What follows belongs to an exercise in optimizing a design on an open flow for small area, a short achievable clock period and few clock cycles; a production flow would make more cautious choices.
RTL that was checked went through simulation tests only; none was proved equivalent to the original.
Some runs may be left out. An edit can pass the tests and still lose a function that they never use.
No functional check of the RTL was part of runs 5 to 16.
Power is estimated from default activity; no workload was simulated.

===== flow/design.v =====
module alu16(CK, reset, start, instruction, inputR1, inputR2, outputR, busy, done);
	input [15:0] inputR1, inputR2;
	input [2:0] instruction;
	input CK, reset, start;
	output [15:0] outputR;
	output reg busy;
	output reg done;
	reg [15:0] ra, rb, rc;
	reg        st_alu, st_mul, st_pre, st_div;
	reg        sub, osel;
	reg [3:0]  cnt;
	reg        triv;
	wire go = start & ~busy;
	function [3:0] msb;
		input [15:0] v;
		integer i;
		begin
			msb = 4'd0;
			for (i = 0; i < 16; i = i + 1)
				if (v[i]) msb = i;
		end
	endfunction
	function [3:0] nib;
		input [15:0] v;
		begin
			nib[3] = |v[15:12];
			nib[2] = |v[15:8];
			nib[1] = |v[15:4];
			nib[0] = |v;
		end
	endfunction
	wire        m   = ~st_mul | rb[0];
	wire [15:0] Q   = sub ? ~rb : (ra & {16{m}});
	wire        cin = sub | st_pre;
	wire [17:0] S2  = {1'b0, rc, 1'b1} + {1'b0, Q, cin};
	wire [15:0] S   = S2[16:1];
	wire        ge  = S2[17];
	wire [3:0]  pa = msb(inputR1);
	wire [3:0]  pb = msb(inputR2);
	wire        zb = (rb == 16'd0);
	wire [3:0]  na = nib(inputR1);
	wire [3:0]  nb = nib(inputR2);
	wire        sw = ~na[2] | nb[2];          
	wire [15:0] mc = sw ? inputR2 : inputR1;  
	wire [15:0] mp = sw ? inputR1 : inputR2;  
	wire        mul1 = (mp[15:1] == 15'd0);   
	wire        dv0  = ((nb & ~na) != 4'd0);  
	wire        fast = ((instruction == 3'b010) & mul1) | (((instruction == 3'b011) | (instruction == 3'b100)) & dv0);
	assign outputR = osel ? ra : rc;
	always @(posedge CK) begin
		if (reset) begin
			busy   <= 1'b0;
			done   <= 1'b0;
			st_alu <= 1'b0;
			st_mul <= 1'b0;
			st_pre <= 1'b0;
			st_div <= 1'b0;
		end
		else begin
			done <= 1'b0;
			if (go) begin
				sub  <= (instruction == 3'b001);
				osel <= (instruction == 3'b100);
				case (instruction)
					3'b000: begin ra <= inputR1; rc <= inputR2; end
					3'b001: begin rb <= inputR1; rc <= 16'd0; end
					3'b010: begin
						ra <= {mc[14:0], 1'b0};
						rb <= {1'b0, mp[15:1]};
						rc <= mc & {16{mp[0]}};
					end
					3'b011, 3'b100: begin
						ra   <= 16'd0;
						rb   <= inputR2;
						rc   <= inputR1;
						cnt  <= pa - pb;
						triv <= (pa < pb);
					end
					3'b101: rc <= inputR1 & inputR2;
					3'b110: rc <= inputR1 | inputR2;
					default: rc <= 16'd0;
				endcase
				st_alu <= (instruction == 3'b000) | (instruction == 3'b001);
				st_mul <= (instruction == 3'b010) & ~mul1;
				st_pre <= ((instruction == 3'b011) | (instruction == 3'b100)) & ~dv0;
				busy   <= ((instruction[2] == 1'b0) | (instruction == 3'b100)) & ~fast;
				done   <= ((instruction[2] == 1'b1) & (instruction != 3'b100)) | fast;
			end
			else if (st_alu) begin
				rc     <= S;
				st_alu <= 1'b0;
				busy   <= 1'b0;
				done   <= 1'b1;
			end
			else if (st_mul) begin
				rc <= S;
				ra <= ra << 1;
				rb <= rb >> 1;
				if (rb[15:1] == 15'd0) begin
					st_mul <= 1'b0;
					busy   <= 1'b0;
					done   <= 1'b1;
				end
			end
			else if (st_pre) begin
				st_pre <= 1'b0;
				if (zb) begin
					rc   <= S;
					ra   <= 16'hffff;
					busy <= 1'b0;
					done <= 1'b1;
				end
				else if (triv) begin
					busy <= 1'b0;
					done <= 1'b1;
				end
				else begin
					rb     <= rb << cnt;
					sub    <= 1'b1;
					st_div <= 1'b1;
				end
			end
			else if (st_div) begin
				if (ge) rc <= S;
				ra  <= {ra[14:0], ge};
				rb  <= rb >> 1;
				cnt <= cnt - 4'd1;
				if (cnt == 4'd0) begin
					st_div <= 1'b0;
					busy   <= 1'b0;
					done   <= 1'b1;
				end
			end
		end
	end
endmodule

===== flow/flow/run.sh =====
#!/bin/bash
# Standard layout, with the port buffers built from a regular buffer cell
# instead of the delay cell the resizer picks by default.
export BUFFER_PORTS_ARGS="-buffer_cell sky130_fd_sc_hd__buf_4"
bash standard.sh > standard.log 2>&1

===== flow/standard.sh =====
#!/bin/bash
# synth_recipe.tcl (not shown) runs the flow's synth.tcl, then flattens the netlist and writes it again
# the make line also repeats each setting of config.mk as NAME=value (left out here)
make -C /OpenROAD-flow-scripts/flow DESIGN_CONFIG=/design/flow/config.mk WORK_HOME=/design/flow/orfs CLKGATE_MAP_FILE= SYNTH_SCRIPT=/design/flow/synth_recipe.tcl "${@:-finish}"

===== flow/config.mk =====
export PLATFORM = sky130hd
export DESIGN_NAME = alu16
export DESIGN_NICKNAME = alu16
export VERILOG_FILES = /design/flow/design.v
export SDC_FILE = /design/flow/constraint.sdc
export NUM_CORES = 4
export LEC_CHECK = 0
export CAP_MARGIN = 20
export CORE_MARGIN = 2
export CORE_UTILIZATION = 40
export SETUP_SLACK_MARGIN = 3.8
export SLEW_MARGIN = 20

===== flow/constraint.sdc =====
create_clock -name core_clock -period 7.5 [get_ports {CK}]
set_input_delay 1.5000 -clock core_clock [delete_from_list [all_inputs] [get_ports {CK}]]
set_output_delay 1.5000 -clock core_clock [all_outputs]
set_load 0.01 [all_outputs]

==> summary.md, run 1 <==
| Metric | Value |
|---|---|
| Run status | timing/DRC/antenna clean |
| Endpoints failing setup | 0 |
| Pins over their slew limit | 0 |
| CP cell instances | buf_4 > or4_4 > a211oi_4 > mux2_4 > and2b_1 > a21oi_2 > nor2_1 > a31o_1 |
| Yosys reg bits | 61 |
| Crit. End Element | flip-flop |
| Total negative slack | 0 ps |
| Non-clock buffer share of cell area | 7.320% |
| P_sw | 0.4504 mW |
| Die W | 129.0 um |
| Drt via density | 6.586 |
| H-tree Lvls | 3 |
| Worst hold path type | flip-flop to flip-flop |
| Clk pwr | 0.398 mW |
| # diodes | 0 |
| First-pass GRT wire length | 36,050 um |
| Multi-input gate area | 4126 um^2 |
| Final #Nets | 848 |
| Largest net degree at the start of global routing | 56 |
| Top FF cell, synth | edfxtp_1 |
| Placed Cells | 979 |
| Seq cells | 61 |
| Leak | 2.611 nW |
| Top delay family on crit path | simple AND/OR/NAND/NOR gates |
| Synth Warn # | 1 |
| Final clock-cell share | 3.960% |
| # DRC | 0 |
| TritonCTS clock tree | done |
| Vias in the first global route | 6,125 |
| Period utilization | 47.75% |
| Syn avg cell area | 8.028 um^2 |
| Post-CTS sizing | 3 |
| Final Power | 1.277 mW |
| Achievable Freq | 279.2 MHz |
| Initial antenna violation count | 0 |
| WP depth | 8 |
| Slowest stage cell, crit path | or4_4 |
Testbench counts for the RTL of run 1, summed over its fixed seeds: cycles 21,521.
-- run 1: metal layers --
metal | wire length (um) | vias up | share of wire (%)
met5 | 0 | - | 0
met4 | 664 | 0 | 2.8
met3 | 2540 | 50 | 11
met2 | 10160 | 448 | 43
met1 | 10130 | 3136 | 43
li1 | - | 2965 | -
-- run 1: cells by family after synthesis --
group                    count (synthesis)  synth area share [%]
adder cells (fa/ha/maj)                 24                 5.048
AND/OR/NAND/NOR                        233                 17.33
AO/OA/AOI/OAI                          296                 30.87
flip-flops                              61                 28.37
multiplexers                            47                 9.635
XOR/XNOR                                13                 1.823
buffers and inverters                  104                 6.931
-- run 1: worst paths after layout --
check	start	slack (ps)	end
setup / recovery	inputR2[8]	3920	rc[12]
hold / removal	st_div	550	st_div
setup reg to reg	rb[0]	3960	rc[1]
hold reg to reg	st_div	550	st_div
-- run 1: registers in the layout, summed over array words and instances, names as in the netlist, 4 cells and up --
name,flops
ra,16
cnt,4
rc,16
rb,16
-- run 1: metrics by stage --
step | setup WS (ps) | area, um^2
2_1_floorplan | 3806 | 6257
3_3_place_gp | 3162 | 6689
3_5_place_dp | 3111 | 6700
4_1_cts | 3814 | 7014
5_1_grt | 3793 | 7077
6_report | 3919 | 7077
Run 1, routing congestion:
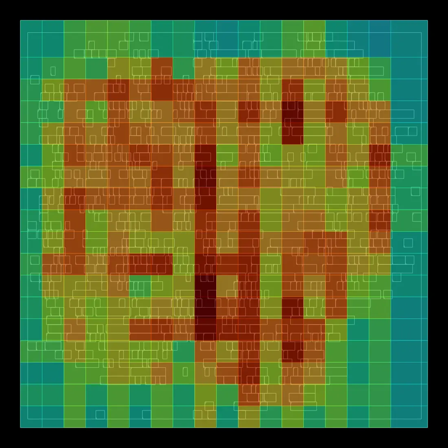
WL/cell: 23.45 um
gr usage total: 28.48%
grt met2 use: 42.39%
Global Route met3 Usage: 5.489%

Run 1, metal 2:
Cells faint in the background.
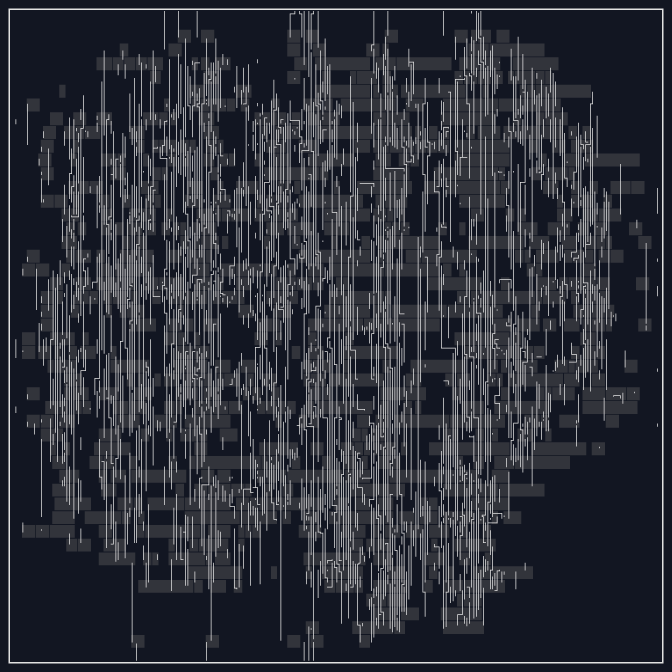
The layer holds 43% of the routed length. The layer carries 10,200 um of wire. 706 nets have wire on it. The longest straight run is 57.6 um. The wires run mostly vertical.
vias post-DR: 6,599
total wire length: 23,500 um

Run 1, register map, names as in the netlist:
The bar under the picture is 50 um long. Other sequential cells in the stronger gray, the rest of the logic in the fainter gray.
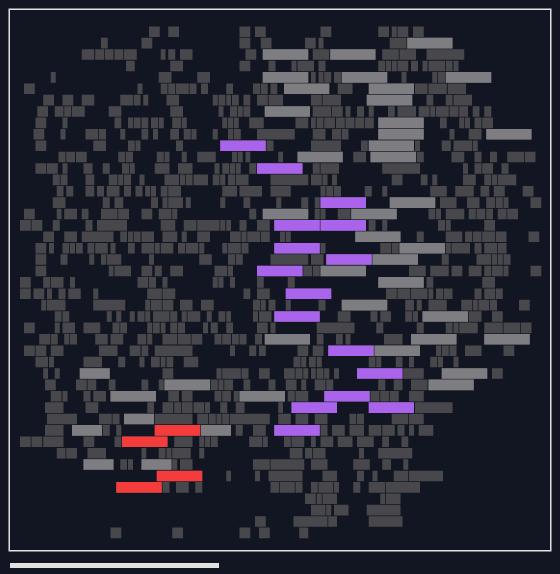
Key: rb = purple [sequential cells 16, where middle]; cnt = red [sequential cells 4, where bottom left]
register area: 1772 um^2
Seq. pwr: 0.447 mW

Run 1, pin map:
Pins as bars across the die edge, other pins in gray.
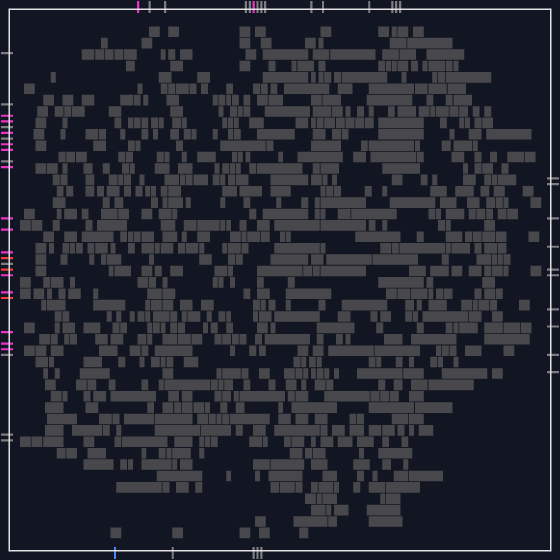

--- run 2 (diff from run 1) ---
--- a/flow/config.mk
+++ b/flow/config.mk
@@ -8,5 +8,5 @@
 export CAP_MARGIN = 20
 export CORE_MARGIN = 2
 export CORE_UTILIZATION = 40
-export SETUP_SLACK_MARGIN = 3.8
+export SETUP_SLACK_MARGIN = 4.1
 export SLEW_MARGIN = 20
Run 2, pin map:
Pins as bars across the die edge, other pins in gray.
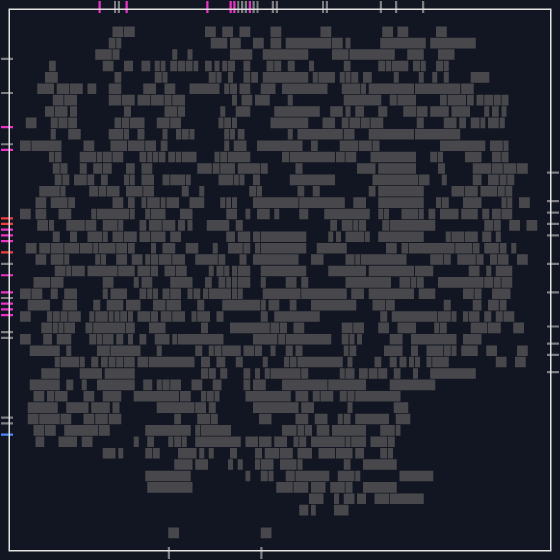
Key: instruction = red [pins 3, direction input, edge left]; inputR2 = magenta [pins 16, direction input, edge 10 left, 6 top]; done = blue [pins 1, direction output, edge left]
All pins by edge: 23 left, 20 top, 11 right, 2 bottom.

Run 2, placed standard cells:
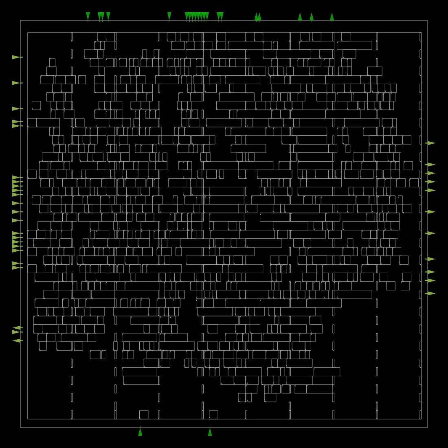
Fill cells: 1,497
Seq cells: 61

==> run 2 against run 1 <==
Net effect:
- critical path depth grew 1
- worst setup slack better by 190 ps
- wire length is 0.44% higher
- still clean
- synthesized area stayed put
==> summary.md, run 2 <==
| Metric | Value |
|---|---|
| Run status | timing/DRC/antenna clean |
| Post-Synth XOR/XNOR Area | 1.823% (unchanged) |
| Mux cell area share after synthesis | 9.635% (unchanged) |
| Initial antenna violation count | 0 (unchanged) |
| P_sw | 0.4519 mW (+0.32%) |
| Crit. End Element | flip-flop |
| Final WS setup | 4112 ps (+193.2 ps) |
| Multi-input gate area | 4300 um^2 (+4.2%) |
| Die W | 129.0 um (unchanged) |
| Yosys reg bits | 61 (unchanged) |
| R2r setup slk | 4180 ps (+220 ps) |
| Largest family of logic cells by synthesized area | compound AO/OA/AOI/OAI gates |
| Synth Warn # | 1 (unchanged) |
| Adder-Cell Fraction of Synth Area | 5.048% (unchanged) |
| Top delay family on crit path | simple AND/OR/NAND/NOR gates |
| Total wire length | 23,600 um (+0.44%) |
| Endpoints failing setup | 0 (unchanged) |
| CP cell instances | buf_4 > or4_4 > buf_6 > a211oi_4 > mux2_4 > and2b_4 > a21oi_2 > nor2_1 > a31o_1 |
| Period utilization | 45.17% (-2.6 points) |
| # DRC | 0 (unchanged) |
| Total negative slack | 0 ps (unchanged) |
| Post-Place Setup Slack | 3156 ps (+45.16 ps) |
| Drt via density | 6.605 (+0.30%) |
| Seq. pwr | 0.448 mW (about the same) |
| First-pass GRT wire length | 35,600 um (-1.3%) |
| Non-clock buffer share of cell area | 9.558% (+2.2 points) |
| Gr usage total | 28.12% (-0.36 points) |
| WL met2 | 10,130 um (-0.32%) |
| Grt met2 use | 41.27% (-1.1 points) |
| WL/cell | 23.16 um (-1.2%) |
| Achievable Freq | 295.2 MHz (+5.7%) |
| Final #Nets | 866 (+2.1%) |
| Leak | 2.756 nW (+5.5%) |
| Post-synthesis compound-gate area fraction | 30.87% (unchanged) |
| Top Registers | ra x16, rb x16, rc x16 |
| Syn avg cell area | 8.028 um^2 (unchanged) |
| Vias post-DR | 6,731 (+2.0%) |
| Post-Synth Simple-Gate Area | 17.33% (unchanged) |
| Largest net degree at the start of global routing | 56 (unchanged) |
| WL met3 | 2766 um (+8.9%) |
| H-tree Lvls | 3 (unchanged) |
| Final clock-cell share | 3.763% (-0.20 points) |
| Metal-1 WL | 9960 um (-1.7%) |
| Top FF cell, synth | edfxtp_1 |
| TritonCTS clock tree | done |
| Register area | 1772 um^2 (unchanged) |
| # diodes | 0 (unchanged) |
run 2: cell counts after synthesis:
Identical to the previous run, type by type.
run 2: worst register-to-register path, cell delays in order (launching register included):
cell and delay, ps:
edfxtp_1 520, inv_1 160, a21oi_1 80, buf_4 210, nand2_1 80, o21ai_0 80
ha_1 260, or3_1 430, o22ai_2 190, a211oi_2 140, o21ai_2 200, a21oi_1 130
or3_1 370, a31o_1 230
run 2: worst paths after layout:
check | startpoint | endpoint | cells past startpoint
min reg2reg | st_div | st_div | 2
max | inputR2[15] | rc[12] | 9
min | st_div | st_div | 2
max reg2reg | rb[0] | rc[12] | 13
run 2: per-stage QoR:
stage	utilization [%]	cell area, um^2	std cells	hold slack, ps
global placement	44.05	6721	977	528.5
floorplan	-	6354	778	498.2
detailed placement	44.05	6721	977	537.6
global route	48.82	7448	1019	589.7
finish	48.82	7448	1019	549.8
CTS	47.05	7179	1004	545.3
run 2: cells by family after synthesis:
family	Yosys count
multiplexers	47
adder cells (fa/ha/maj)	24
AO/OA/AOI/OAI	296
AND/OR/NAND/NOR	233
flip-flops	61
XOR/XNOR	13
buffers and inverters	104
Run 2, register map, names as in the netlist:
The bar under the picture is 50 um long. Other sequential cells in the stronger gray, the rest of the logic in the fainter gray.
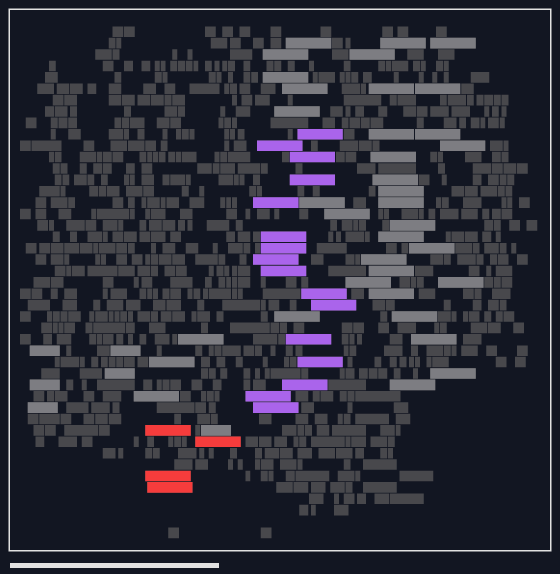

--- run 3 (diff from run 2) ---
--- a/flow/config.mk
+++ b/flow/config.mk
@@ -8,5 +8,5 @@
 export CAP_MARGIN = 20
 export CORE_MARGIN = 2
 export CORE_UTILIZATION = 40
-export SETUP_SLACK_MARGIN = 4.1
+export SETUP_SLACK_MARGIN = 3.6
 export SLEW_MARGIN = 20
Run 3, register map, names as in the netlist:
The bar under the picture is 50 um long. Other sequential cells in the stronger gray, the rest of the logic in the fainter gray.
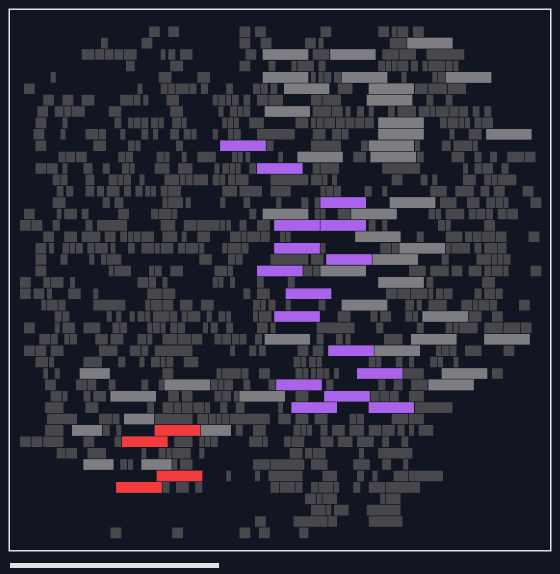
Key: cnt = red [sequential cells 4, where bottom left]; rb = purple [sequential cells 16, where middle]
Another 41 sequential cells are not colored.

==> run 3 against run 2 <==
Net effect:
- still clean on timing, DRC and antenna
- via count decreased by 3.0%
- core utilization decreased by 2.8 points
- clock skew decreased by 1.9 ps
- sequential share of layout area increased by 1.5 points
- combinational power decreased by 7.0%
- first-iteration DRC count increased by 2.1%
- register-to-register slack got worse by 320 ps
- power decreased by 2.6%
==> summary.md, run 3 <==
| Metric | Value |
|---|---|
| Gr usage total | 28.48% (+0.36 points) |
| Top Registers | ra x16, rb x16, rc x16 |
| TritonCTS clock tree | done |
| H-tree Lvls | 3 (unchanged) |
| Total wire length | 23,370 um (-0.96%) |
| Crit path from | inputR2[8] |
| Yosys reg bits | 61 (unchanged) |
| Post-Place Setup Slack | 3111 ps (-45.16 ps) |
| WL met3 | 2534 um (-8.4%) |
| Fill cells | 1,508 (+0.73%) |
| P_sw | 0.4467 mW (-1.1%) |
| Fin cells | 997 (-2.2%) |
| Period utilization | 50.40% (+5.2 points) |
| Seq cells | 61 (unchanged) |
| WL/cell | 23.44 um (+1.2%) |
| Achievable Freq | 264.6 MHz (-10%) |
| Drt via density | 6.548 (-0.88%) |
| Fin util | 45.99% (-2.8 points) |
| Final clock-cell share | 3.994% (+0.23 points) |
| Top FF cell, synth | edfxtp_1 |
| Synth Warn # | 1 (unchanged) |
| Non-clock buffer share of cell area | 6.847% (-2.7 points) |
| Register area | 1772 um^2 (unchanged) |
| Final instance area | 7017 um^2 (-5.8%) |
| # diodes | 0 (unchanged) |
| # DRC | 0 (unchanged) |
| Metal-1 WL | 10,080 um (+1.2%) |
| Largest net degree at the start of global routing | 56 (unchanged) |
| Initial antenna violation count | 0 (unchanged) |
| R2r startpoint | rb[0] |
| Hold slack final | 555.8 ps (+5.940 ps) |
| Leak | 2.580 nW (-6.4%) |
| Crit. End Element | flip-flop |
| Placement Cell Area | 6700 um^2 (-0.32%) |
| Grt met2 use | 42.42% (+1.2 points) |
| WL met2 | 10,140 um (+0.15%) |
| Run status | timing/DRC/antenna clean |
| Placed Cells | 979 (+0.20%) |
| Worst min-delay path startpoint | st_div |
| Final #Nets | 843 (-2.7%) |
Run 3, pin map:
Pins as bars across the die edge, other pins in gray.
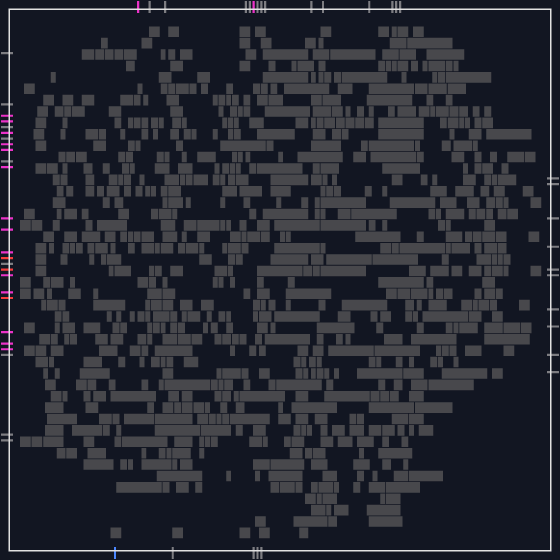
Key: instruction = red [pins 3, direction input, edge left]; inputR2 = magenta [pins 16, direction input, edge 14 left, 2 top]; done = blue [pins 1, direction output, edge bottom]
All pins by edge: 26 left, 15 top, 10 right, 5 bottom.
PortBufs: 55
Die Ht: 129.0 um
Die W: 129.0 um

## run 3: changes by cell type in the layout (fill, tap and decap cells not counted), moves of 5 or more
cell	change
buf_4	-14
o21ai_0	+11
o21ai_1	-7
nor3_1	+6
nor3_2	-6
a21oi_1	+5
buf_6	-5
## run 3: worst max-delay path, cell delays in order
cell      delay, ps
buf_4           140
or4_1           710
nor2_4          300
nand2_2         250
nand2_1         120
o21ai_0         100
a222oi_1        580
a21oi_1         150
## run 3: cells by family (layout without fill, tap and decap cells)
| family | count (synthesis) | count (layout) | synth area share (%) |
|---|---|---|---|
| AOI/OAI and AO/OA | 296 | 297 | 30.87 |
| and+or+nand+nor | 233 | 233 | 17.33 |
| buffers and inverters | 104 | 111 | 6.931 |
| DFF | 61 | 61 | 28.37 |
| muxes | 47 | 47 | 9.635 |
| adders and majority gates | 24 | 24 | 5.048 |
| xor gates and xnor gates | 13 | 13 | 1.823 |
## run 3: worst paths after layout
path             to  slack [ps]  cells past startpoint
min reg2reg  st_div         560                      2
max           rb[0]        3720                      8
min          st_div         560                      2
max reg2reg   rc[2]        3860                     14
Run 3, metal 2:
Cells faint in the background.
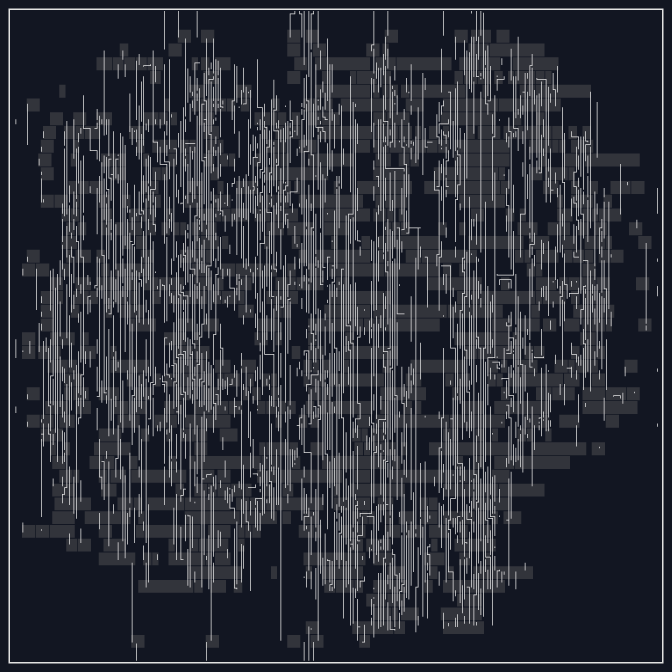

--- run 4 (diff from run 3) ---
--- a/flow/config.mk
+++ b/flow/config.mk
@@ -7,6 +7,7 @@
 export LEC_CHECK = 0
 export CAP_MARGIN = 20
 export CORE_MARGIN = 2
-export CORE_UTILIZATION = 40
-export SETUP_SLACK_MARGIN = 3.6
+export CORE_UTILIZATION = 65
+export PLACE_DENSITY = 0.75
+export SETUP_SLACK_MARGIN = 4.1
 export SLEW_MARGIN = 20
Run 4, metal 2:
Cells faint in the background.
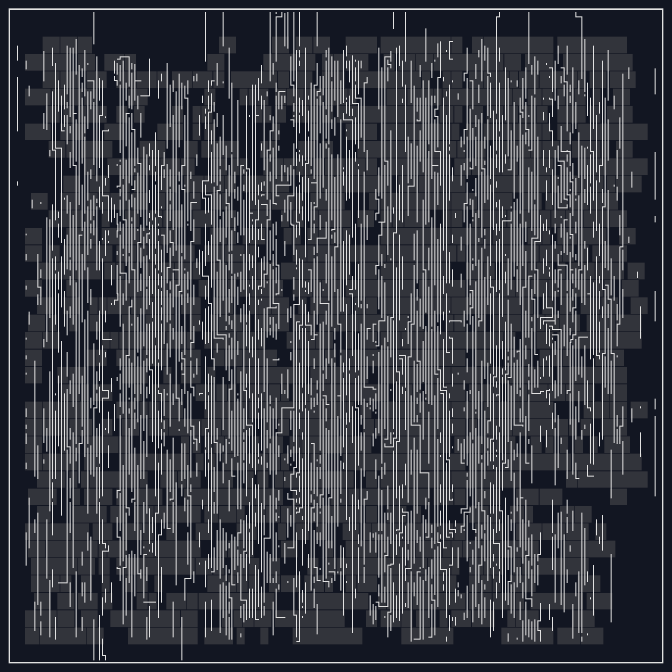
The wires run mostly vertical. The layer carries 9,480 um of wire. 750 nets have wire on it. The layer holds 42% of the routed length.
vias post-DR: 6,985
total wire length: 22,310 um
grt met2 use: 62.15%

==> run 4 against run 3 <==
Net effect:
- sequential power barely moved
- synthesized cell count unchanged
- register-to-register slack gained 310 ps
- largest power group is now combinational logic
- clock skew up 8.2 ps
- worst setup slack improved by 360 ps
- sequential share of layout area fell by 0.80 points
- critical path type unchanged
- via count up 7.0%
- combinational power increased by 6.6%
- non-clock buffer count increased by 22
==> summary.md, run 4 <==
| Metric | Value |
|---|---|
| Seq pwr share | 36.9% |
| Mux cell area share after synthesis | 9.635% (unchanged) |
| WL met2 | 9475 um (-6.6%) |
| Pins over their slew limit | 0 |
| Achievable Freq | 292.7 MHz (+11%) |
| Leak | 2.714 nW (+5.2%) |
| Area of the core | 9284 um^2 |
| Crit. End Element | flip-flop |
| Fin cells | 937 (-6.0%) |
| P_sw | 0.4417 mW (-1.1%) |
| Async S/R FF share, synth | 0% |
| Top delay family on crit path | simple AND/OR/NAND/NOR gates |
| Final #Nets | 865 (+2.6%) |
| Initial antenna violation count | 0 (unchanged) |
| PortBufs | 55 (unchanged) |
| Slowest stage delay, CP | 540 ps (-170 ps) |
| Share of cells above drive strength 1 | 21.66% |
| Commonest non-fill, non-tap cell in the layout | a21oi_1 |
| Gr usage total | 42.84% (+14 points) |
| Post-Place Setup Slack | 3199 ps (+87.87 ps) |
| Grt peak-use layer | met2 |
| First DRT Iteration DRCs | 967 |
| Synth top area share | 26.44% |
| Fin crit period | 3417 ps |
| Yosys reg bits | 61 (unchanged) |
| H-tree Lvls | 3 (unchanged) |
| Synth Warn # | 1 (unchanged) |
| Metal-1 WL | 8091 um (-20%) |
| Final WS setup | 4083 ps |
| Int Power | 0.7727 mW |
| Slowest stage cell, crit path | or4_4 |
| # diodes | 0 (unchanged) |
| Bufs and invs on worst path | 2 (+1) |
| Top Registers | ra x16, rb x16, rc x16 |
| Max Used Layer | met4 |
| Largest family of logic cells by synthesized area | compound AO/OA/AOI/OAI gates |
| Post-Synth Simple-Gate Area | 17.33% (unchanged) |
| Critical path launch point type | input pin |
| Placed Cells | 895 (-8.6%) |
| Final instance area | 7246 um^2 (+3.3%) |
| Post-Synth XOR/XNOR Area | 1.823% (unchanged) |
| WL met3 | 3543 um (+40%) |
| Drt via density | 7.455 (+14%) |
| CP cell instances | buf_8 > or4_4 > buf_6 > a211oi_4 > mux2_4 > and2b_2 > a21oi_2 > nor2_1 > a31o_1 |
| Largest net degree at the start of global routing | 56 (unchanged) |
| Adder-Cell Fraction of Synth Area | 5.048% (unchanged) |
| Run status | timing/DRC/antenna clean |
| # DRC | 0 (unchanged) |
| Hold slack final | 549.6 ps (-6.199 ps) |
| WL/cell | 23.81 um (+1.6%) |
| Placement Cell Area | 6619 um^2 (-1.2%) |
| Top FF cell, synth | edfxtp_1 |
| Fin util | 78.05% (+32 points) |
| Period utilization | 45.56% (-4.8 points) |
Run 4, pin map:
Pins as bars across the die edge, other pins in gray.
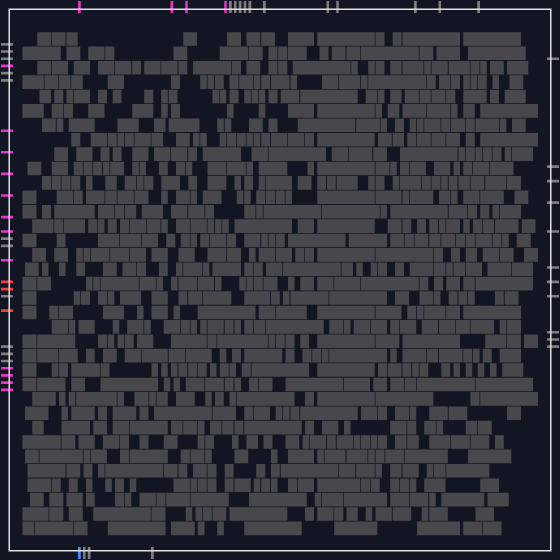
Key: instruction = red [pins 3, direction input, edge left]; done = blue [pins 1, direction output, edge bottom]; inputR2 = magenta [pins 16, direction input, edge 12 left, 4 top]
All pins by edge: 26 left, 15 top, 11 right, 4 bottom.
Die W: 102.0 um
Die Ht: 102.0 um

## run 4: cell count changes in the layout (fill, tap and decap cells not counted), sizes merged
cell,previous run,this run
inv,30,28
buf,64,86
bufinv,0,1
clkbuf,13,14
## run 4: power groups by stage
stage,clock [mW],sequential (mW),combinational (mW)
5_1_grt,0.317,0.449,0.486
6_report,0.311,0.448,0.455
3_3_place_gp,0,0.451,0.393
3_5_place_dp,0,0.452,0.405
4_1_cts,0.304,0.445,0.422
2_1_floorplan,0,0.433,0.298
## run 4: worst paths after layout
path          startpoint  endpoint  slack (ps)  cells past startpoint
max          inputR2[13]    rc[12]        4080                      9
min reg2reg       st_div    st_div         550                      2
min               st_div    st_div         550                      2
max reg2reg          sub    rc[12]        4170                     10
## run 4: layout make-up
cell class / instances / area (um^2)
Multi-Input combinational cell: 614 / 4237
Fill cell: 637 / 2038
Sequential cell: 61 / 1772
Timing Repair Buffer: 86 / 742.0
Clock buffer: 14 / 162.7
Tap cell: 129 / 161.4
Inverter: 31 / 136.4
Clock inverter: 2 / 35.03
## run 4: what timing repair did
item,CTS,global route
buffers inserted,7,18
resized for setup,16,37
endpoints found under the setup margin,66,53
cloned,1,0
pin swaps,6,31
Run 4, metal 1:
The bar under the picture is 20 um long. Cells faint in the background.
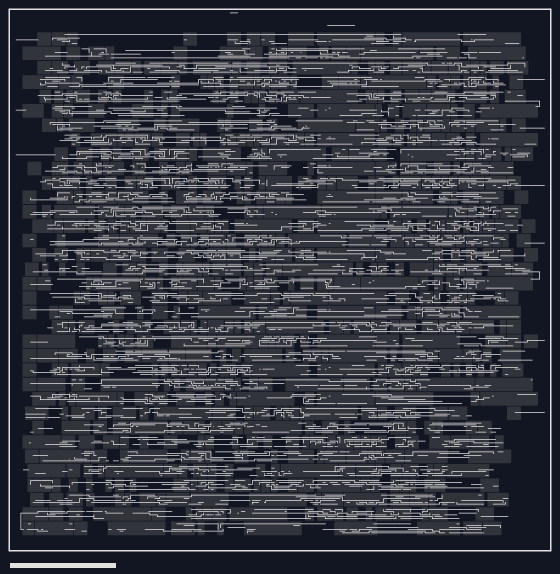

--- run 5 (diff from run 4) ---
--- a/flow/design.v
+++ b/flow/design.v
@@ -40,7 +40,7 @@
 	wire        zb = (rb == 16'd0);
 	wire [3:0]  na = nib(inputR1);
 	wire [3:0]  nb = nib(inputR2);
-	wire        sw = ~na[2] | nb[2];          
+	wire        sw = ((na & ~nb) == 4'd0);    
 	wire [15:0] mc = sw ? inputR2 : inputR1;  
 	wire [15:0] mp = sw ? inputR1 : inputR2;  
 	wire        mul1 = (mp[15:1] == 15'd0);   
--- a/flow/config.mk
+++ b/flow/config.mk
@@ -7,7 +7,6 @@
 export LEC_CHECK = 0
 export CAP_MARGIN = 20
 export CORE_MARGIN = 2
-export CORE_UTILIZATION = 65
-export PLACE_DENSITY = 0.75
-export SETUP_SLACK_MARGIN = 4.1
+export CORE_UTILIZATION = 40
+export SETUP_SLACK_MARGIN = 3.8
 export SLEW_MARGIN = 20
Run 5, metal 1:
The bar under the picture is 50 um long. Cells faint in the background.
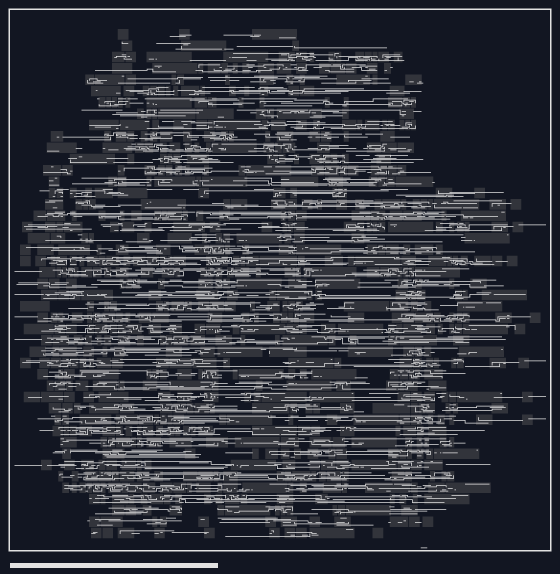
The layer carries 10,100 um of wire. 796 nets have wire on it. The longest straight run is 57.5 um. The wires run mostly horizontal. The layer holds 43% of the routed length.
total wire length: 23,350 um
M1 GR Usage: 39.39%
vias post-DR: 6,711

==> run 5 against run 4 <==
Net effect:
- wire length grew 4.7%
- via count shrank 3.9%
- global-route usage shrank 15 points
- worst setup slack lost 290 ps
- first-iteration DRC count grew 3.0%
- sequential cell count is the same
- die area grew 61%
- clock skew shrank 4.6 ps
- maximum frequency shrank 7.9%
- non-clock buffer count grew 2
==> summary.md, run 5 <==
| Metric | Value |
|---|---|
| Post-Synth Simple-Gate Area | 16.26% (-1.1 points) |
| Die W | 129.6 um (+27%) |
| Top Registers | ra x16, rb x16, rc x16 |
| Max Used Layer | met4 |
| Period utilization | 49.48% (+3.9 points) |
| Slowest stage cell, crit path | a222oi_1 |
| Final #Nets | 865 (unchanged) |
| CP cell instances | buf_6 > nor4_4 > nand4_1 > o2111ai_4 > a21oi_4 > buf_12 > buf_16 > mux2_4 > a222oi_1 > a21oi_1 |
| Share of cells above drive strength 1 | 21.19% (-0.47 points) |
| Crit. End Element | flip-flop |
| Multi-input gate area | 4295 um^2 (+1.4%) |
| Top pwr grp | combinational logic |
| Run status | timing/DRC/antenna clean |
| Seq pwr share | 35.1% (-1.8 points) |
| R2r startpoint | rb[0] |
| Initial antenna violation count | 0 (unchanged) |
| Die Ht | 129.6 um (+27%) |
| Leak | 2.739 nW (+0.91%) |
| Largest net degree at the start of global routing | 55 (-1.8%) |
| Combinational power | 0.445 mW (-2%) |
| WL met3 | 2226 um (-37%) |
| # diodes | 0 (unchanged) |
| Synth top area share | 26.17% (-0.27 points) |
| Critical path launch point type | input pin |
| Yosys reg bits | 61 (unchanged) |
| Metal-1 WL | 10,130 um (+25%) |
| Int Power | 0.8168 mW (+5.7%) |
| Placed Cells | 974 (+8.8%) |
| Synth Warn # | 1 (unchanged) |
| Final instance area | 7505 um^2 (+3.6%) |
| Top FF cell, synth | edfxtp_1 |
| Post-CTS sizing | 19 (+3) |
| Commonest non-fill, non-tap cell in the layout | a21oi_1 |
| Gr usage total | 27.57% (-15 points) |
Run 5, placed standard cells:
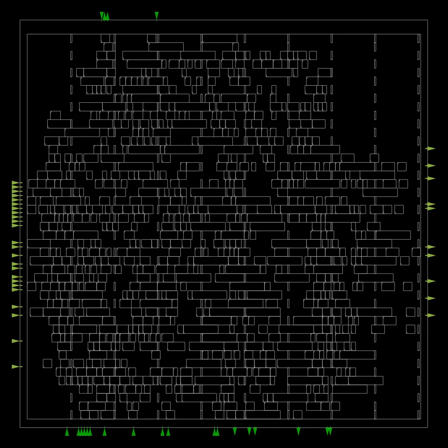
Seq area share: 23.61%
area of the core: 15,310 um^2
fin cells: 1,018
Cell Rows: 45

## run 5: changes by cell type after synthesis, sizes merged, moves of 6 or more
cell and delta:
nand2 -28, a222oi +10, mux2i +10, nand3 +9, o211ai +9, mux2 +8
a211oi +6, a221o +6, a221oi -6, mux4 -6, nor3 +6, or3 -6
## run 5: per-layer routing
metal | track usage, % | up-vias
li1 | - | 3036
met1 | 39.39 | 3178
met2 | 40.59 | 439
met3 | 5.780 | 58
met4 | 11.01 | 0
met5 | 0 | -
## run 5: path summary, 6_finish.rpt
| path | endpoint | slack, ps | depth (start not counted) |
|---|---|---|---|
| worst max-delay path | rb[7] | 3790 | 10 |
| worst min-delay path | busy | 510 | 2 |
| worst min register to register | busy | 510 | 2 |
| worst max register to register | rc[13] | 3930 | 16 |
## run 5: stage by stage
step                      util (%)  power, mW
after global routing         49.00      1.315
final                        49.00      1.260
after floorplan                  -     0.7245
after CTS                    47.65      1.235
after detailed placement     44.15     0.8526
after global placement       44.15     0.8448
## run 5: cell type report
cell class                 instances  share of cell area, %
multi-input combinational        609                  57.24
timing repair buffer              88                  10.44
sequential                        61                  23.61
clock inverter                     4                 0.3501
inverter                          34                  1.751
clock buffer                      11                  3.101
tap                              211                  3.518
Run 5, pin map:
Pins as bars across the die edge, other pins in gray.
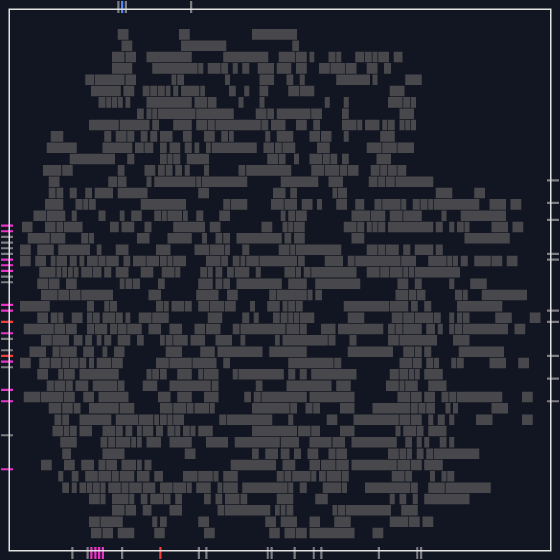

--- run 6 (diff from run 5) ---
--- a/flow/config.mk
+++ b/flow/config.mk
@@ -8,5 +8,5 @@
 export CAP_MARGIN = 20
 export CORE_MARGIN = 2
 export CORE_UTILIZATION = 40
-export SETUP_SLACK_MARGIN = 3.8
+export SETUP_SLACK_MARGIN = 4.2
 export SLEW_MARGIN = 20
Run 6, pin map:
Pins as bars across the die edge, other pins in gray.
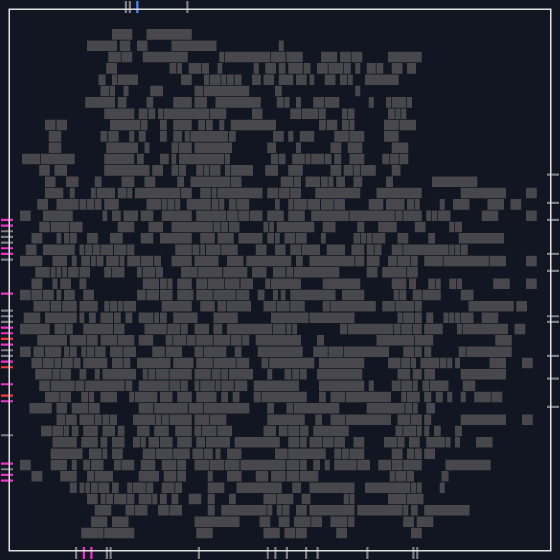
Key: done = blue [pins 1, direction output, edge top]; instruction = red [pins 3, direction input, edge left]; inputR2 = magenta [pins 16, direction input, edge 14 left, 2 bottom]
Die W: 129.6 um
Die Ht: 129.6 um

Run 6, placed standard cells:
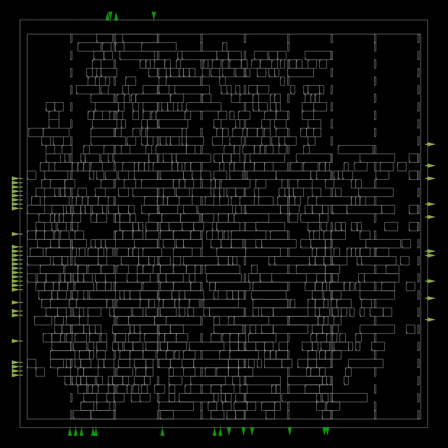
Tap Count: 211
fin util: 54.67%
fin cells: 1,054

==> run 6 against run 5 <==
Net effect:
- wire length increased by 6.1%
- hold slack improved by 3.7 ps
- clock skew decreased by 2.9 ps
- cell count increased by 3.5%
- die area unchanged
==> summary.md, run 6 <==
| Metric | Value |
|---|---|
| Run status | timing/DRC/antenna clean |
| Slowest stage cell, crit path | a222oi_1 |
| Placed Cells | 973 (-0.10%) |
| Seq pwr share | 31.7% (-3.4 points) |
| Synth Warn # | 1 (unchanged) |
| Yosys reg bits | 61 (unchanged) |
| Synth top area share | 26.17% (unchanged) |
| WL met3 | 2577 um (+16%) |
| # diodes | 0 (unchanged) |
| Leak | 3.030 nW (+11%) |
| Multi-input gate share of the layout cell area | 56.22% (-1.0 points) |
| Final clock-cell share | 3.646% (+0.20 points) |
| Max Used Layer | met4 |
| Final #Nets | 901 (+4.2%) |
| Largest class | multi-input combinational cells |
| Non-clock buffer share of cell area | 14.11% (+3.7 points) |
| Bufs w/o clock | 122 (+39%) |
| Crit. End Element | flip-flop |
| Grt met2 use | 44.26% (+3.7 points) |
| Largest net degree at the start of global routing | 56 (+1.8%) |
| Seq cells | 61 (unchanged) |
| Grt peak-use layer | met2 |
| Metal-1 WL | 10,120 um (about the same) |
| CP cell instances | buf_12 > or4_4 > nor2_4 > o2111ai_4 > a21oi_4 > buf_12 > mux2_4 > a222oi_1 > a21oi_1 |
| Top pwr grp | combinational logic |
| Share of cells above drive strength 1 | 33.21% (+12 points) |
| Commonest non-fill, non-tap cell in the layout | buf_4 |
| Int Power | 0.9171 mW (+12%) |
| Vias post-DR | 7,004 (+4.4%) |
| Top Registers | ra x16, rb x16, rc x16 |
run 6: changes by cell type in the layout (fill, tap and decap cells not counted), moves of 7 or more:
| cell | change |
|---|---|
| a21oi_1 | -26 |
| nor3_1 | -7 |
| a21oi_2 | +18 |
| buf_6 | +19 |
| a21oi_4 | +9 |
| buf_4 | +7 |
| nor3_2 | +7 |
| mux2i_1 | -7 |
| nor2_2 | +9 |
| nor2_1 | -14 |
run 6: repair_timing:
| item | CTS | global route |
|---|---|---|
| setup buffers | 45 | 16 |
| endpoints found under the setup margin | 121 | 84 |
| pin swaps | 63 | 46 |
| gates resized for setup | 110 | 60 |
| gates cloned | 5 | 0 |
run 6: cells by family after synthesis:
group / after synthesis / synth area share [%]
AOI/OAI and AO/OA: 295 / 30.69
xor gates and xnor gates: 16 / 2.220
adders and majority gates: 24 / 4.996
buffers and inverters: 112 / 7.355
DFF: 61 / 28.07
muxes: 59 / 10.41
and+or+nand+nor: 213 / 16.26
run 6: worst paths after layout:
kind	to	cells past startpoint	slack, ps	from
hold reg to reg	busy	2	520	busy
setup / recovery	rb[6]	9	3730	inputR2[10]
hold / removal	busy	2	520	busy
setup reg to reg	rc[0]	16	3890	rb[0]
Run 6, metal 1:
The bar under the picture is 50 um long. Cells faint in the background.
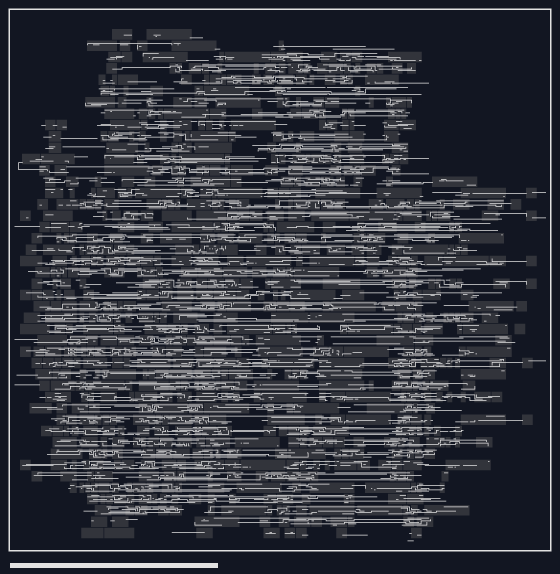

--- run 7 (diff from run 6) ---
==> flow/run.sh (new file) <==
#!/bin/bash
# synth_recipe.tcl (not shown) runs the flow's synth.tcl, then flattens the netlist and writes it again
# the make line also repeats each setting of config.mk as NAME=value (left out here)
make -C /OpenROAD-flow-scripts/flow DESIGN_CONFIG=/design/flow/config.mk WORK_HOME=/design/flow/orfs CLKGATE_MAP_FILE= SYNTH_SCRIPT=/design/flow/synth_recipe.tcl finish
--- a/flow/config.mk
+++ b/flow/config.mk
@@ -8,5 +8,5 @@
 export CAP_MARGIN = 20
 export CORE_MARGIN = 2
 export CORE_UTILIZATION = 40
-export SETUP_SLACK_MARGIN = 4.2
+export SETUP_SLACK_MARGIN = 3.8
 export SLEW_MARGIN = 20
removed: flow/flow/run.sh
removed: flow/standard.sh
Run 7, metal 1:
The bar under the picture is 50 um long. Cells faint in the background.
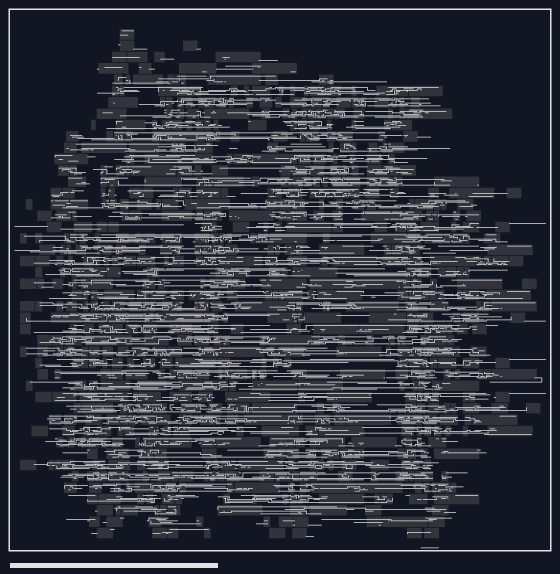
806 nets have wire on it. The layer holds 42% of the routed length.
total wire length: 23,630 um
M1 GR Usage: 40.68%
vias post-DR: 6,823

==> run 7 against run 6 <==
Net effect:
- still clean on timing, DRC and antenna
- die area is the same
- global-route usage down 1.0 points
- first-iteration DRC count rose by 6.4%
- maximum frequency up 0.54%
- worst setup slack gained 20 ps
- sequential cell count unchanged
- via count down 2.6%
- hold slack lost 1.6 ps
- synthesized cell count did not move
- critical path depth increased by 1
- largest cell class unchanged
==> summary.md, run 7 <==
| Metric | Value |
|---|---|
| Pins over their slew limit | 0 |
| First-pass GRT wire length | 35,850 um |
| Postcts setup bufs | 22 (-51%) |
| Int Power | 0.8917 mW (-2.8%) |
| Fin cells | 1,033 (-2.0%) |
| Fin crit period | 3750 ps |
| Hold Vio Cnt, Final | 0 |
| Endpoints failing setup | 0 |
| Largest net degree at the start of global routing | 56 (unchanged) |
| Crit path from | inputR1[12] |
| Worst flop-to-flop path endpoint | rc[2] |
| P_sw | 0.4555 mW |
| R2r setup slk | 3860 ps (-30 ps) |
| Slowest stage cell, crit path | a222oi_1 |
| Clock latency on the worst-skew pair | 340 ps |
| Commonest non-fill, non-tap cell in the layout | a21oi_1 |
| Placed Cells | 975 (+0.21%) |
| Final #Nets | 880 (-2.3%) |
| Top pwr grp | combinational logic |
| Worst min-delay path startpoint | busy |
| Leak | 2.802 nW (-7.5%) |
| End of the worst hold path | busy |
| Crit. End Element | flip-flop |
| Clk pwr | 0.443 mW |
| Die Ht | 129.6 um (unchanged) |
| Seq pwr share | 32.7% (+1.0 points) |
| List of most frequent post-synthesis cells | 94 x a21oi_1, 67 x nor2_1, 60 x o21ai_0 |
| Yosys reg bits | 61 (unchanged) |
| Syn avg cell area | 8.091 um^2 |
| Top Registers | ra x16, rb x16, rc x16 |
| Ports | 56 |
| R2r startpoint | st_mul |
| # diodes | 0 (unchanged) |
| Share of cells above drive strength 1 | 20.92% (-12 points) |
| Post-CTS sizing | 136 (+24%) |
| WP depth | 10 (+1) |
| FF-to-FF path depth | 15 (-1) |
| Fin util | 50.87% (-3.8 points) |
| CP cell instances | clkdlybuf4s15_2 > nor4_4 > nand4_1 > o2111ai_4 > a21oi_4 > buf_12 > buf_16 > mux2_4 > a222oi_1 > o21ai_1 |
| Synth top area share | 26.17% (unchanged) |
| Depth of the worst hold-timing path | 2 (unchanged) |
| Run status | timing/DRC/antenna clean |
| Final Power | 1.347 mW |
| Die W | 129.6 um (unchanged) |
| Die Footprint | 16,800 um^2 |
| Max_slew headroom | 39.76% |
| Synth Warn # | 1 (unchanged) |
| # DRC | 0 |
| Synthesized net count | 842 |
| Critical path capture point | rb[8] |
Run 7, pin map:
Pins as bars across the die edge, other pins in gray.
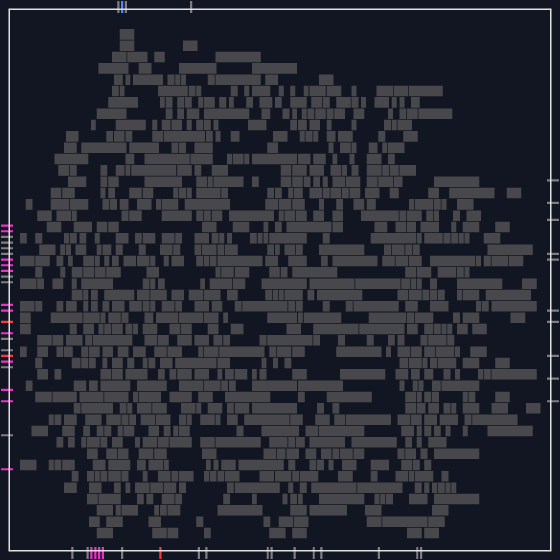
Key: inputR2 = magenta [pins 16, direction input, edge 12 left, 4 bottom]; done = blue [pins 1, direction output, edge top]; instruction = red [pins 3, direction input, edge 2 left, 1 bottom]
All pins by edge: 24 left, 18 bottom, 10 right, 4 top.

==> run 7: cell counts after synthesis <==
Identical to the previous run, type by type.
==> run 7: final cells by class <==
class	count	area, um^2
clock buffers	10	229.0
clock inverters	5	76.32
fillers	1476	7525
inverters	34	135.1
multi-input cells	610	4368
flip-flops and latches	61	1772
well taps	211	264.0
repair buffers	101	940.9
repair inverters	1	5.005
==> run 7: cell families (layout without fill, tap and decap cells) <==
logic type,after synthesis,count (layout),share of synthesized area (%)
DFF,61,61,28.07
buffers and inverters,112,151,7.355
adders and majority gates,24,24,4.996
AOI/OAI and AO/OA,295,297,30.69
muxes,59,59,10.41
and+or+nand+nor,213,214,16.26
xor gates and xnor gates,16,16,2.220
==> run 7: routing by layer <==
layer | GRT usage [%] | share of wire [%]
met4 | 8.286 | 2.6
met1 | 40.68 | 42
met5 | 0 | 0
met2 | 41.33 | 43
met3 | 6.358 | 11
==> run 7: metrics by stage <==
stage	setup WS [ps]	hold WS, ps	cell area (um^2)
floorplan	3619	499.9	6367
global placement	2462	504.7	6907
detailed placement	2304	514.4	6907
CTS	3784	521.0	7537
global route	3659	560.4	7790
finish	3750	515.8	7790
Run 7, placed standard cells:
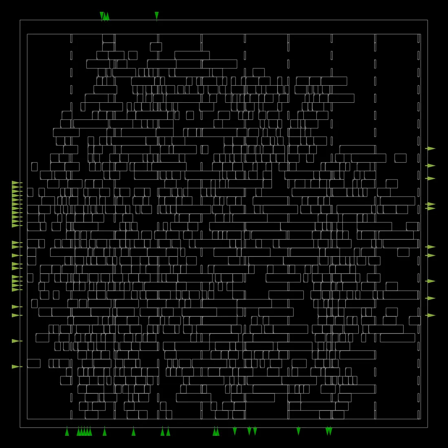

--- run 8 (diff from run 7) ---
--- a/flow/design.v
+++ b/flow/design.v
@@ -9,7 +9,6 @@
 	reg        st_alu, st_mul, st_pre, st_div;
 	reg        sub, osel;
 	reg [3:0]  cnt;
-	reg        triv;
 	wire go = start & ~busy;
 	function [3:0] msb;
 		input [15:0] v;
@@ -35,9 +34,11 @@
 	wire [17:0] S2  = {1'b0, rc, 1'b1} + {1'b0, Q, cin};
 	wire [15:0] S   = S2[16:1];
 	wire        ge  = S2[17];
-	wire [3:0]  pa = msb(inputR1);
-	wire [3:0]  pb = msb(inputR2);
+	wire [3:0]  pa = msb(rc);
+	wire [3:0]  pb = msb(rb);
 	wire        zb = (rb == 16'd0);
+	wire        triv = (pa < pb);
+	wire [3:0]  d  = pa - pb;
 	wire [3:0]  na = nib(inputR1);
 	wire [3:0]  nb = nib(inputR2);
 	wire        sw = ((na & ~nb) == 4'd0);    
@@ -69,13 +70,7 @@
 						rb <= {1'b0, mp[15:1]};
 						rc <= mc & {16{mp[0]}};
 					end
-					3'b011, 3'b100: begin
-						ra   <= 16'd0;
-						rb   <= inputR2;
-						rc   <= inputR1;
-						cnt  <= pa - pb;
-						triv <= (pa < pb);
-					end
+					3'b011, 3'b100: begin ra <= 16'd0; rb <= inputR2; rc <= inputR1; end
 					3'b101: rc <= inputR1 & inputR2;
 					3'b110: rc <= inputR1 | inputR2;
 					default: rc <= 16'd0;
@@ -115,7 +110,8 @@
 					done <= 1'b1;
 				end
 				else begin
-					rb     <= rb << cnt;
+					rb     <= rb << d;
+					cnt    <= d;
 					sub    <= 1'b1;
 					st_div <= 1'b1;
 				end
Run 8, placed standard cells:
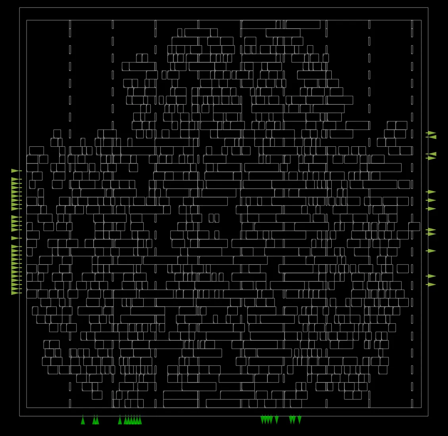
Cell Rows: 46
Seq cells: 60
area of the core: 15,940 um^2

==> run 8 against run 7 <==
Net effect:
- via count grew 2.4%
- power increased by 10%
- largest cell class unchanged
- largest power group unchanged
- cell count increased by 2.0%
==> summary.md, run 8 <==
| Metric | Value |
|---|---|
| Fill cells | 1,525 (+3.3%) |
| CP cell instances | buf_2 > or4_4 > buf_4 > a211oi_4 > o22ai_4 > bufbuf_16 > mux2_4 > a221oi_2 > a21oi_1 |
| Int Power | 0.9252 mW (+3.8%) |
| Multi-input gate share of the layout cell area | 59.15% (+3.1 points) |
| Top pwr grp | combinational logic |
| Vias post-DR | 6,985 (+2.4%) |
| Number of multi-input logic gates | 640 (+4.9%) |
| Mux cell area share after synthesis | 11.16% (+0.76 points) |
| Die Footprint | 17,400 um^2 (+3.6%) |
| Post-synthesis compound-gate area fraction | 30.99% (+0.30 points) |
| Slowest stage cell, crit path | or4_4 |
| Largest family of logic cells by synthesized area | compound AO/OA/AOI/OAI gates |
| Commonest non-fill, non-tap cell in the layout | a21oi_1 |
| Placed Cells | 999 (+2.5%) |
| Crit path from | inputR1[4] |
| Final clock-cell share | 3.756% (-0.16 points) |
| Endpoints failing setup | 0 (unchanged) |
| Fin crit period | 3699 ps (-50.87 ps) |
| Syn avg cell area | 8.434 um^2 (+4.2%) |
| Bufs w/o clock | 102 (+0.99%) |
| Post-Synthesis Cells | 776 |
| Run status | timing/DRC/antenna clean |
| Adder-Cell Fraction of Synth Area | 4.626% (-0.37 points) |
| First-pass GRT wire length | 37,870 um (+5.6%) |
| List of most frequent post-synthesis cells | 71 x a21oi_1, 67 x nand2_1, 64 x nor2_1 |
| # DRC | 0 (unchanged) |
| Synth Warn # | 1 (unchanged) |
| Yosys reg bits | 60 (-1.6%) |
| R2r startpoint | rc[3] |
| Seq area share | 21.70% (-1.0 points) |
| Die W | 131.9 um (+1.8%) |
| Final Power | 1.488 mW (+10%) |
| TritonCTS Sinks | 60 |
| Largest net degree at the start of global routing | 49 (-13%) |
| Leak | 2.926 nW (+4.4%) |
| Clock buffers | 9 (-1) |
| Total wire length | 25,000 um (+5.8%) |
| Die Ht | 131.9 um (+1.8%) |
| Multi-input gate area | 4748 um^2 (+8.7%) |
| Hold Vio Cnt, Final | 0 (unchanged) |
| Post-Synth XOR/XNOR Area | 2.007% (-0.21 points) |
| Crit. End Element | flip-flop |
| Pins over their slew limit | 0 (unchanged) |
| Share of cells above drive strength 1 | 20.41% (-0.52 points) |
| Final #Nets | 894 (+1.6%) |
| Ports | 56 (unchanged) |
| Register area | 1742 um^2 (-1.7%) |
| P_sw | 0.5629 mW (+24%) |
| Seq pwr share | 29.5% (-3.2 points) |
Run 8, metal 1:
The bar under the picture is 50 um long. Cells faint in the background.
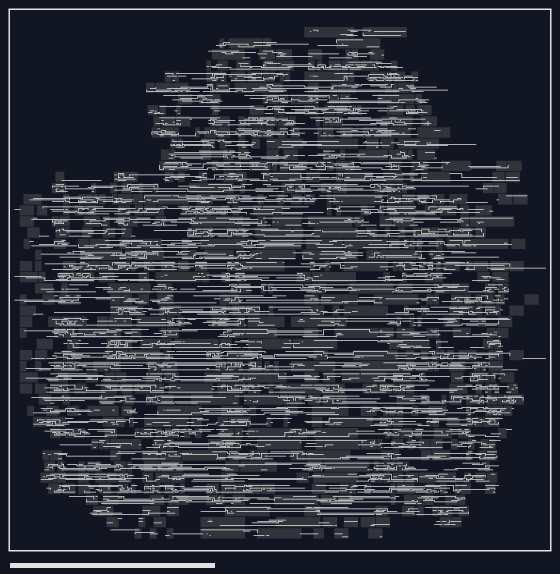
818 nets have wire on it. The layer holds 43% of the routed length. The wires run mostly horizontal. The layer carries 10,900 um of wire. The longest straight run is 48.3 um.

## run 8: per-layer routing
layer	part of all wire (%)	track usage [%]	vias to the layer above
met5	0	0	-
met4	4.2	11.71	0
met3	11	4.344	56
met2	42	39.58	426
met1	43	42.23	3332
li1	-	-	3171
## run 8: worst paths after layout
check                               to  slack (ps)  depth (start not counted)
worst max-delay path             rb[5]        3800                          9
worst min-delay path              busy         580                          1
worst max register to register  rb[13]        3820                         15
worst min register to register    busy         580                          1
## run 8: metrics by stage
stage               utilization (%)  instance area (um^2)  setup slack (ps)  hold slack [ps]
global placement              45.40                  7238              2401            568.8
detailed placement            45.40                  7238              2290            576.9
CTS                           48.93                  7801              3799            584.4
finish                        50.35                  8028              3801            582.1
floorplan                         -                  6571              3806            536.7
global route                  50.35                  8028              3718            614.7
## run 8: logic make-up after synthesis
logic type,Yosys count
xor gates and xnor gates,15
AOI/OAI and AO/OA,284
buffers and inverters,77
adders and majority gates,23
and+or+nand+nor,253
DFF,60
muxes,64
## run 8: timing repair
action / in CTS / in global routing
buffers inserted: 16 / 21
pin swaps: 13 / 17
endpoints found under the hold margin: 0 / 0
endpoints found under the setup margin: 84 / 80
resized for setup: 81 / 50
cloned: 2 / 0
Run 8, pin map:
Pins as bars across the die edge, other pins in gray.
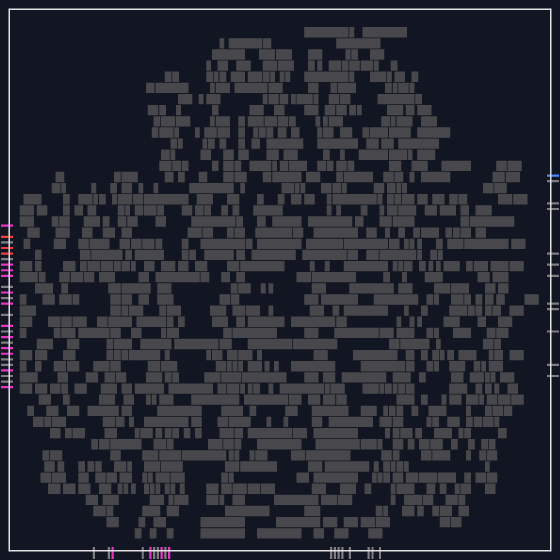

--- run 9 (diff from run 8) ---
--- a/flow/design.v
+++ b/flow/design.v
@@ -37,16 +37,11 @@
 	wire [3:0]  pa = msb(rc);
 	wire [3:0]  pb = msb(rb);
 	wire        zb = (rb == 16'd0);
-	wire        triv = (pa < pb);
+	wire        triv = (rc == 16'd0) | (pa < pb);
 	wire [3:0]  d  = pa - pb;
 	wire [3:0]  na = nib(inputR1);
 	wire [3:0]  nb = nib(inputR2);
 	wire        sw = ((na & ~nb) == 4'd0);    
-	wire [15:0] mc = sw ? inputR2 : inputR1;  
-	wire [15:0] mp = sw ? inputR1 : inputR2;  
-	wire        mul1 = (mp[15:1] == 15'd0);   
-	wire        dv0  = ((nb & ~na) != 4'd0);  
-	wire        fast = ((instruction == 3'b010) & mul1) | (((instruction == 3'b011) | (instruction == 3'b100)) & dv0);
 	assign outputR = osel ? ra : rc;
 	always @(posedge CK) begin
 		if (reset) begin
@@ -66,9 +61,9 @@
 					3'b000: begin ra <= inputR1; rc <= inputR2; end
 					3'b001: begin rb <= inputR1; rc <= 16'd0; end
 					3'b010: begin
-						ra <= {mc[14:0], 1'b0};
-						rb <= {1'b0, mp[15:1]};
-						rc <= mc & {16{mp[0]}};
+						ra <= sw ? inputR2 : inputR1;
+						rb <= sw ? inputR1 : inputR2;
+						rc <= 16'd0;
 					end
 					3'b011, 3'b100: begin ra <= 16'd0; rb <= inputR2; rc <= inputR1; end
 					3'b101: rc <= inputR1 & inputR2;
@@ -76,10 +71,10 @@
 					default: rc <= 16'd0;
 				endcase
 				st_alu <= (instruction == 3'b000) | (instruction == 3'b001);
-				st_mul <= (instruction == 3'b010) & ~mul1;
-				st_pre <= ((instruction == 3'b011) | (instruction == 3'b100)) & ~dv0;
-				busy   <= ((instruction[2] == 1'b0) | (instruction == 3'b100)) & ~fast;
-				done   <= ((instruction[2] == 1'b1) & (instruction != 3'b100)) | fast;
+				st_mul <= (instruction == 3'b010);
+				st_pre <= (instruction == 3'b011) | (instruction == 3'b100);
+				busy   <= (instruction[2] == 1'b0) | (instruction == 3'b100);
+				done   <= (instruction[2] == 1'b1) & (instruction != 3'b100);
 			end
 			else if (st_alu) begin
 				rc     <= S;
--- a/flow/config.mk
+++ b/flow/config.mk
@@ -8,5 +8,5 @@
 export CAP_MARGIN = 20
 export CORE_MARGIN = 2
 export CORE_UTILIZATION = 40
-export SETUP_SLACK_MARGIN = 3.8
+export SETUP_SLACK_MARGIN = 2.5
 export SLEW_MARGIN = 20
Run 9, pin map:
Pins as bars across the die edge, other pins in gray.
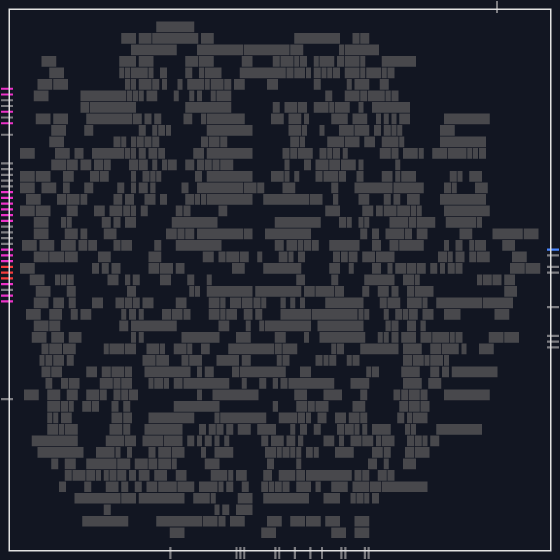
Key: instruction = red [pins 3, direction input, edge left]; inputR2 = magenta [pins 16, direction input, edge left]; done = blue [pins 1, direction output, edge right]

Run 9, metal 1:
The bar under the picture is 50 um long. Cells faint in the background.
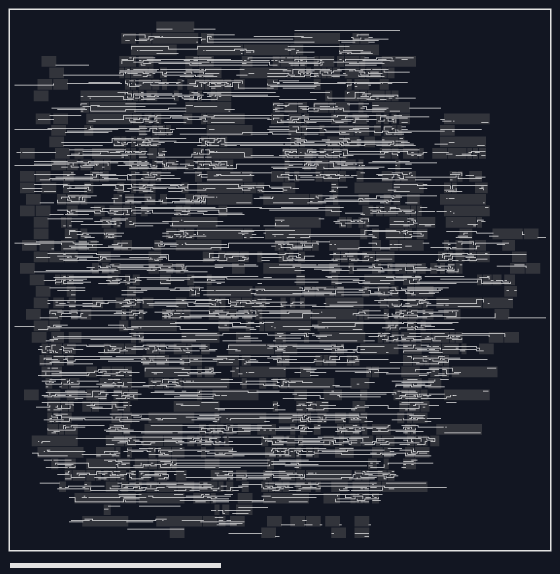
The layer carries 9,700 um of wire. 788 nets have wire on it.
total wire length: 23,570 um
vias post-DR: 6,571
M1 GR Usage: 39.07%

==> run 9 against run 8 <==
Net effect:
- critical path type is now flip-flop to flip-flop
- first-iteration DRC count shrank 13%
- largest cell class unchanged
- critical endpoint is now rb[13]
- sequential share of layout area grew 3.1 points
- synthesized area shrank 6.4%
- register-to-register slack lost 730 ps
- clock power shrank 6.6%
- core utilization shrank 3.8 points
==> summary.md, run 9 <==
| Metric | Value |
|---|---|
| Hold slack final | 532.7 ps (-49.42 ps) |
| Placement Cell Area | 6744 um^2 (-6.8%) |
| Fin crit period | 4415 ps (+716.3 ps) |
| Fill cells | 1,472 (-3.5%) |
| Endpoints failing setup | 0 (unchanged) |
| Post-Synthesis Cells | 776 (unchanged) |
| Die Footprint | 16,330 um^2 (-6.2%) |
| Area of the core | 15,090 um^2 (-5.4%) |
| Cell Rows | 45 (-2.2%) |
| Grt met2 use | 45.08% (+5.5 points) |
| Top pwr grp | combinational logic |
| Seq pwr share | 32.6% (+3.1 points) |
| Largest net degree at the start of global routing | 66 (+35%) |
| Run status | timing/DRC/antenna clean |
| Final WS setup | 3085 ps (-716.3 ps) |
| Die Ht | 127.8 um (-3.1%) |
| Fin util | 46.57% (-3.8 points) |
| CP cell instances | a21oi_1 > o21bai_1 > a21oi_1 > o31ai_1 > a221oi_1 > ha_1 > inv_1 > fa_1 > xnor2_1 > o21ai_0 > a222oi_1 > a22oi_1 |
| Pins over their slew limit | 0 (unchanged) |
| First-pass GRT wire length | 36,070 um (-4.8%) |
| List of most frequent post-synthesis cells | 105 x nand2_1, 91 x a21oi_1, 54 x edfxtp_1, 54 x nor2_1, 49 x o21ai_0 |
| Metal-1 WL | 9698 um (-11%) |
| Crit. End Element | flip-flop |
| Grt peak-use layer | met2 |
| Post-Place Setup Slack | 2551 ps (+261.2 ps) |
| Final instance area | 7027 um^2 (-12%) |
## run 9: changes by cell type in the layout (fill, tap and decap cells not counted), sizes merged, moves of 12 or more
cell	before	now
dlygate4sd2	12	0
a21oi	71	91
buf	53	7
nand2	67	105
nor3b	18	0
a31oi	6	19
a211oi	8	26
a22o	16	4
clkdlybuf4s50	21	55
a221o	15	1
## run 9: final timing paths
check / slack, ps / cells past startpoint / endpoint / startpoint
max: 3090 / 12 / rb[13] / rc[3]
min: 530 / 2 / st_div / st_div
max reg2reg: 3090 / 12 / rb[13] / rc[3]
min reg2reg: 530 / 2 / st_div / st_div
## run 9: layout make-up
type / instances / area share [%]
well taps: 188 / 3.348
clock inverters: 5 / 0.3917
inverters: 18 / 0.9615
repair buffers: 62 / 8.583
clock buffers: 11 / 3.454
flip-flops and latches: 60 / 24.79
multi-input cells: 639 / 58.48
## run 9: logic make-up after synthesis
| kind of cell | share of synthesized area (%) |
|---|---|
| buffers and inverters | 5.063 |
| and+or+nand+nor | 20.03 |
| AOI/OAI and AO/OA | 30.48 |
| xor gates and xnor gates | 2.430 |
| DFF | 28.42 |
| adders and majority gates | 4.941 |
| muxes | 8.636 |
--- run 10 (diff from run 9) ---
--- a/flow/config.mk
+++ b/flow/config.mk
@@ -8,5 +8,4 @@
 export CAP_MARGIN = 20
 export CORE_MARGIN = 2
 export CORE_UTILIZATION = 40
-export SETUP_SLACK_MARGIN = 2.5
 export SLEW_MARGIN = 20
Run 10, register map, names as in the netlist:
The bar under the picture is 50 um long. Other sequential cells in the stronger gray, the rest of the logic in the fainter gray.
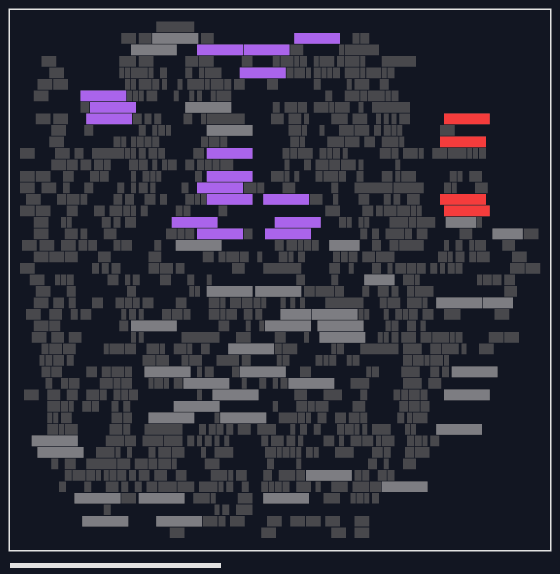
Key: rb = purple [sequential cells 16]; cnt = red [sequential cells 4]
fin util: 46.57%
register area: 1742 um^2

==> run 10 against run 9 <==
Net effect:
- synthesized area stayed put
- hold slack stayed put
- via count stayed put
- clock skew stayed put
- wire length stayed put
- non-clock buffer count stayed put
- sequential power hardly changed
- register-to-register slack hardly changed
- die area stayed put
- sequential share of layout area stayed put
==> summary.md, run 10 <==
| Metric | Value |
|---|---|
| Run status | timing/DRC/antenna clean |
| R2r startpoint | rc[3] |
| First-pass GRT wire length | 36,070 um (unchanged) |
| R2r setup slk | 3090 ps (about the same) |
| Seq pwr share | 32.6% (about the same) |
| Fill cells | 1,472 (unchanged) |
| Number of multi-input logic gates | 639 (unchanged) |
| Post-Place Setup Slack | 2551 ps (unchanged) |
| Largest net degree at the start of global routing | 66 (unchanged) |
| Total wire length | 23,570 um (unchanged) |
| Largest family of logic cells by synthesized area | compound AO/OA/AOI/OAI gates |
| End of the worst hold path | st_div |
| Critical path capture point | rb[13] |
| Final WS setup | 3085 ps (unchanged) |
| Adder-Cell Fraction of Synth Area | 4.941% (unchanged) |
| Largest class | multi-input combinational cells |
| Clock buffers | 11 (unchanged) |
| Crit path from | rc[3] |
| Post-Synth XOR/XNOR Area | 2.430% (unchanged) |
| Final clock-cell share | 3.846% (unchanged) |
| Post-Synthesis Cells | 776 (unchanged) |
| Depth of the worst hold-timing path | 2 (unchanged) |
| Inverters | 18 (unchanged) |
| Multi-input gate share of the layout cell area | 58.48% (unchanged) |
| CP cell instances | a21oi_1 > o21bai_1 > a21oi_1 > o31ai_1 > a221oi_1 > ha_1 > inv_1 > fa_1 > xnor2_1 > o21ai_0 > a222oi_1 > a22oi_1 |
| Worst min-delay path startpoint | st_div |
| WP depth | 12 (unchanged) |
| FF-to-FF path depth | 12 (unchanged) |
| Die Footprint | 16,330 um^2 (unchanged) |
| Die Ht | 127.8 um (unchanged) |
| Fin crit period | 4415 ps (unchanged) |
| Post-Synth Simple-Gate Area | 20.03% (unchanged) |
| Post-synthesis compound-gate area fraction | 30.48% (unchanged) |
| Worst flop-to-flop path endpoint | rb[13] |
| Non-clock buffer share of cell area | 8.583% (unchanged) |
| Bufs w/o clock | 62 (unchanged) |
| # DRC | 0 |
Run 10, placed standard cells:
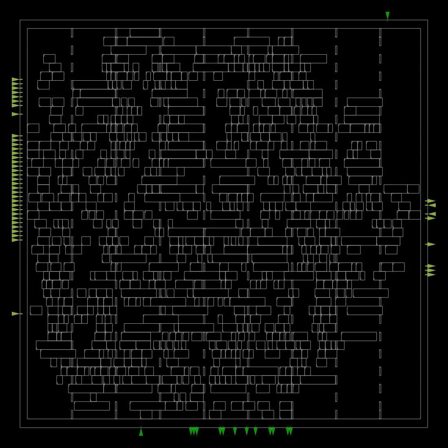
area of the core: 15,090 um^2
fin cells: 983
Tap Count: 188
Seq area share: 24.79%

run 10: power groups by stage:
stage | clock, mW | combinational (mW) | sequential, mW
after detailed placement | 0 | 0.490 | 0.442
final | 0.398 | 0.507 | 0.438
after CTS | 0.398 | 0.493 | 0.436
after global routing | 0.415 | 0.549 | 0.439
after global placement | 0 | 0.478 | 0.442
after floorplan | 0 | 0.346 | 0.424
run 10: metal layers:
metal	up-vias	part of all wire [%]	track usage, %
met2	424	45	45.08
li1	3015	-	-
met3	60	10	5.301
met4	0	3.7	11.96
met5	-	0	0
met1	3072	41	39.07
run 10: stage by stage:
| step | util (%) | std cells | area [um^2] | hold slack, ps | power, mW |
|---|---|---|---|---|---|
| final | 46.57 | 983 | 7027 | 532.7 | 1.342 |
| after global routing | 46.57 | 983 | 7027 | 542.0 | 1.403 |
| after CTS | 46.48 | 983 | 7014 | 520.8 | 1.327 |
| after detailed placement | 44.69 | 967 | 6744 | 512.4 | 0.9325 |
| after global placement | 44.69 | 967 | 6744 | 492.2 | 0.9207 |
| after floorplan | - | 776 | 6128 | 472.0 | 0.7701 |
Run 10, metal 2:
Cells faint in the background.
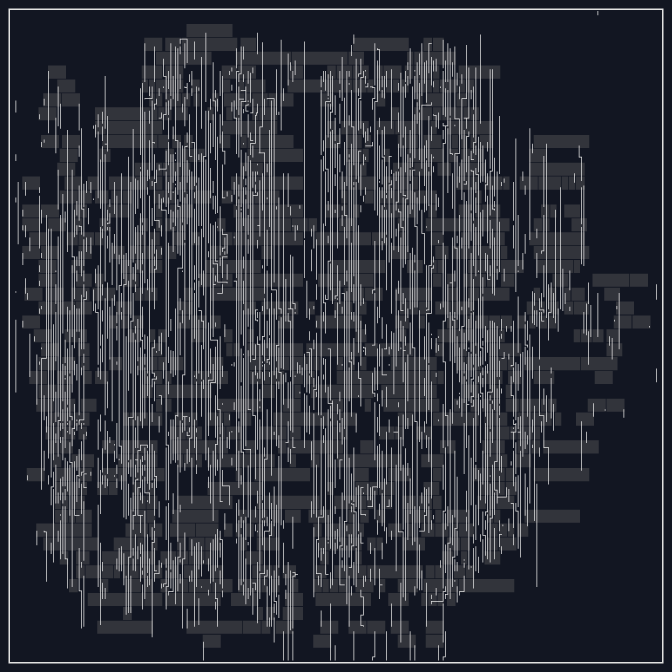

--- run 11 (diff from run 10) ---
--- a/flow/config.mk
+++ b/flow/config.mk
@@ -8,4 +8,5 @@
 export CAP_MARGIN = 20
 export CORE_MARGIN = 2
 export CORE_UTILIZATION = 40
+export SETUP_SLACK_MARGIN = 3.3
 export SLEW_MARGIN = 20
Run 11, metal 2:
Cells faint in the background.
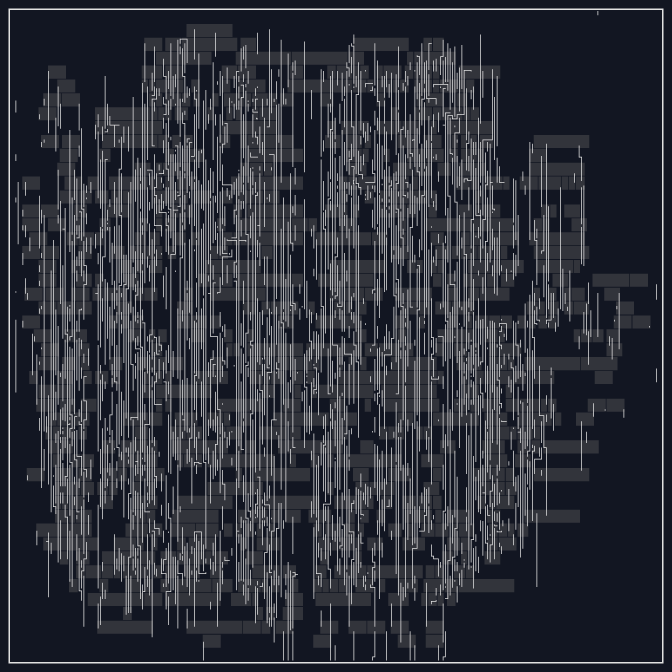
The longest straight run is 58.8 um. 705 nets have wire on it. The wires run mostly vertical. The layer carries 10,800 um of wire.
total wire length: 23,680 um
vias post-DR: 6,673
grt met2 use: 45.14%

==> run 11 against run 10 <==
Net effect:
- still clean on timing, DRC and antenna
- sequential power hardly changed
- synthesized cell count stayed put
- critical path depth is 2 higher
- synthesized area stayed put
- via count is 1.6% higher
- global-route usage hardly changed
- maximum frequency is 8.0% higher
- clock power hardly changed
- cell count is 0.31% higher
- combinational power is 1% higher
- wire length is 0.45% higher
- clock skew is 3.3 ps lower
- critical endpoint unchanged
- largest cell class unchanged
==> summary.md, run 11 <==
| Metric | Value |
|---|---|
| Fin util | 46.90% (+0.33 points) |
| Largest family of logic cells by synthesized area | compound AO/OA/AOI/OAI gates |
| Combinational power | 0.513 mW (+1%) |
| Post-synthesis compound-gate area fraction | 30.48% (unchanged) |
| Crit path from | rc[3] |
| Worst flop-to-flop path endpoint | rb[13] |
| Clk pwr | 0.399 mW (about the same) |
| Largest net degree at the start of global routing | 66 (unchanged) |
| R2r setup slk | 3410 ps (+330 ps) |
| Post-Synthesis Cells | 776 (unchanged) |
| Die Ht | 127.8 um (unchanged) |
| Fin crit period | 4087 ps (-328.2 ps) |
| Fin cells | 986 (+0.31%) |
| Critical path capture point | rb[13] |
| Die Footprint | 16,330 um^2 (unchanged) |
| Final WS setup | 3413 ps (+328.2 ps) |
| First-pass GRT wire length | 36,080 um (about the same) |
| Area of the core | 15,090 um^2 (unchanged) |
| Run status | timing/DRC/antenna clean |
| Grt peak-use layer | met2 |
| M1 GR Usage | 39.33% (+0.26 points) |
| Global Route met3 Usage | 6.010% (+0.71 points) |
| Seq. pwr | 0.437 mW (about the same) |
| Top pwr grp | combinational logic |
| Post-Synth Simple-Gate Area | 20.03% (unchanged) |
Run 11, pin map:
Pins as bars across the die edge, other pins in gray.
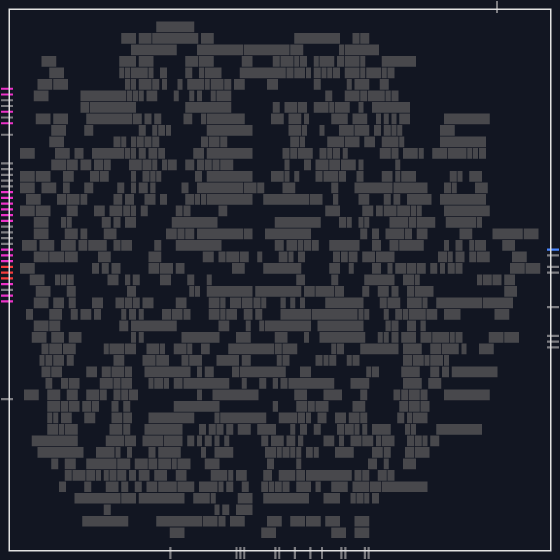
Key: instruction = red [pins 3, direction input, edge left]; inputR2 = magenta [pins 16, direction input, edge left]; done = blue [pins 1, direction output, edge right]

-- run 11: area by class of cell --
class | count | area (um^2)
fillers | 1468 | 8013
multi-input cells | 639 | 4140
flip-flops and latches | 60 | 1742
repair buffers | 64 | 613.1
clock buffers | 11 | 242.7
well taps | 188 | 235.2
inverters | 18 | 71.32
clock inverters | 5 | 27.53
repair inverters | 1 | 5.005
-- run 11: per-stage QoR --
stage          instance area, um^2  power, mW
4_1_cts                       7037      1.329
3_5_place_dp                  6744     0.9325
3_3_place_gp                  6744     0.9207
2_1_floorplan                 6128     0.7701
5_1_grt                       7077      1.409
6_report                      7077      1.348
-- run 11: per-layer routing --
metal	share of wire, %	vias to the layer above
met4	3.4	0
met3	9.9	66
met2	45	432
met5	0	-
li1	-	3015
met1	41	3160
-- run 11: timing repair --
action	CTS	global route
resized for setup	6	8
setup endpoints to repair	46	51
setup buffers	0	2
pin swaps	0	0
gates cloned	0	1
hold endpoints to repair	0	0
-- run 11: worst min-delay path by stage --
stage                        end  slack [ps]  cells past startpoint
after floorplan           st_div         470                      2
after global placement    st_div         490                      2
after detailed placement  st_div         510                      2
after CTS                 st_div         520                      2
after global routing      st_div         540                      2
final                     st_div         530                      2
Run 11, metal 1:
The bar under the picture is 50 um long. Cells faint in the background.
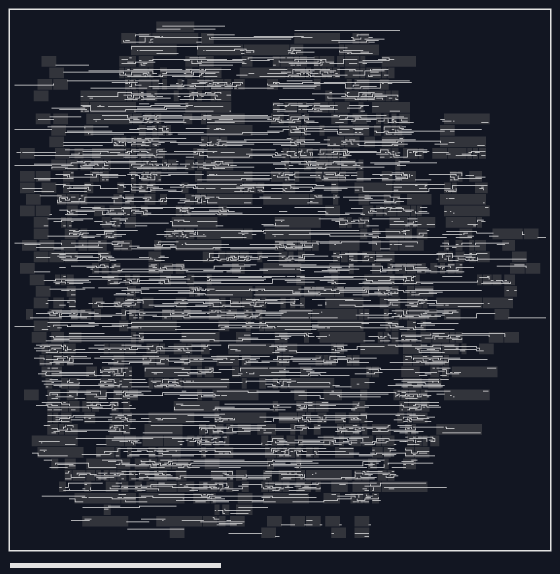

--- run 12 (diff from run 11) ---
--- a/flow/config.mk
+++ b/flow/config.mk
@@ -8,5 +8,5 @@
 export CAP_MARGIN = 20
 export CORE_MARGIN = 2
 export CORE_UTILIZATION = 40
-export SETUP_SLACK_MARGIN = 3.3
+export SETUP_SLACK_MARGIN = 3.8
 export SLEW_MARGIN = 20
Run 12, metal 1:
The bar under the picture is 50 um long. Cells faint in the background.
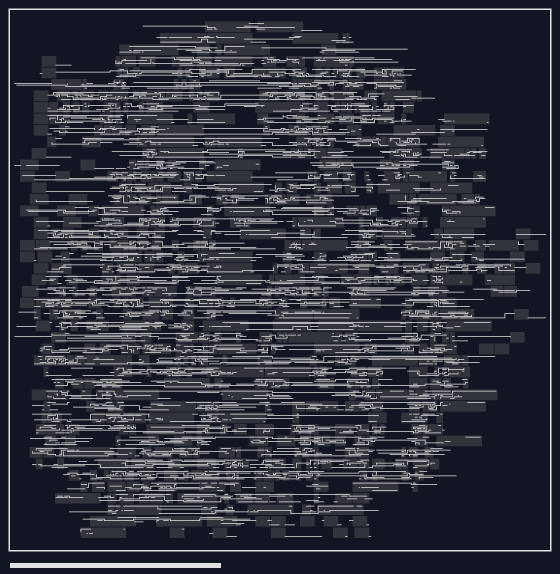
803 nets have wire on it. The layer carries 9,650 um of wire. The layer holds 41% of the routed length. The longest straight run is 49.7 um. The wires run mostly horizontal.

Run 12, pin map:
Pins as bars across the die edge, other pins in gray.
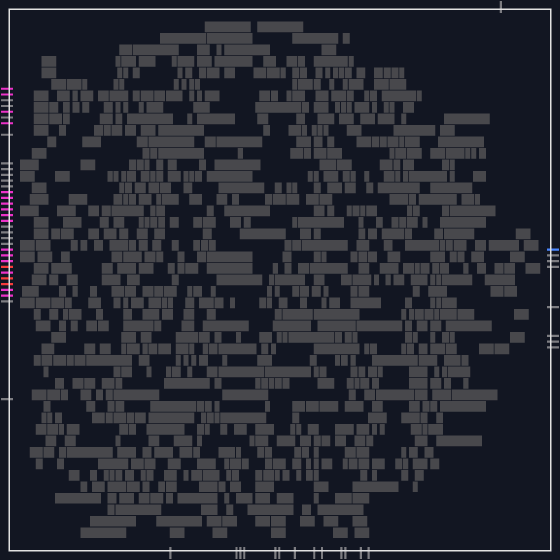
Key: inputR2 = magenta [pins 16, direction input, edge left]; done = blue [pins 1, direction output, edge right]; instruction = red [pins 3, direction input, edge left]
All pins by edge: 34 left, 13 bottom, 8 right, 1 top.
Die W: 127.8 um
Die Ht: 127.8 um

==> run 12 against run 11 <==
Net effect:
- still clean on timing, DRC and antenna
- global-route usage shrank 0.087 points
- critical path depth is 6 lower
- wire length is 0.58% lower
- die area unchanged
- non-clock buffer count up 13
- worst setup slack improved by 410 ps
- critical endpoint is now ra[13]
- largest power group unchanged
==> summary.md, run 12 <==
| Metric | Value |
|---|---|
| Multi-input gate area | 4319 um^2 (+4.3%) |
| Non-clock buffer share of cell area | 10.19% (+1.5 points) |
| Seq cells | 60 (unchanged) |
| Largest class | multi-input combinational cells |
| Leak | 2.681 nW |
| Die Footprint | 16,330 um^2 (unchanged) |
| Final instance area | 7416 um^2 (+4.8%) |
| Overflow left after global routing | 0 |
| Max_slew headroom | 42.83% |
| Total wire length | 23,540 um (-0.58%) |
| Inverters | 19 (unchanged) |
| Tap Count | 188 (unchanged) |
| Register area | 1742 um^2 (unchanged) |
| Clock buffers | 10 (-1) |
| Final WS setup | 3828 ps (+414.3 ps) |
| End of the worst hold path | st_div |
| Global Route met3 Usage | 4.716% (-1.3 points) |
| Seq area share | 23.49% (-1.1 points) |
| Multi-input gate share of the layout cell area | 58.24% (-0.26 points) |
| Bufs w/o clock | 77 (+20%) |
| Placement Cell Area | 6744 um^2 (unchanged) |
| M1 GR Usage | 38.23% (-1.1 points) |
| Dominant cell type by area after synthesis | edfxtp_1 |
| Fin cells | 1,001 (+1.5%) |
| Vias post-DR | 6,755 (+1.2%) |
| Post-Synthesis Cells | 776 (unchanged) |
| Final Power | 1.387 mW (+2.8%) |
| R2r setup slk | 3910 ps (+500 ps) |
| Fin crit period | 3672 ps (-414.3 ps) |
| Grt peak-use layer | met2 |
| Depth of the worst hold-timing path | 2 (unchanged) |
| Post-Synth Simple-Gate Area | 20.03% (unchanged) |
| Grt met2 use | 46.12% (+0.98 points) |
| Achievable Freq | 272.3 MHz |
| Post-synthesis compound-gate area fraction | 30.48% (unchanged) |
| Run status | timing/DRC/antenna clean |
| First-pass GRT wire length | 35,920 um (-0.44%) |
| Fin util | 49.15% (+2.2 points) |
| Largest family of logic cells by synthesized area | compound AO/OA/AOI/OAI gates |
| Area of the core | 15,090 um^2 (unchanged) |
| Largest net degree at the start of global routing | 66 (unchanged) |
| Hold Vio Cnt, Final | 0 |
| Fill cells | 1,504 (+2.5%) |
## run 12: what timing repair did
item | 4_1_cts | 5_1_grt
pin swaps | 5 | 3
buffers inserted | 13 | 2
gates cloned | 3 | 0
endpoints found under the setup margin | 81 | 75
gates resized for setup | 26 | 31
## run 12: critical path, delay by kind of cell
family	cells	cell delay, ps
and+or+nand+nor	5	1430
buffers and inverters	2	760
AOI/OAI and AO/OA	1	90
## run 12: routing by layer
layer / routed length [um] / up-vias
met5: 0 / -
li1: - / 3056
met1: 9651 / 3210
met2: 10700 / 413
met3: 2225 / 76
met4: 963 / 0
## run 12: where the power goes
group | leakage (nW) | total [mW] | internal, mW | switching [mW]
clock network | 0.137 | 0.409 | 0.254 | 0.155
registers | 0.544 | 0.438 | 0.401 | 0.0370
logic | 2.00 | 0.540 | 0.221 | 0.319
## run 12: how the worst max path moves through the flow
stage,from,to,slack [ps],depth (start not counted)
after CTS,inputR2[5],rb[12],3790,7
after global placement,instruction[1],rb[13],2630,7
after floorplan,start,ra[0],4020,5
after global routing,rc[3],rb[13],3710,14
after detailed placement,instruction[1],rb[12],2540,8
final,inputR2[0],ra[13],3830,8
Run 12, metal 2:
Cells faint in the background.
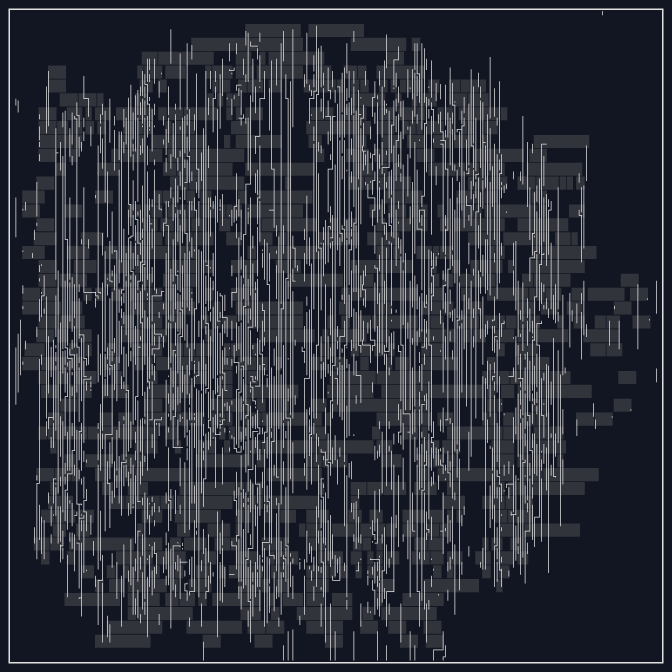

--- run 13 (diff from run 12) ---
--- a/flow/config.mk
+++ b/flow/config.mk
@@ -8,5 +8,5 @@
 export CAP_MARGIN = 20
 export CORE_MARGIN = 2
 export CORE_UTILIZATION = 40
-export SETUP_SLACK_MARGIN = 3.8
+export SETUP_SLACK_MARGIN = 4.3
 export SLEW_MARGIN = 20
Run 13, metal 2:
Cells faint in the background.
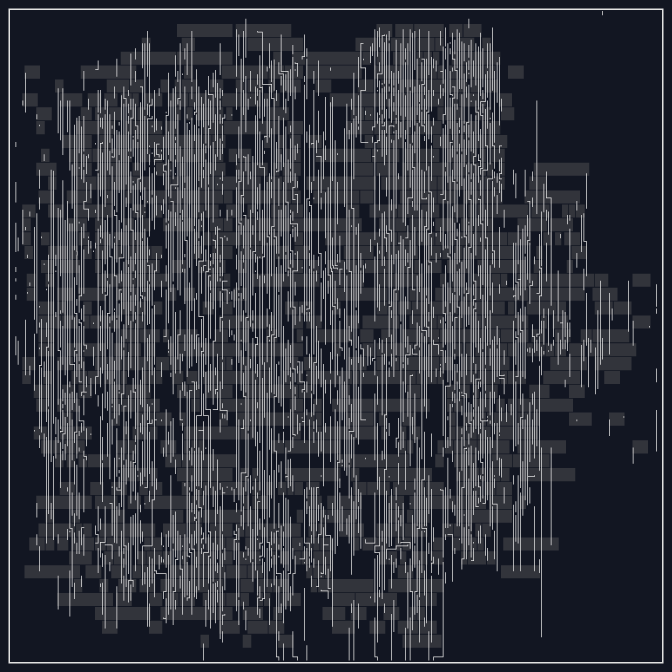
798 nets have wire on it. The longest straight run is 57.1 um.

==> run 13 against run 12 <==
Net effect:
- sequential power barely moved
- largest power group unchanged
- die area did not move
- worst setup slack improved by 200 ps
- count of clock-buffer cells in the layout did not move
- critical path depth rose by 6
- sequential share of layout area fell by 2.6 points
- critical path type is now flip-flop to flip-flop
==> summary.md, run 13 <==
| Metric | Value |
|---|---|
| Seq. pwr | 0.437 mW (about the same) |
| Depth of the worst hold-timing path | 2 (unchanged) |
| P_sw | 0.5851 mW (+14%) |
| Final Power | 1.531 mW (+10%) |
| Seq pwr share | 28.5% (-3.1 points) |
| Total wire length | 26,760 um (+14%) |
| Multi-input gate area | 4776 um^2 (+11%) |
| Global Route met3 Usage | 6.260% (+1.5 points) |
| Clock buffers | 10 (unchanged) |
| Fin crit period | 3469 ps (-203.9 ps) |
| Tap Count | 188 (unchanged) |
| Hold Vio Cnt, Final | 0 (unchanged) |
| R2r setup slk | 4030 ps (+120 ps) |
| Top pwr grp | combinational logic |
| Switching Share | 38.21% (+1.4 points) |
| Multi-input gate share of the layout cell area | 57.30% (-0.94 points) |
| Fin util | 55.23% (+6.1 points) |
| Combinational power | 0.677 mW (+25%) |
| Final WS setup | 4031 ps (+203.9 ps) |
| Largest net degree at the start of global routing | 66 (unchanged) |
| Area of the core | 15,090 um^2 (unchanged) |
| Largest class | multi-input combinational cells |
| Grt met2 use | 50.46% (+4.3 points) |
| Register area | 1743 um^2 (about the same) |
| M1 GR Usage | 41.21% (+3.0 points) |
| Clock power frac | 27.3% (-2.2 points) |
| Placement Cell Area | 6768 um^2 (+0.35%) |
| Overflow left after global routing | 0 (unchanged) |
| Die W | 127.8 um (unchanged) |
| Die Ht | 127.8 um (unchanged) |
| Seq cells | 60 (unchanged) |
| Final instance area | 8334 um^2 (+12%) |
| Bufs w/o clock | 138 (+79%) |
| Seq area share | 20.91% (-2.6 points) |
| Post-Synthesis Cells | 776 (unchanged) |
| Achievable Freq | 288.3 MHz (+5.9%) |
| Non-clock buffer share of cell area | 14.52% (+4.3 points) |
| Dominant cell type by area after synthesis | edfxtp_1 |
| Leak | 3.124 nW (+17%) |
| Run status | timing/DRC/antenna clean |
| Synth-to-layout area growth | 35.99% |
| Fill cells | 1,365 (-9.2%) |
| Inverters | 19 (unchanged) |
Run 13, pin map:
Pins as bars across the die edge, other pins in gray.
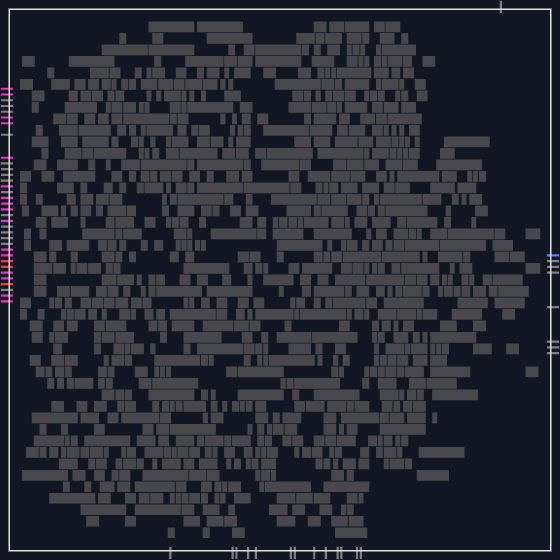
Key: done = blue [pins 1, direction output, edge right]; instruction = red [pins 3, direction input, edge left]; inputR2 = magenta [pins 16, direction input, edge left]
All pins by edge: 34 left, 13 bottom, 8 right, 1 top.

## run 13: layer usage
metal / part of all wire (%) / wire [um] / vias up
met5: 0 / 0 / -
met1: 39 / 10380 / 3461
met4: 5.9 / 1589 / 0
met2: 45 / 12100 / 515
li1: - / - / 3187
met3: 10 / 2688 / 115
## run 13: worst max-delay path, delay by kind of cell (launching register included)
kind            cells  cell delay, ps
fa+ha+maj           2             900
mux                 1             160
flops               1             430
buf+inv             2             130
simple gates        2             180
compound gates      7            1390
## run 13: logic make-up (layout without fill, tap and decap cells)
group | after synthesis | in the layout | synth area share, %
AND/OR/NAND/NOR | 261 | 266 | 20.03
AO/OA/AOI/OAI | 290 | 290 | 30.48
adder cells (fa/ha/maj) | 23 | 23 | 4.941
flip-flops | 60 | 60 | 28.42
buffers and inverters | 77 | 172 | 5.063
XOR/XNOR | 17 | 17 | 2.430
multiplexers | 48 | 48 | 8.636
## run 13: worst min path at each step
stage | start | to | slack (ps)
final | st_div | st_div | 520
after global routing | st_div | st_div | 540
after CTS | st_div | st_div | 510
after detailed placement | st_div | st_div | 510
after global placement | st_div | st_div | 490
after floorplan | st_div | st_div | 470
Run 13, metal 1:
The bar under the picture is 50 um long. Cells faint in the background.
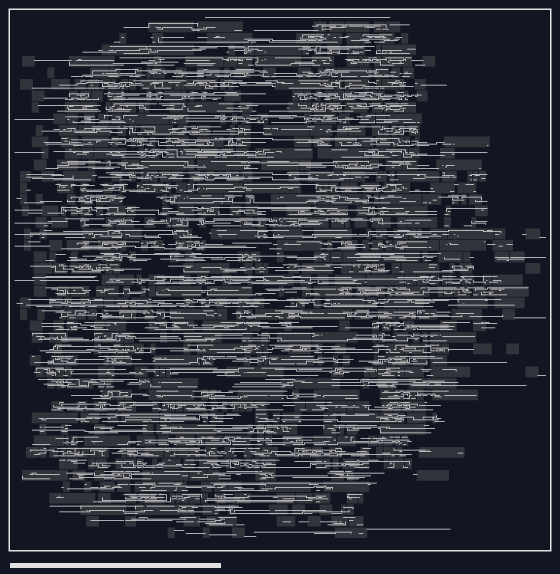

--- run 14 (diff from run 13) ---
--- a/flow/config.mk
+++ b/flow/config.mk
@@ -8,5 +8,5 @@
 export CAP_MARGIN = 20
 export CORE_MARGIN = 2
 export CORE_UTILIZATION = 40
-export SETUP_SLACK_MARGIN = 4.3
+export SETUP_SLACK_MARGIN = 4.8
 export SLEW_MARGIN = 20
Run 14, metal 1:
The bar under the picture is 50 um long. Cells faint in the background.
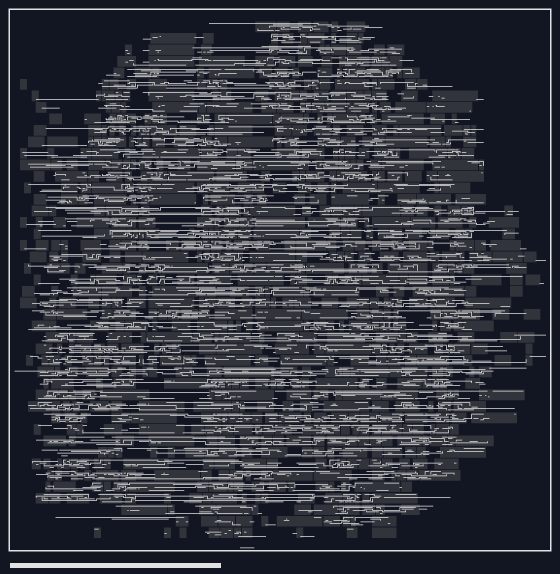
The layer holds 37% of the routed length. The layer carries 10,700 um of wire. The longest straight run is 50.1 um. The wires run mostly horizontal.

==> run 14 against run 13 <==
Net effect:
- critical path type unchanged
- hold slack better by 31 ps
- die area stayed put
- highest routed layer unchanged
- critical endpoint is now rb[11]
- core utilization is 7.1 points higher
==> summary.md, run 14 <==
| Metric | Value |
|---|---|
| Leak | 3.526 nW (+13%) |
| Post-Synthesis Cells | 776 (unchanged) |
| Global Route met3 Usage | 5.384% (-0.88 points) |
| Fin crit period | 3513 ps (+44.31 ps) |
| Bufs and invs on worst path | 2 (unchanged) |
| Top pwr grp | combinational logic |
| End of the worst hold path | st_div |
| Worst flop-to-flop path endpoint | rb[11] |
| Seq pwr share | 26.4% (-2.1 points) |
| Synthesized net count | 837 |
| Top delay family on crit path | compound AO/OA/AOI/OAI gates |
| R2r startpoint | rc[1] |
| Overflow left after global routing | 0 (unchanged) |
| Synth-to-layout area growth | 53.49% |
| Routability congestion estimate | 0.9937 |
| Final instance area | 9407 um^2 (+13%) |
| Clk pwr | 0.381 mW |
| Fill cells | 1,254 (-8.1%) |
| Achievable Freq | 284.7 MHz (-1.3%) |
| Crit Path Max Fanout | 4 |
| Area of the core | 15,090 um^2 (unchanged) |
| Die Ht | 127.8 um (unchanged) |
| Switching Share | 39.17% (+0.96 points) |
| Most frequent cells in the layout | 92 x nand2_1, 85 x buf_4, 73 x a21oi_1, 54 x edfxtp_1, 45 x nor2_1 |
| Combinational power | 0.829 mW (+22%) |
| Largest family of logic cells by synthesized area | compound AO/OA/AOI/OAI gates |
| Post-Synth Simple-Gate Area | 20.03% (unchanged) |
| Placement Cell Area | 6992 um^2 (+3.3%) |
| Seq. pwr | 0.435 mW (about the same) |
| WL met3 | 3325 um (+24%) |
| Worst min-delay path startpoint | st_div |
| Max Used Layer | met4 |
| Largest net degree at the start of global routing | 42 (-36%) |
| Adder-Cell Fraction of Synth Area | 4.941% (unchanged) |
| Mux cell area share after synthesis | 8.636% (unchanged) |
| Register area | 1747 um^2 (+0.22%) |
| Post-synthesis compound-gate area fraction | 30.48% (unchanged) |
| Share of cells above drive strength 1 | 42.55% |
| Clock power frac | 23.2% (-4.1 points) |
| Fin util | 62.34% (+7.1 points) |
| P_sw | 0.6441 mW (+10%) |
| Die W | 127.8 um (unchanged) |
| Dominant cell type by area after synthesis | edfxtp_1 |
| Yosys reg bits | 60 |
| R2r setup slk | 3990 ps (-40 ps) |
| M1 GR Usage | 43.30% (+2.1 points) |
| Fin cells | 1,114 |
| Run status | timing/DRC/antenna clean |
| Metal-1 WL | 10,710 um (+3.2%) |
Run 14, metal 2:
Cells faint in the background.
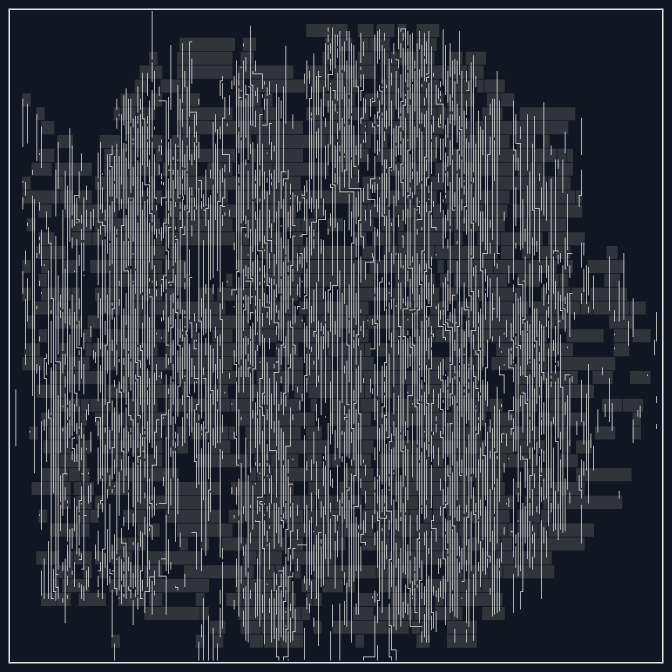
872 nets have wire on it. The wires run mostly vertical. The layer holds 45% of the routed length. The layer carries 12,900 um of wire.
total wire length: 28,790 um
vias post-DR: 7,750
grt met2 use: 51.21%

-- run 14: cell types whose count changed in the layout (fill, tap and decap cells not counted), moves of 10 or more --
| cell | change |
|---|---|
| a221oi_2 | +13 |
| o21ai_0 | -14 |
| buf_2 | +14 |
| buf_4 | +19 |
| a21oi_1 | -10 |
| dlygate4sd2_1 | -11 |
| a221oi_1 | -12 |
| buf_6 | +32 |
-- run 14: area by class of cell --
class,instances,share of cell area (%)
timing repair buffer,184,18.78
clock buffer,10,2.434
multi-input combinational,648,56.45
sequential,60,18.57
inverter,18,0.9311
tap,188,2.501
clock inverter,6,0.3325
-- run 14: tightest hold or removal path, delay by kind of cell (launching register included) --
| kind | cells | cell delay [ps] |
|---|---|---|
| AO/OA/AOI/OAI | 1 | 60 |
| flip-flops | 1 | 360 |
| AND/OR/NAND/NOR | 1 | 80 |
-- run 14: worst max path at each step --
stage	from	endpoint	slack (ps)	depth (start not counted)
global placement	instruction[2]	rb[14]	2970	7
floorplan	inputR2[1]	ra[7]	4180	8
CTS	rc[1]	rb[7]	4110	13
detailed placement	instruction[2]	rb[14]	2850	7
global route	rc[1]	rb[13]	3890	14
finish	rc[1]	rb[11]	3990	14
Run 14, routing congestion:
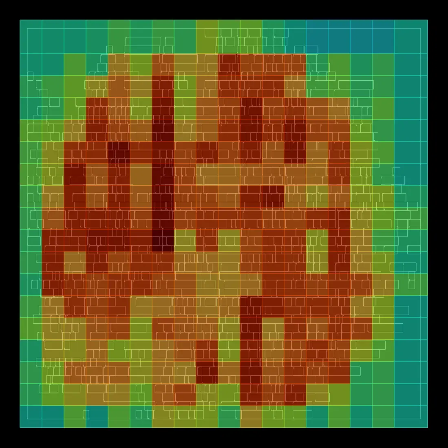

--- run 15 (diff from run 14) ---
==> flow/design.v (replaced) <==
module alu16(CK, reset, start, instruction, inputR1, inputR2, outputR, busy, done);
	input [15:0] inputR1, inputR2;
	input [2:0] instruction;
	input CK, reset, start;
	output [15:0] outputR;
	output reg busy;
	output reg done;
	reg [15:0] ra, rb, rc;
	reg        st_alu, st_mul, st_pre, st_div;
	reg        sub, osel;
	reg [3:0]  cnt;
	wire go = start & ~busy;
	function [3:0] msb;
		input [15:0] v;
		integer i;
		begin
			msb = 4'd0;
			for (i = 0; i < 16; i = i + 1)
				if (v[i]) msb = i;
		end
	endfunction
	wire        m   = st_mul ? rb[0] : 1'b1;
	wire [16:0] P   = st_div ? {rc, ra[15]} : {1'b0, rc};
	wire [16:0] Q   = sub ? {1'b1, ~rb} : {1'b0, ra & {16{m}}};
	wire        cin = sub | st_pre;
	wire [17:0] S   = {1'b0, P} + {1'b0, Q} + {17'd0, cin};
	wire        ge  = S[17];
	wire [3:0]  pa = msb(ra);
	wire [3:0]  pb = msb(rb);
	wire        za = (ra == 16'd0);
	wire        zb = (rb == 16'd0);
	wire [4:0]  k  = (za | (pa < pb)) ? 5'd0 : {1'b0, pa} - {1'b0, pb} + 5'd1;
	wire [31:0] ini = {ra, 16'd0} >> k;
	wire sw = (inputR1 < inputR2);
	assign outputR = osel ? ra : rc;
	always @(posedge CK) begin
		if (reset) begin
			busy   <= 1'b0;
			done   <= 1'b0;
			st_alu <= 1'b0;
			st_mul <= 1'b0;
			st_pre <= 1'b0;
			st_div <= 1'b0;
		end
		else begin
			done <= 1'b0;
			if (go) begin
				ra   <= (instruction == 3'b010 && sw) ? inputR2 : inputR1;
				rb   <= (instruction == 3'b001 || (instruction == 3'b010 && sw)) ? inputR1 : inputR2;
				sub  <= (instruction == 3'b001);
				osel <= (instruction == 3'b100);
				case (instruction)
					3'b000, 3'b011, 3'b100: rc <= inputR2;
					3'b101: rc <= inputR1 & inputR2;
					3'b110: rc <= inputR1 | inputR2;
					default: rc <= 16'd0;
				endcase
				st_alu <= (instruction == 3'b000) | (instruction == 3'b001);
				st_mul <= (instruction == 3'b010);
				st_pre <= (instruction == 3'b011) | (instruction == 3'b100);
				busy   <= (instruction[2] == 1'b0) | (instruction == 3'b100);
				done   <= (instruction[2] == 1'b1) & (instruction != 3'b100);
			end
			else if (st_alu) begin
				rc     <= S[15:0];
				st_alu <= 1'b0;
				busy   <= 1'b0;
				done   <= 1'b1;
			end
			else if (st_mul) begin
				rc <= S[15:0];
				ra <= ra << 1;
				rb <= rb >> 1;
				if (rb[15:1] == 15'd0) begin
					st_mul <= 1'b0;
					busy   <= 1'b0;
					done   <= 1'b1;
				end
			end
			else if (st_pre) begin
				st_pre <= 1'b0;
				if (zb) begin
					rc   <= S[15:0];
					ra   <= 16'hffff;
					busy <= 1'b0;
					done <= 1'b1;
				end
				else begin
					{rc, ra} <= ini;
					cnt <= k[3:0] - 4'd1;
					sub <= 1'b1;
					if (k == 5'd0) begin
						busy <= 1'b0;
						done <= 1'b1;
					end
					else
						st_div <= 1'b1;
				end
			end
			else if (st_div) begin
				rc  <= ge ? S[15:0] : {rc[14:0], ra[15]};
				ra  <= {ra[14:0], ge};
				cnt <= cnt - 4'd1;
				if (cnt == 4'd0) begin
					st_div <= 1'b0;
					busy   <= 1'b0;
					done   <= 1'b1;
				end
			end
		end
	end
endmodule
--- a/flow/config.mk
+++ b/flow/config.mk
@@ -8,5 +8,4 @@
 export CAP_MARGIN = 20
 export CORE_MARGIN = 2
 export CORE_UTILIZATION = 40
-export SETUP_SLACK_MARGIN = 4.8
 export SLEW_MARGIN = 20
Run 15, routing congestion:
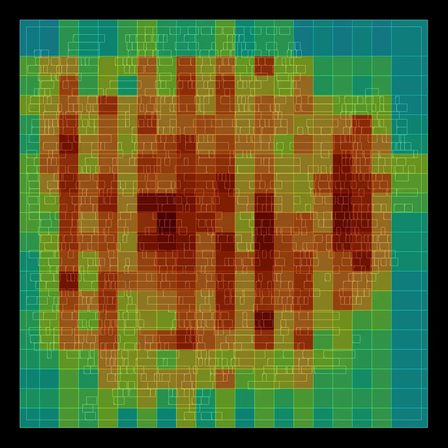
fin util: 45.96%
grt met2 use: 46.89%
grt peak-use layer: met2

==> run 15 against run 14 <==
Net effect:
- via count rose by 5.2%
- first-iteration DRC count decreased by 16%
- synthesized cell count increased by 28%
- core utilization fell by 16 points
- global-route usage shrank 3.4 points
- clock power grew 25%
- wire length increased by 3.7%
- cell count is 15% higher
- sequential power grew 12%
- sequential cell count stayed put
- synthesized area increased by 28%
- power rose by 15%
==> summary.md, run 15 <==
| Metric | Value |
|---|---|
| Setup CP Type | flip-flop to flip-flop |
| Share of cells above drive strength 1 | 8.012% (-35 points) |
| Run status | timing/DRC/antenna clean |
| Seq cells | 60 (unchanged) |
| Top delay family on crit path | compound AO/OA/AOI/OAI gates |
| Tap Count | 265 (+41%) |
| WL met3 | 2379 um (-28%) |
| Placement Cell Area | 8552 um^2 (+22%) |
| Final #Nets | 1,119 |
| Fill cells | 1,944 (+55%) |
| Inverters | 67 (+49) |
| Largest class | multi-input combinational cells |
| Drt via density | 6.385 |
| Leak | 3.447 nW (-2.3%) |
| Fin crit period | 5554 ps (+2041 ps) |
| Seq area share | 19.60% (+1.0 points) |
| Synthesized net count | 1,105 (+32%) |
| Number of multi-input logic gates | 797 (+23%) |
| Multi-input gate share of the layout cell area | 62.53% (+6.1 points) |
| Clock buffers | 10 (unchanged) |
| Dominant cell type by area after synthesis | edfxtp_1 |
| Fin cells | 1,277 (+15%) |
| Final instance area | 8886 um^2 (-5.5%) |
| Vias post-DR | 8,154 (+5.2%) |
| Most frequent cells in the layout | 99 x nand2_1, 92 x o21ai_0, 89 x nor2_1, 71 x ha_1, 66 x inv_1 |
| Yosys reg bits | 60 (unchanged) |
| Max Used Layer | met4 |
| M1 GR Usage | 38.59% (-4.7 points) |
| Bufs w/o clock | 71 (-61%) |
| Global Route met3 Usage | 4.998% (-0.39 points) |
| Achievable Freq | 180.0 MHz (-37%) |
| Crit Path Max Fanout | 16 (+12) |
| Final clock-cell share | 3.731% (+0.96 points) |
| Bufs and invs on worst path | 1 (-1) |
| Largest net degree at the start of global routing | 56 (+33%) |
| Die Ht | 143.9 um (+13%) |
| Area of the core | 19,330 um^2 (+28%) |
| Metal-1 WL | 12,420 um (+16%) |
| Post-Synthesis Cells | 992 (+28%) |
| Routability congestion estimate | 1.025 (+3.1%) |
| Overflow left after global routing | 0 (unchanged) |
Run 15, pin map:
Pins as bars across the die edge, other pins in gray.
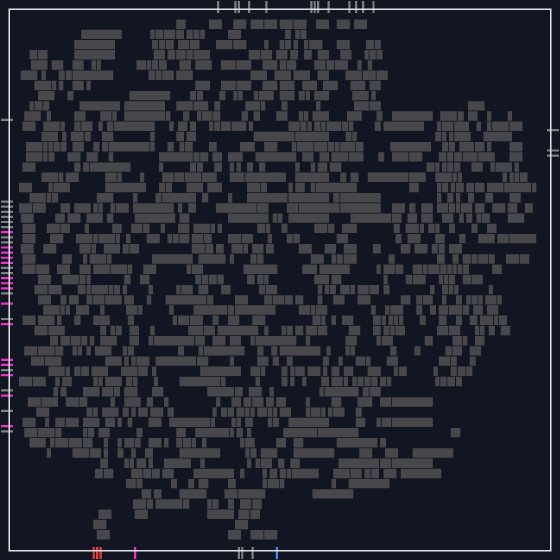
Key: instruction = red [pins 3, direction input, edge bottom]; done = blue [pins 1, direction output, edge bottom]; inputR2 = magenta [pins 16, direction input, edge 15 left, 1 bottom]

run 15: cell types whose count changed after synthesis, moves of 16 or more:
cell      previous run  this run
o311ai_0             0        16
nor2_1              54        89
a221oi_1            30        13
a22oi_1              9        26
a21oi_1             91        47
o21ai_0             49        93
a211oi_1            26         8
ha_1                21        71
nand3_1             14        31
inv_1               17        66
run 15: worst paths after layout:
kind              startpoint  endpoint  slack [ps]  cells after the start
hold reg to reg         busy      busy         520                      2
setup / recovery       rb[7]    ra[11]        1950                     13
setup reg to reg       rb[7]    ra[11]        1950                     13
hold / removal          busy      busy         520                      2
run 15: power breakdown:
| part | internal [mW] | leakage [nW] | switching [mW] |
|---|---|---|---|
| clock network | 0.322 | 0.162 | 0.154 |
| logic | 0.346 | 2.73 | 0.581 |
| registers | 0.416 | 0.560 | 0.0720 |
run 15: logic make-up (layout without fill, tap and decap cells):
family                   Yosys count  after routing  synth area share (%)
AND/OR/NAND/NOR                  309            309                 18.70
adder cells (fa/ha/maj)           75             75                 12.38
buffers and inverters            135            154                 6.909
AO/OA/AOI/OAI                    326            326                 28.16
XOR/XNOR                          14             14                 1.567
other                              0              1                     0
flip-flops                        60             60                 22.26
multiplexers                      73             73                 10.03
Run 15, metal 2:
Cells faint in the background.
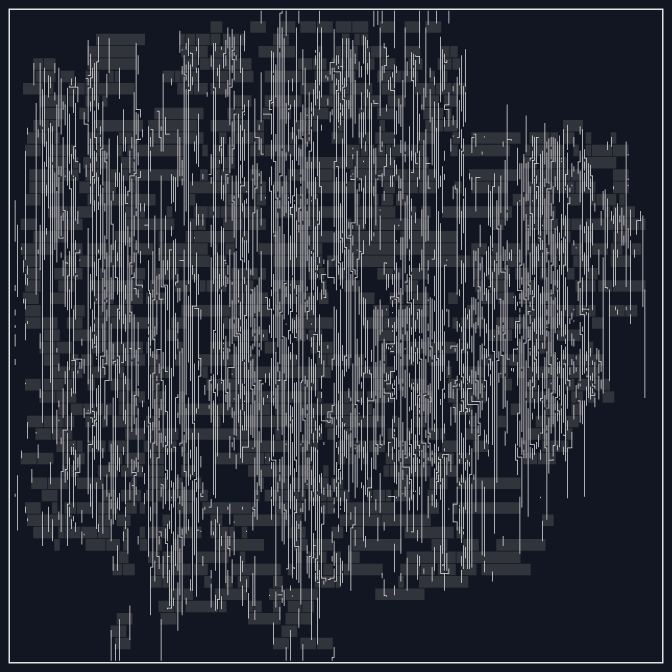

--- run 16 (diff from run 15) ---
--- a/flow/config.mk
+++ b/flow/config.mk
@@ -5,7 +5,9 @@
 export SDC_FILE = /design/flow/constraint.sdc
 export NUM_CORES = 4
 export LEC_CHECK = 0
+export ABC_CLOCK_PERIOD_IN_PS = 3000
 export CAP_MARGIN = 20
 export CORE_MARGIN = 2
 export CORE_UTILIZATION = 40
+export SETUP_SLACK_MARGIN = 4.5
 export SLEW_MARGIN = 20
Run 16, metal 2:
Cells faint in the background.
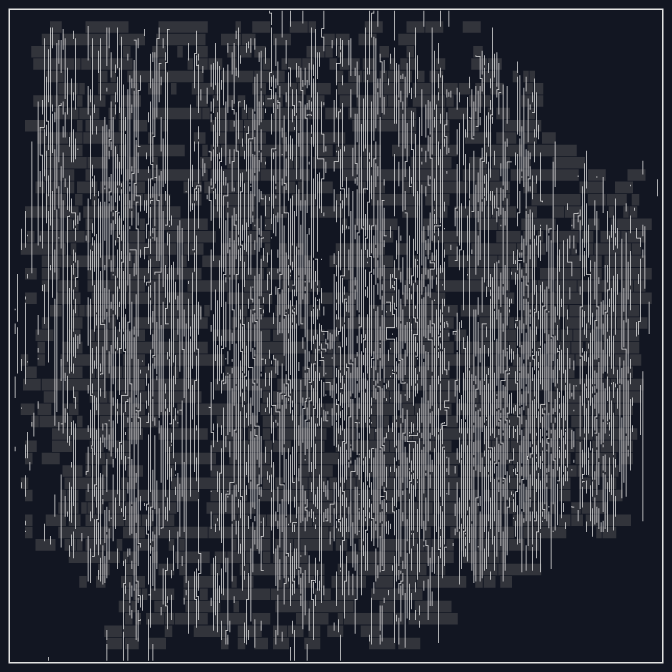
The layer holds 44% of the routed length. 1,104 nets have wire on it. The longest straight run is 70.7 um. The layer carries 16,500 um of wire. The wires run mostly vertical.
grt met2 use: 54.96%
total wire length: 37,360 um

Run 16, pin map:
Pins as bars across the die edge, other pins in gray.
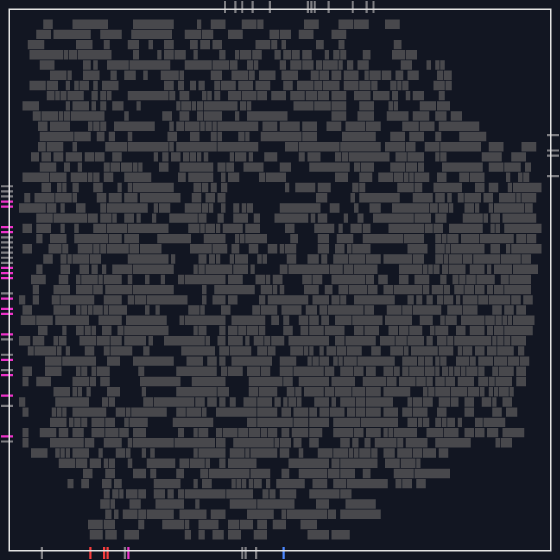
Key: inputR2 = magenta [pins 16, direction input, edge 15 left, 1 bottom]; done = blue [pins 1, direction output, edge bottom]; instruction = red [pins 3, direction input, edge bottom]
All pins by edge: 30 left, 12 top, 10 bottom, 4 right.
Die Ht: 143.9 um
Die W: 143.9 um

==> run 16 against run 15 <==
Net effect:
- clock skew shrank 5.1 ps
- sequential share of layout area is 5.1 points lower
- synthesized cell count stayed put
- combinational power up about 70%
- final area increased by 35%
- cell count is 13% higher
- count of clock-buffer cells in the layout is 2 higher
- clock power is 2% lower
==> summary.md, run 16 <==
| Metric | Value |
|---|---|
| Vias post-DR | 9,407 (+15%) |
| Post-synthesis compound-gate area fraction | 28.16% (unchanged) |
| First-pass GRT wire length | 53,460 um |
| Clock Skews | 6.431 ps |
| Post-Synthesis Cells | 992 (unchanged) |
| Yosys reg bits | 60 (unchanged) |
| WL met3 | 4346 um (+83%) |
| Mux cell area share after synthesis | 10.03% (unchanged) |
| Bufs and invs on worst path | 3 (+2) |
| Crit Path Max Fanout | 6 (-10) |
| Fin cells | 1,446 (+13%) |
| Hold-fix buffers, CTS | 0 |
| Most common cell in the synthesized netlist | nand2_1 |
| Clock power frac | 18.6% (-6.6 points) |
| Placement Cell Area | 8853 um^2 (+3.5%) |
| Most frequent cells in the layout | 135 x buf_4, 89 x nand2_1, 69 x nor2_1, 63 x o21ai_0 |
| Switching Share | 43.95% (+1.2 points) |
| Area of the core | 19,330 um^2 (unchanged) |
| Share of cells above drive strength 1 | 42.59% (+35 points) |
| Synth Warn # | 1 |
| Synthesized net count | 1,105 (unchanged) |
| Leak | 4.707 nW (+37%) |
| Clk slew on worst S/H paths | 50 ps |
| Dominant cell type by area after synthesis | edfxtp_1 |
| Overflow left after global routing | 0 (unchanged) |
| Largest family of logic cells by synthesized area | compound AO/OA/AOI/OAI gates |
| Num CTS Buffers | 9 |
| Comb power frac | 63.0% (+14 points) |
| Grt peak-use layer | met2 |
| First-pass detailed-route iteration total | 7 |
| Post-Synth XOR/XNOR Area | 1.567% (unchanged) |
| Final #Nets | 1,289 (+15%) |
| Drt via density | 6.506 (+1.9%) |
| Fill cells | 1,607 (-17%) |
| Achievable Freq | 244.6 MHz (+36%) |
| Syn avg cell area | 7.887 um^2 |
| Metal-1 WL | 13,740 um (+11%) |
| Top delay family on crit path | adder cells |
| Global Route met3 Usage | 9.630% (+4.6 points) |
| Pins over their slew limit | 0 |
| Fin util | 62.18% (+16 points) |
| Routability congestion estimate | 1.051 (+2.5%) |
| Adder-Cell Fraction of Synth Area | 12.38% (unchanged) |
| Fin crit period | 4089 ps (-1465 ps) |
| Largest net degree at the start of global routing | 56 (unchanged) |
| M1 GR Usage | 41.96% (+3.4 points) |
| Setup CP Type | flip-flop to flip-flop |
| Synth Cell Area | 7824 um^2 |
| Final instance area | 12,020 um^2 (+35%) |
| P_sw | 1.105 mW (+37%) |
| Post-Synth Simple-Gate Area | 18.70% (unchanged) |
| Worst hold path type | flip-flop to flip-flop |
| Run status | timing/DRC/antenna clean |
| Int Power | 1.409 mW (+30%) |
| Max clock buf depth | 2 |
| Seq pwr share | 18.4% (-7.4 points) |
| Max Used Layer | met4 |
| Worst ir drop on vdd | 0.1275 mV |
run 16: power by group through the flow:
stage | clock, mW | combinational (mW) | sequential (mW)
final | 0.468 | 1.58 | 0.462
after global routing | 0.480 | 1.64 | 0.464
after CTS | 0.467 | 1.33 | 0.456
after detailed placement | 0 | 0.969 | 0.480
after global placement | 0 | 0.974 | 0.479
after floorplan | 0 | 0.705 | 0.442
run 16: layout make-up:
class                   instances  area share [%]
multi-input cells             800           59.03
repair buffers                238           18.52
flip-flops and latches         60           14.52
well taps                     265           2.758
inverters                      67           2.435
clock buffers                  12           2.133
clock inverters                 4          0.6036
run 16: final timing paths:
check	slack, ps	cells past startpoint	endpoint	start
worst max-delay path	3410	17	rc[0]	rb[4]
worst min-delay path	520	2	busy	busy
worst max register to register	3410	17	rc[0]	rb[4]
worst min register to register	520	2	busy	busy
run 16: what timing repair did:
action,CTS,global route
setup buffers,118,46
gates cloned,3,3
endpoints found under the setup margin,107,103
pin swaps,60,64
gates resized for setup,409,126
run 16: cells by family (layout without fill, tap and decap cells):
kind of cell	Yosys count	in the layout
compound gates	326	327
simple gates	309	311
buf+inv	135	321
fa+ha+maj	75	75
mux	73	73
flops	60	60
xor+xnor	14	14

==> notes/layouts.md <==
Pictures saved along the way, in no particular order.

Metal 2.
Cells faint in the background.
picture 1
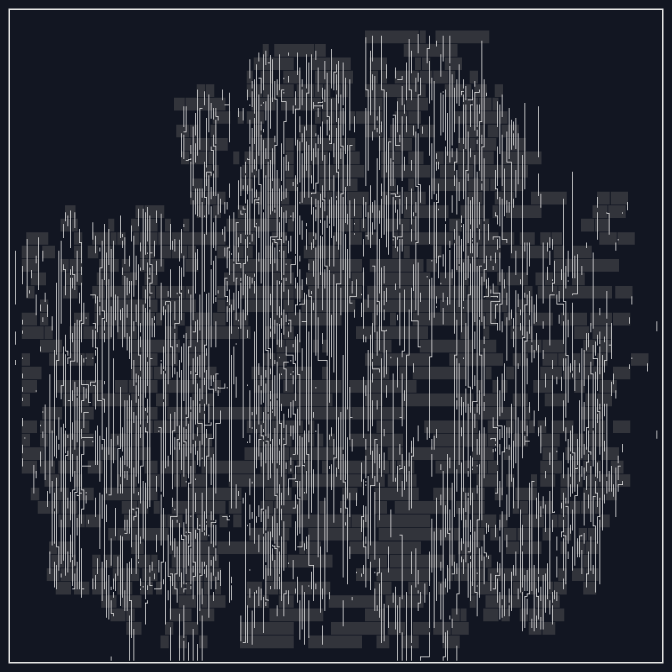
picture 2
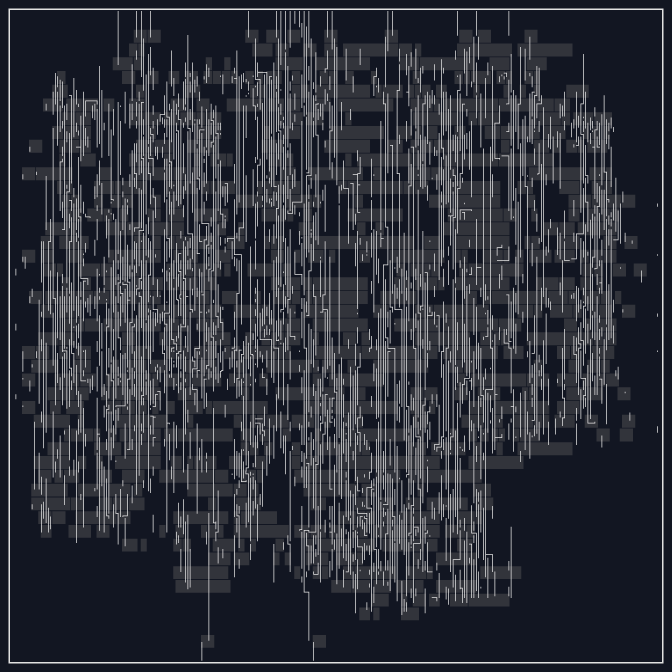
picture 3
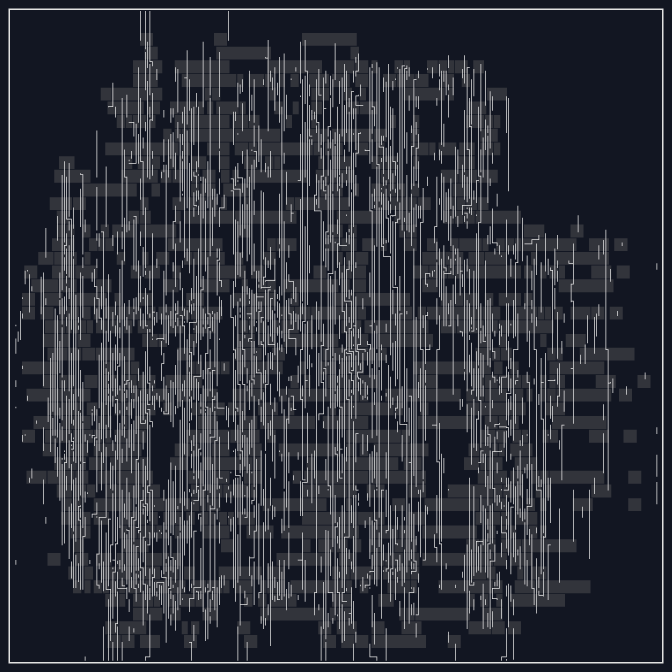
picture 1 -> run 8
picture 2 -> run 2
picture 3 -> run 5

Key to picture 3:
The layer holds 43% of the routed length. The longest straight run is 57.8 um. The wires run mostly vertical.


## Gallery

Placed standard cells.
Plate I
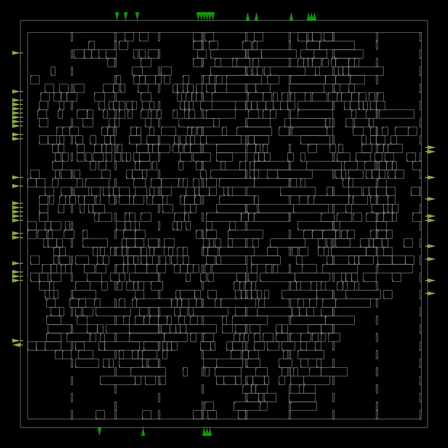
Plate II
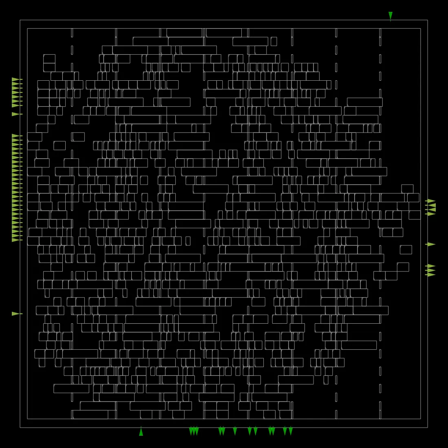
Plate III
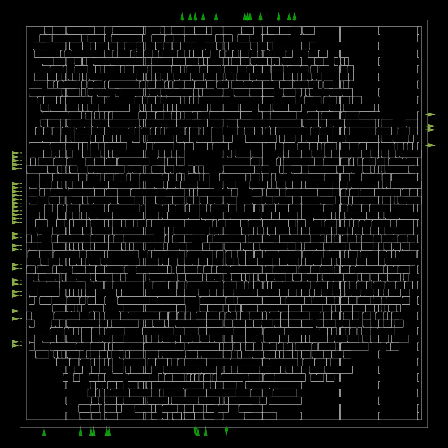
Plate IV
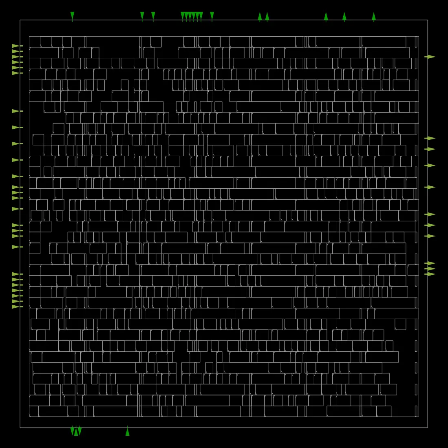
The one with the highest utilization is Plate IV.
The one with the most cells is Plate III.
Plate II: run 12
Plate III: run 16
Plate I: run 3
Plate IV: run 4

-- what the ideal ports hide --
Ports are ideal in the flow. The routed layouts listed here were re-timed in OpenROAD.
Step 1 sets driving cells, clkbuf_16 on the clock port and buf_2 on the other inputs (assumed; they add their load-dependent delay and slew).
Step 2 times the ports against the registers' clock, not the clock port: input delays grow and output delays shrink by t, the midpoint of the rising clock arrivals with the driver on.
a / b / c = ideal ports / drivers / drivers and shift; a / b = the first two.
run	t (ns)	setup WS [ns]	hold slack, ns	worst setup path after step 2
run 1	0.386	3.919 / 3.942 / 3.557	0.550 / 0.550 / 0.550	input to register
run 2	0.376	4.112 / 4.103 / 3.751	0.550 / 0.550 / 0.550	input to register
run 3	0.385	3.720 / 3.744 / 3.359	0.556 / 0.556 / 0.556	input to register
run 4	0.373	4.083 / 4.070 / 3.696	0.550 / 0.550 / 0.550	input to register
run 5	0.372	3.789 / 3.790 / 3.418	0.514 / 0.514 / 0.514	input to register
run 6	0.375	3.730 / 3.733 / 3.358	0.517 / 0.517 / 0.517	input to register
run 7	0.377	3.750 / 3.755 / 3.378	0.516 / 0.516 / 0.516	input to register
run 8	0.382	3.801 / 3.764 / 3.446	0.582 / 0.582 / 0.582	input to register
run 9	0.386	3.085 / 3.085 / 2.745	0.533 / 0.533 / 0.533	input to register
run 10	0.386	3.085 / 3.085 / 2.745	0.533 / 0.533 / 0.533	input to register
run 11	0.383	3.413 / 3.413 / 3.117	0.526 / 0.526 / 0.526	input to register
run 12	0.383	3.828 / 3.850 / 3.470	0.521 / 0.521 / 0.521	input to register
run 13	0.387	4.031 / 4.031 / 3.940	0.519 / 0.519 / 0.519	input to register
run 14	0.379	3.987 / 3.987 / 3.972	0.550 / 0.550 / 0.550	input to register
run 15	0.379	1.946 / 1.946 / 1.946	0.515 / 0.515 / 0.515	register to register
run 16	0.383	3.411 / 3.411 / 3.387	0.517 / 0.517 / 0.517	input to register
After both steps setup and hold are still met in every run listed. The setup slack of run 4, which loses most, moves by -0.013 ns with the drivers and by -0.387 ns with both steps.
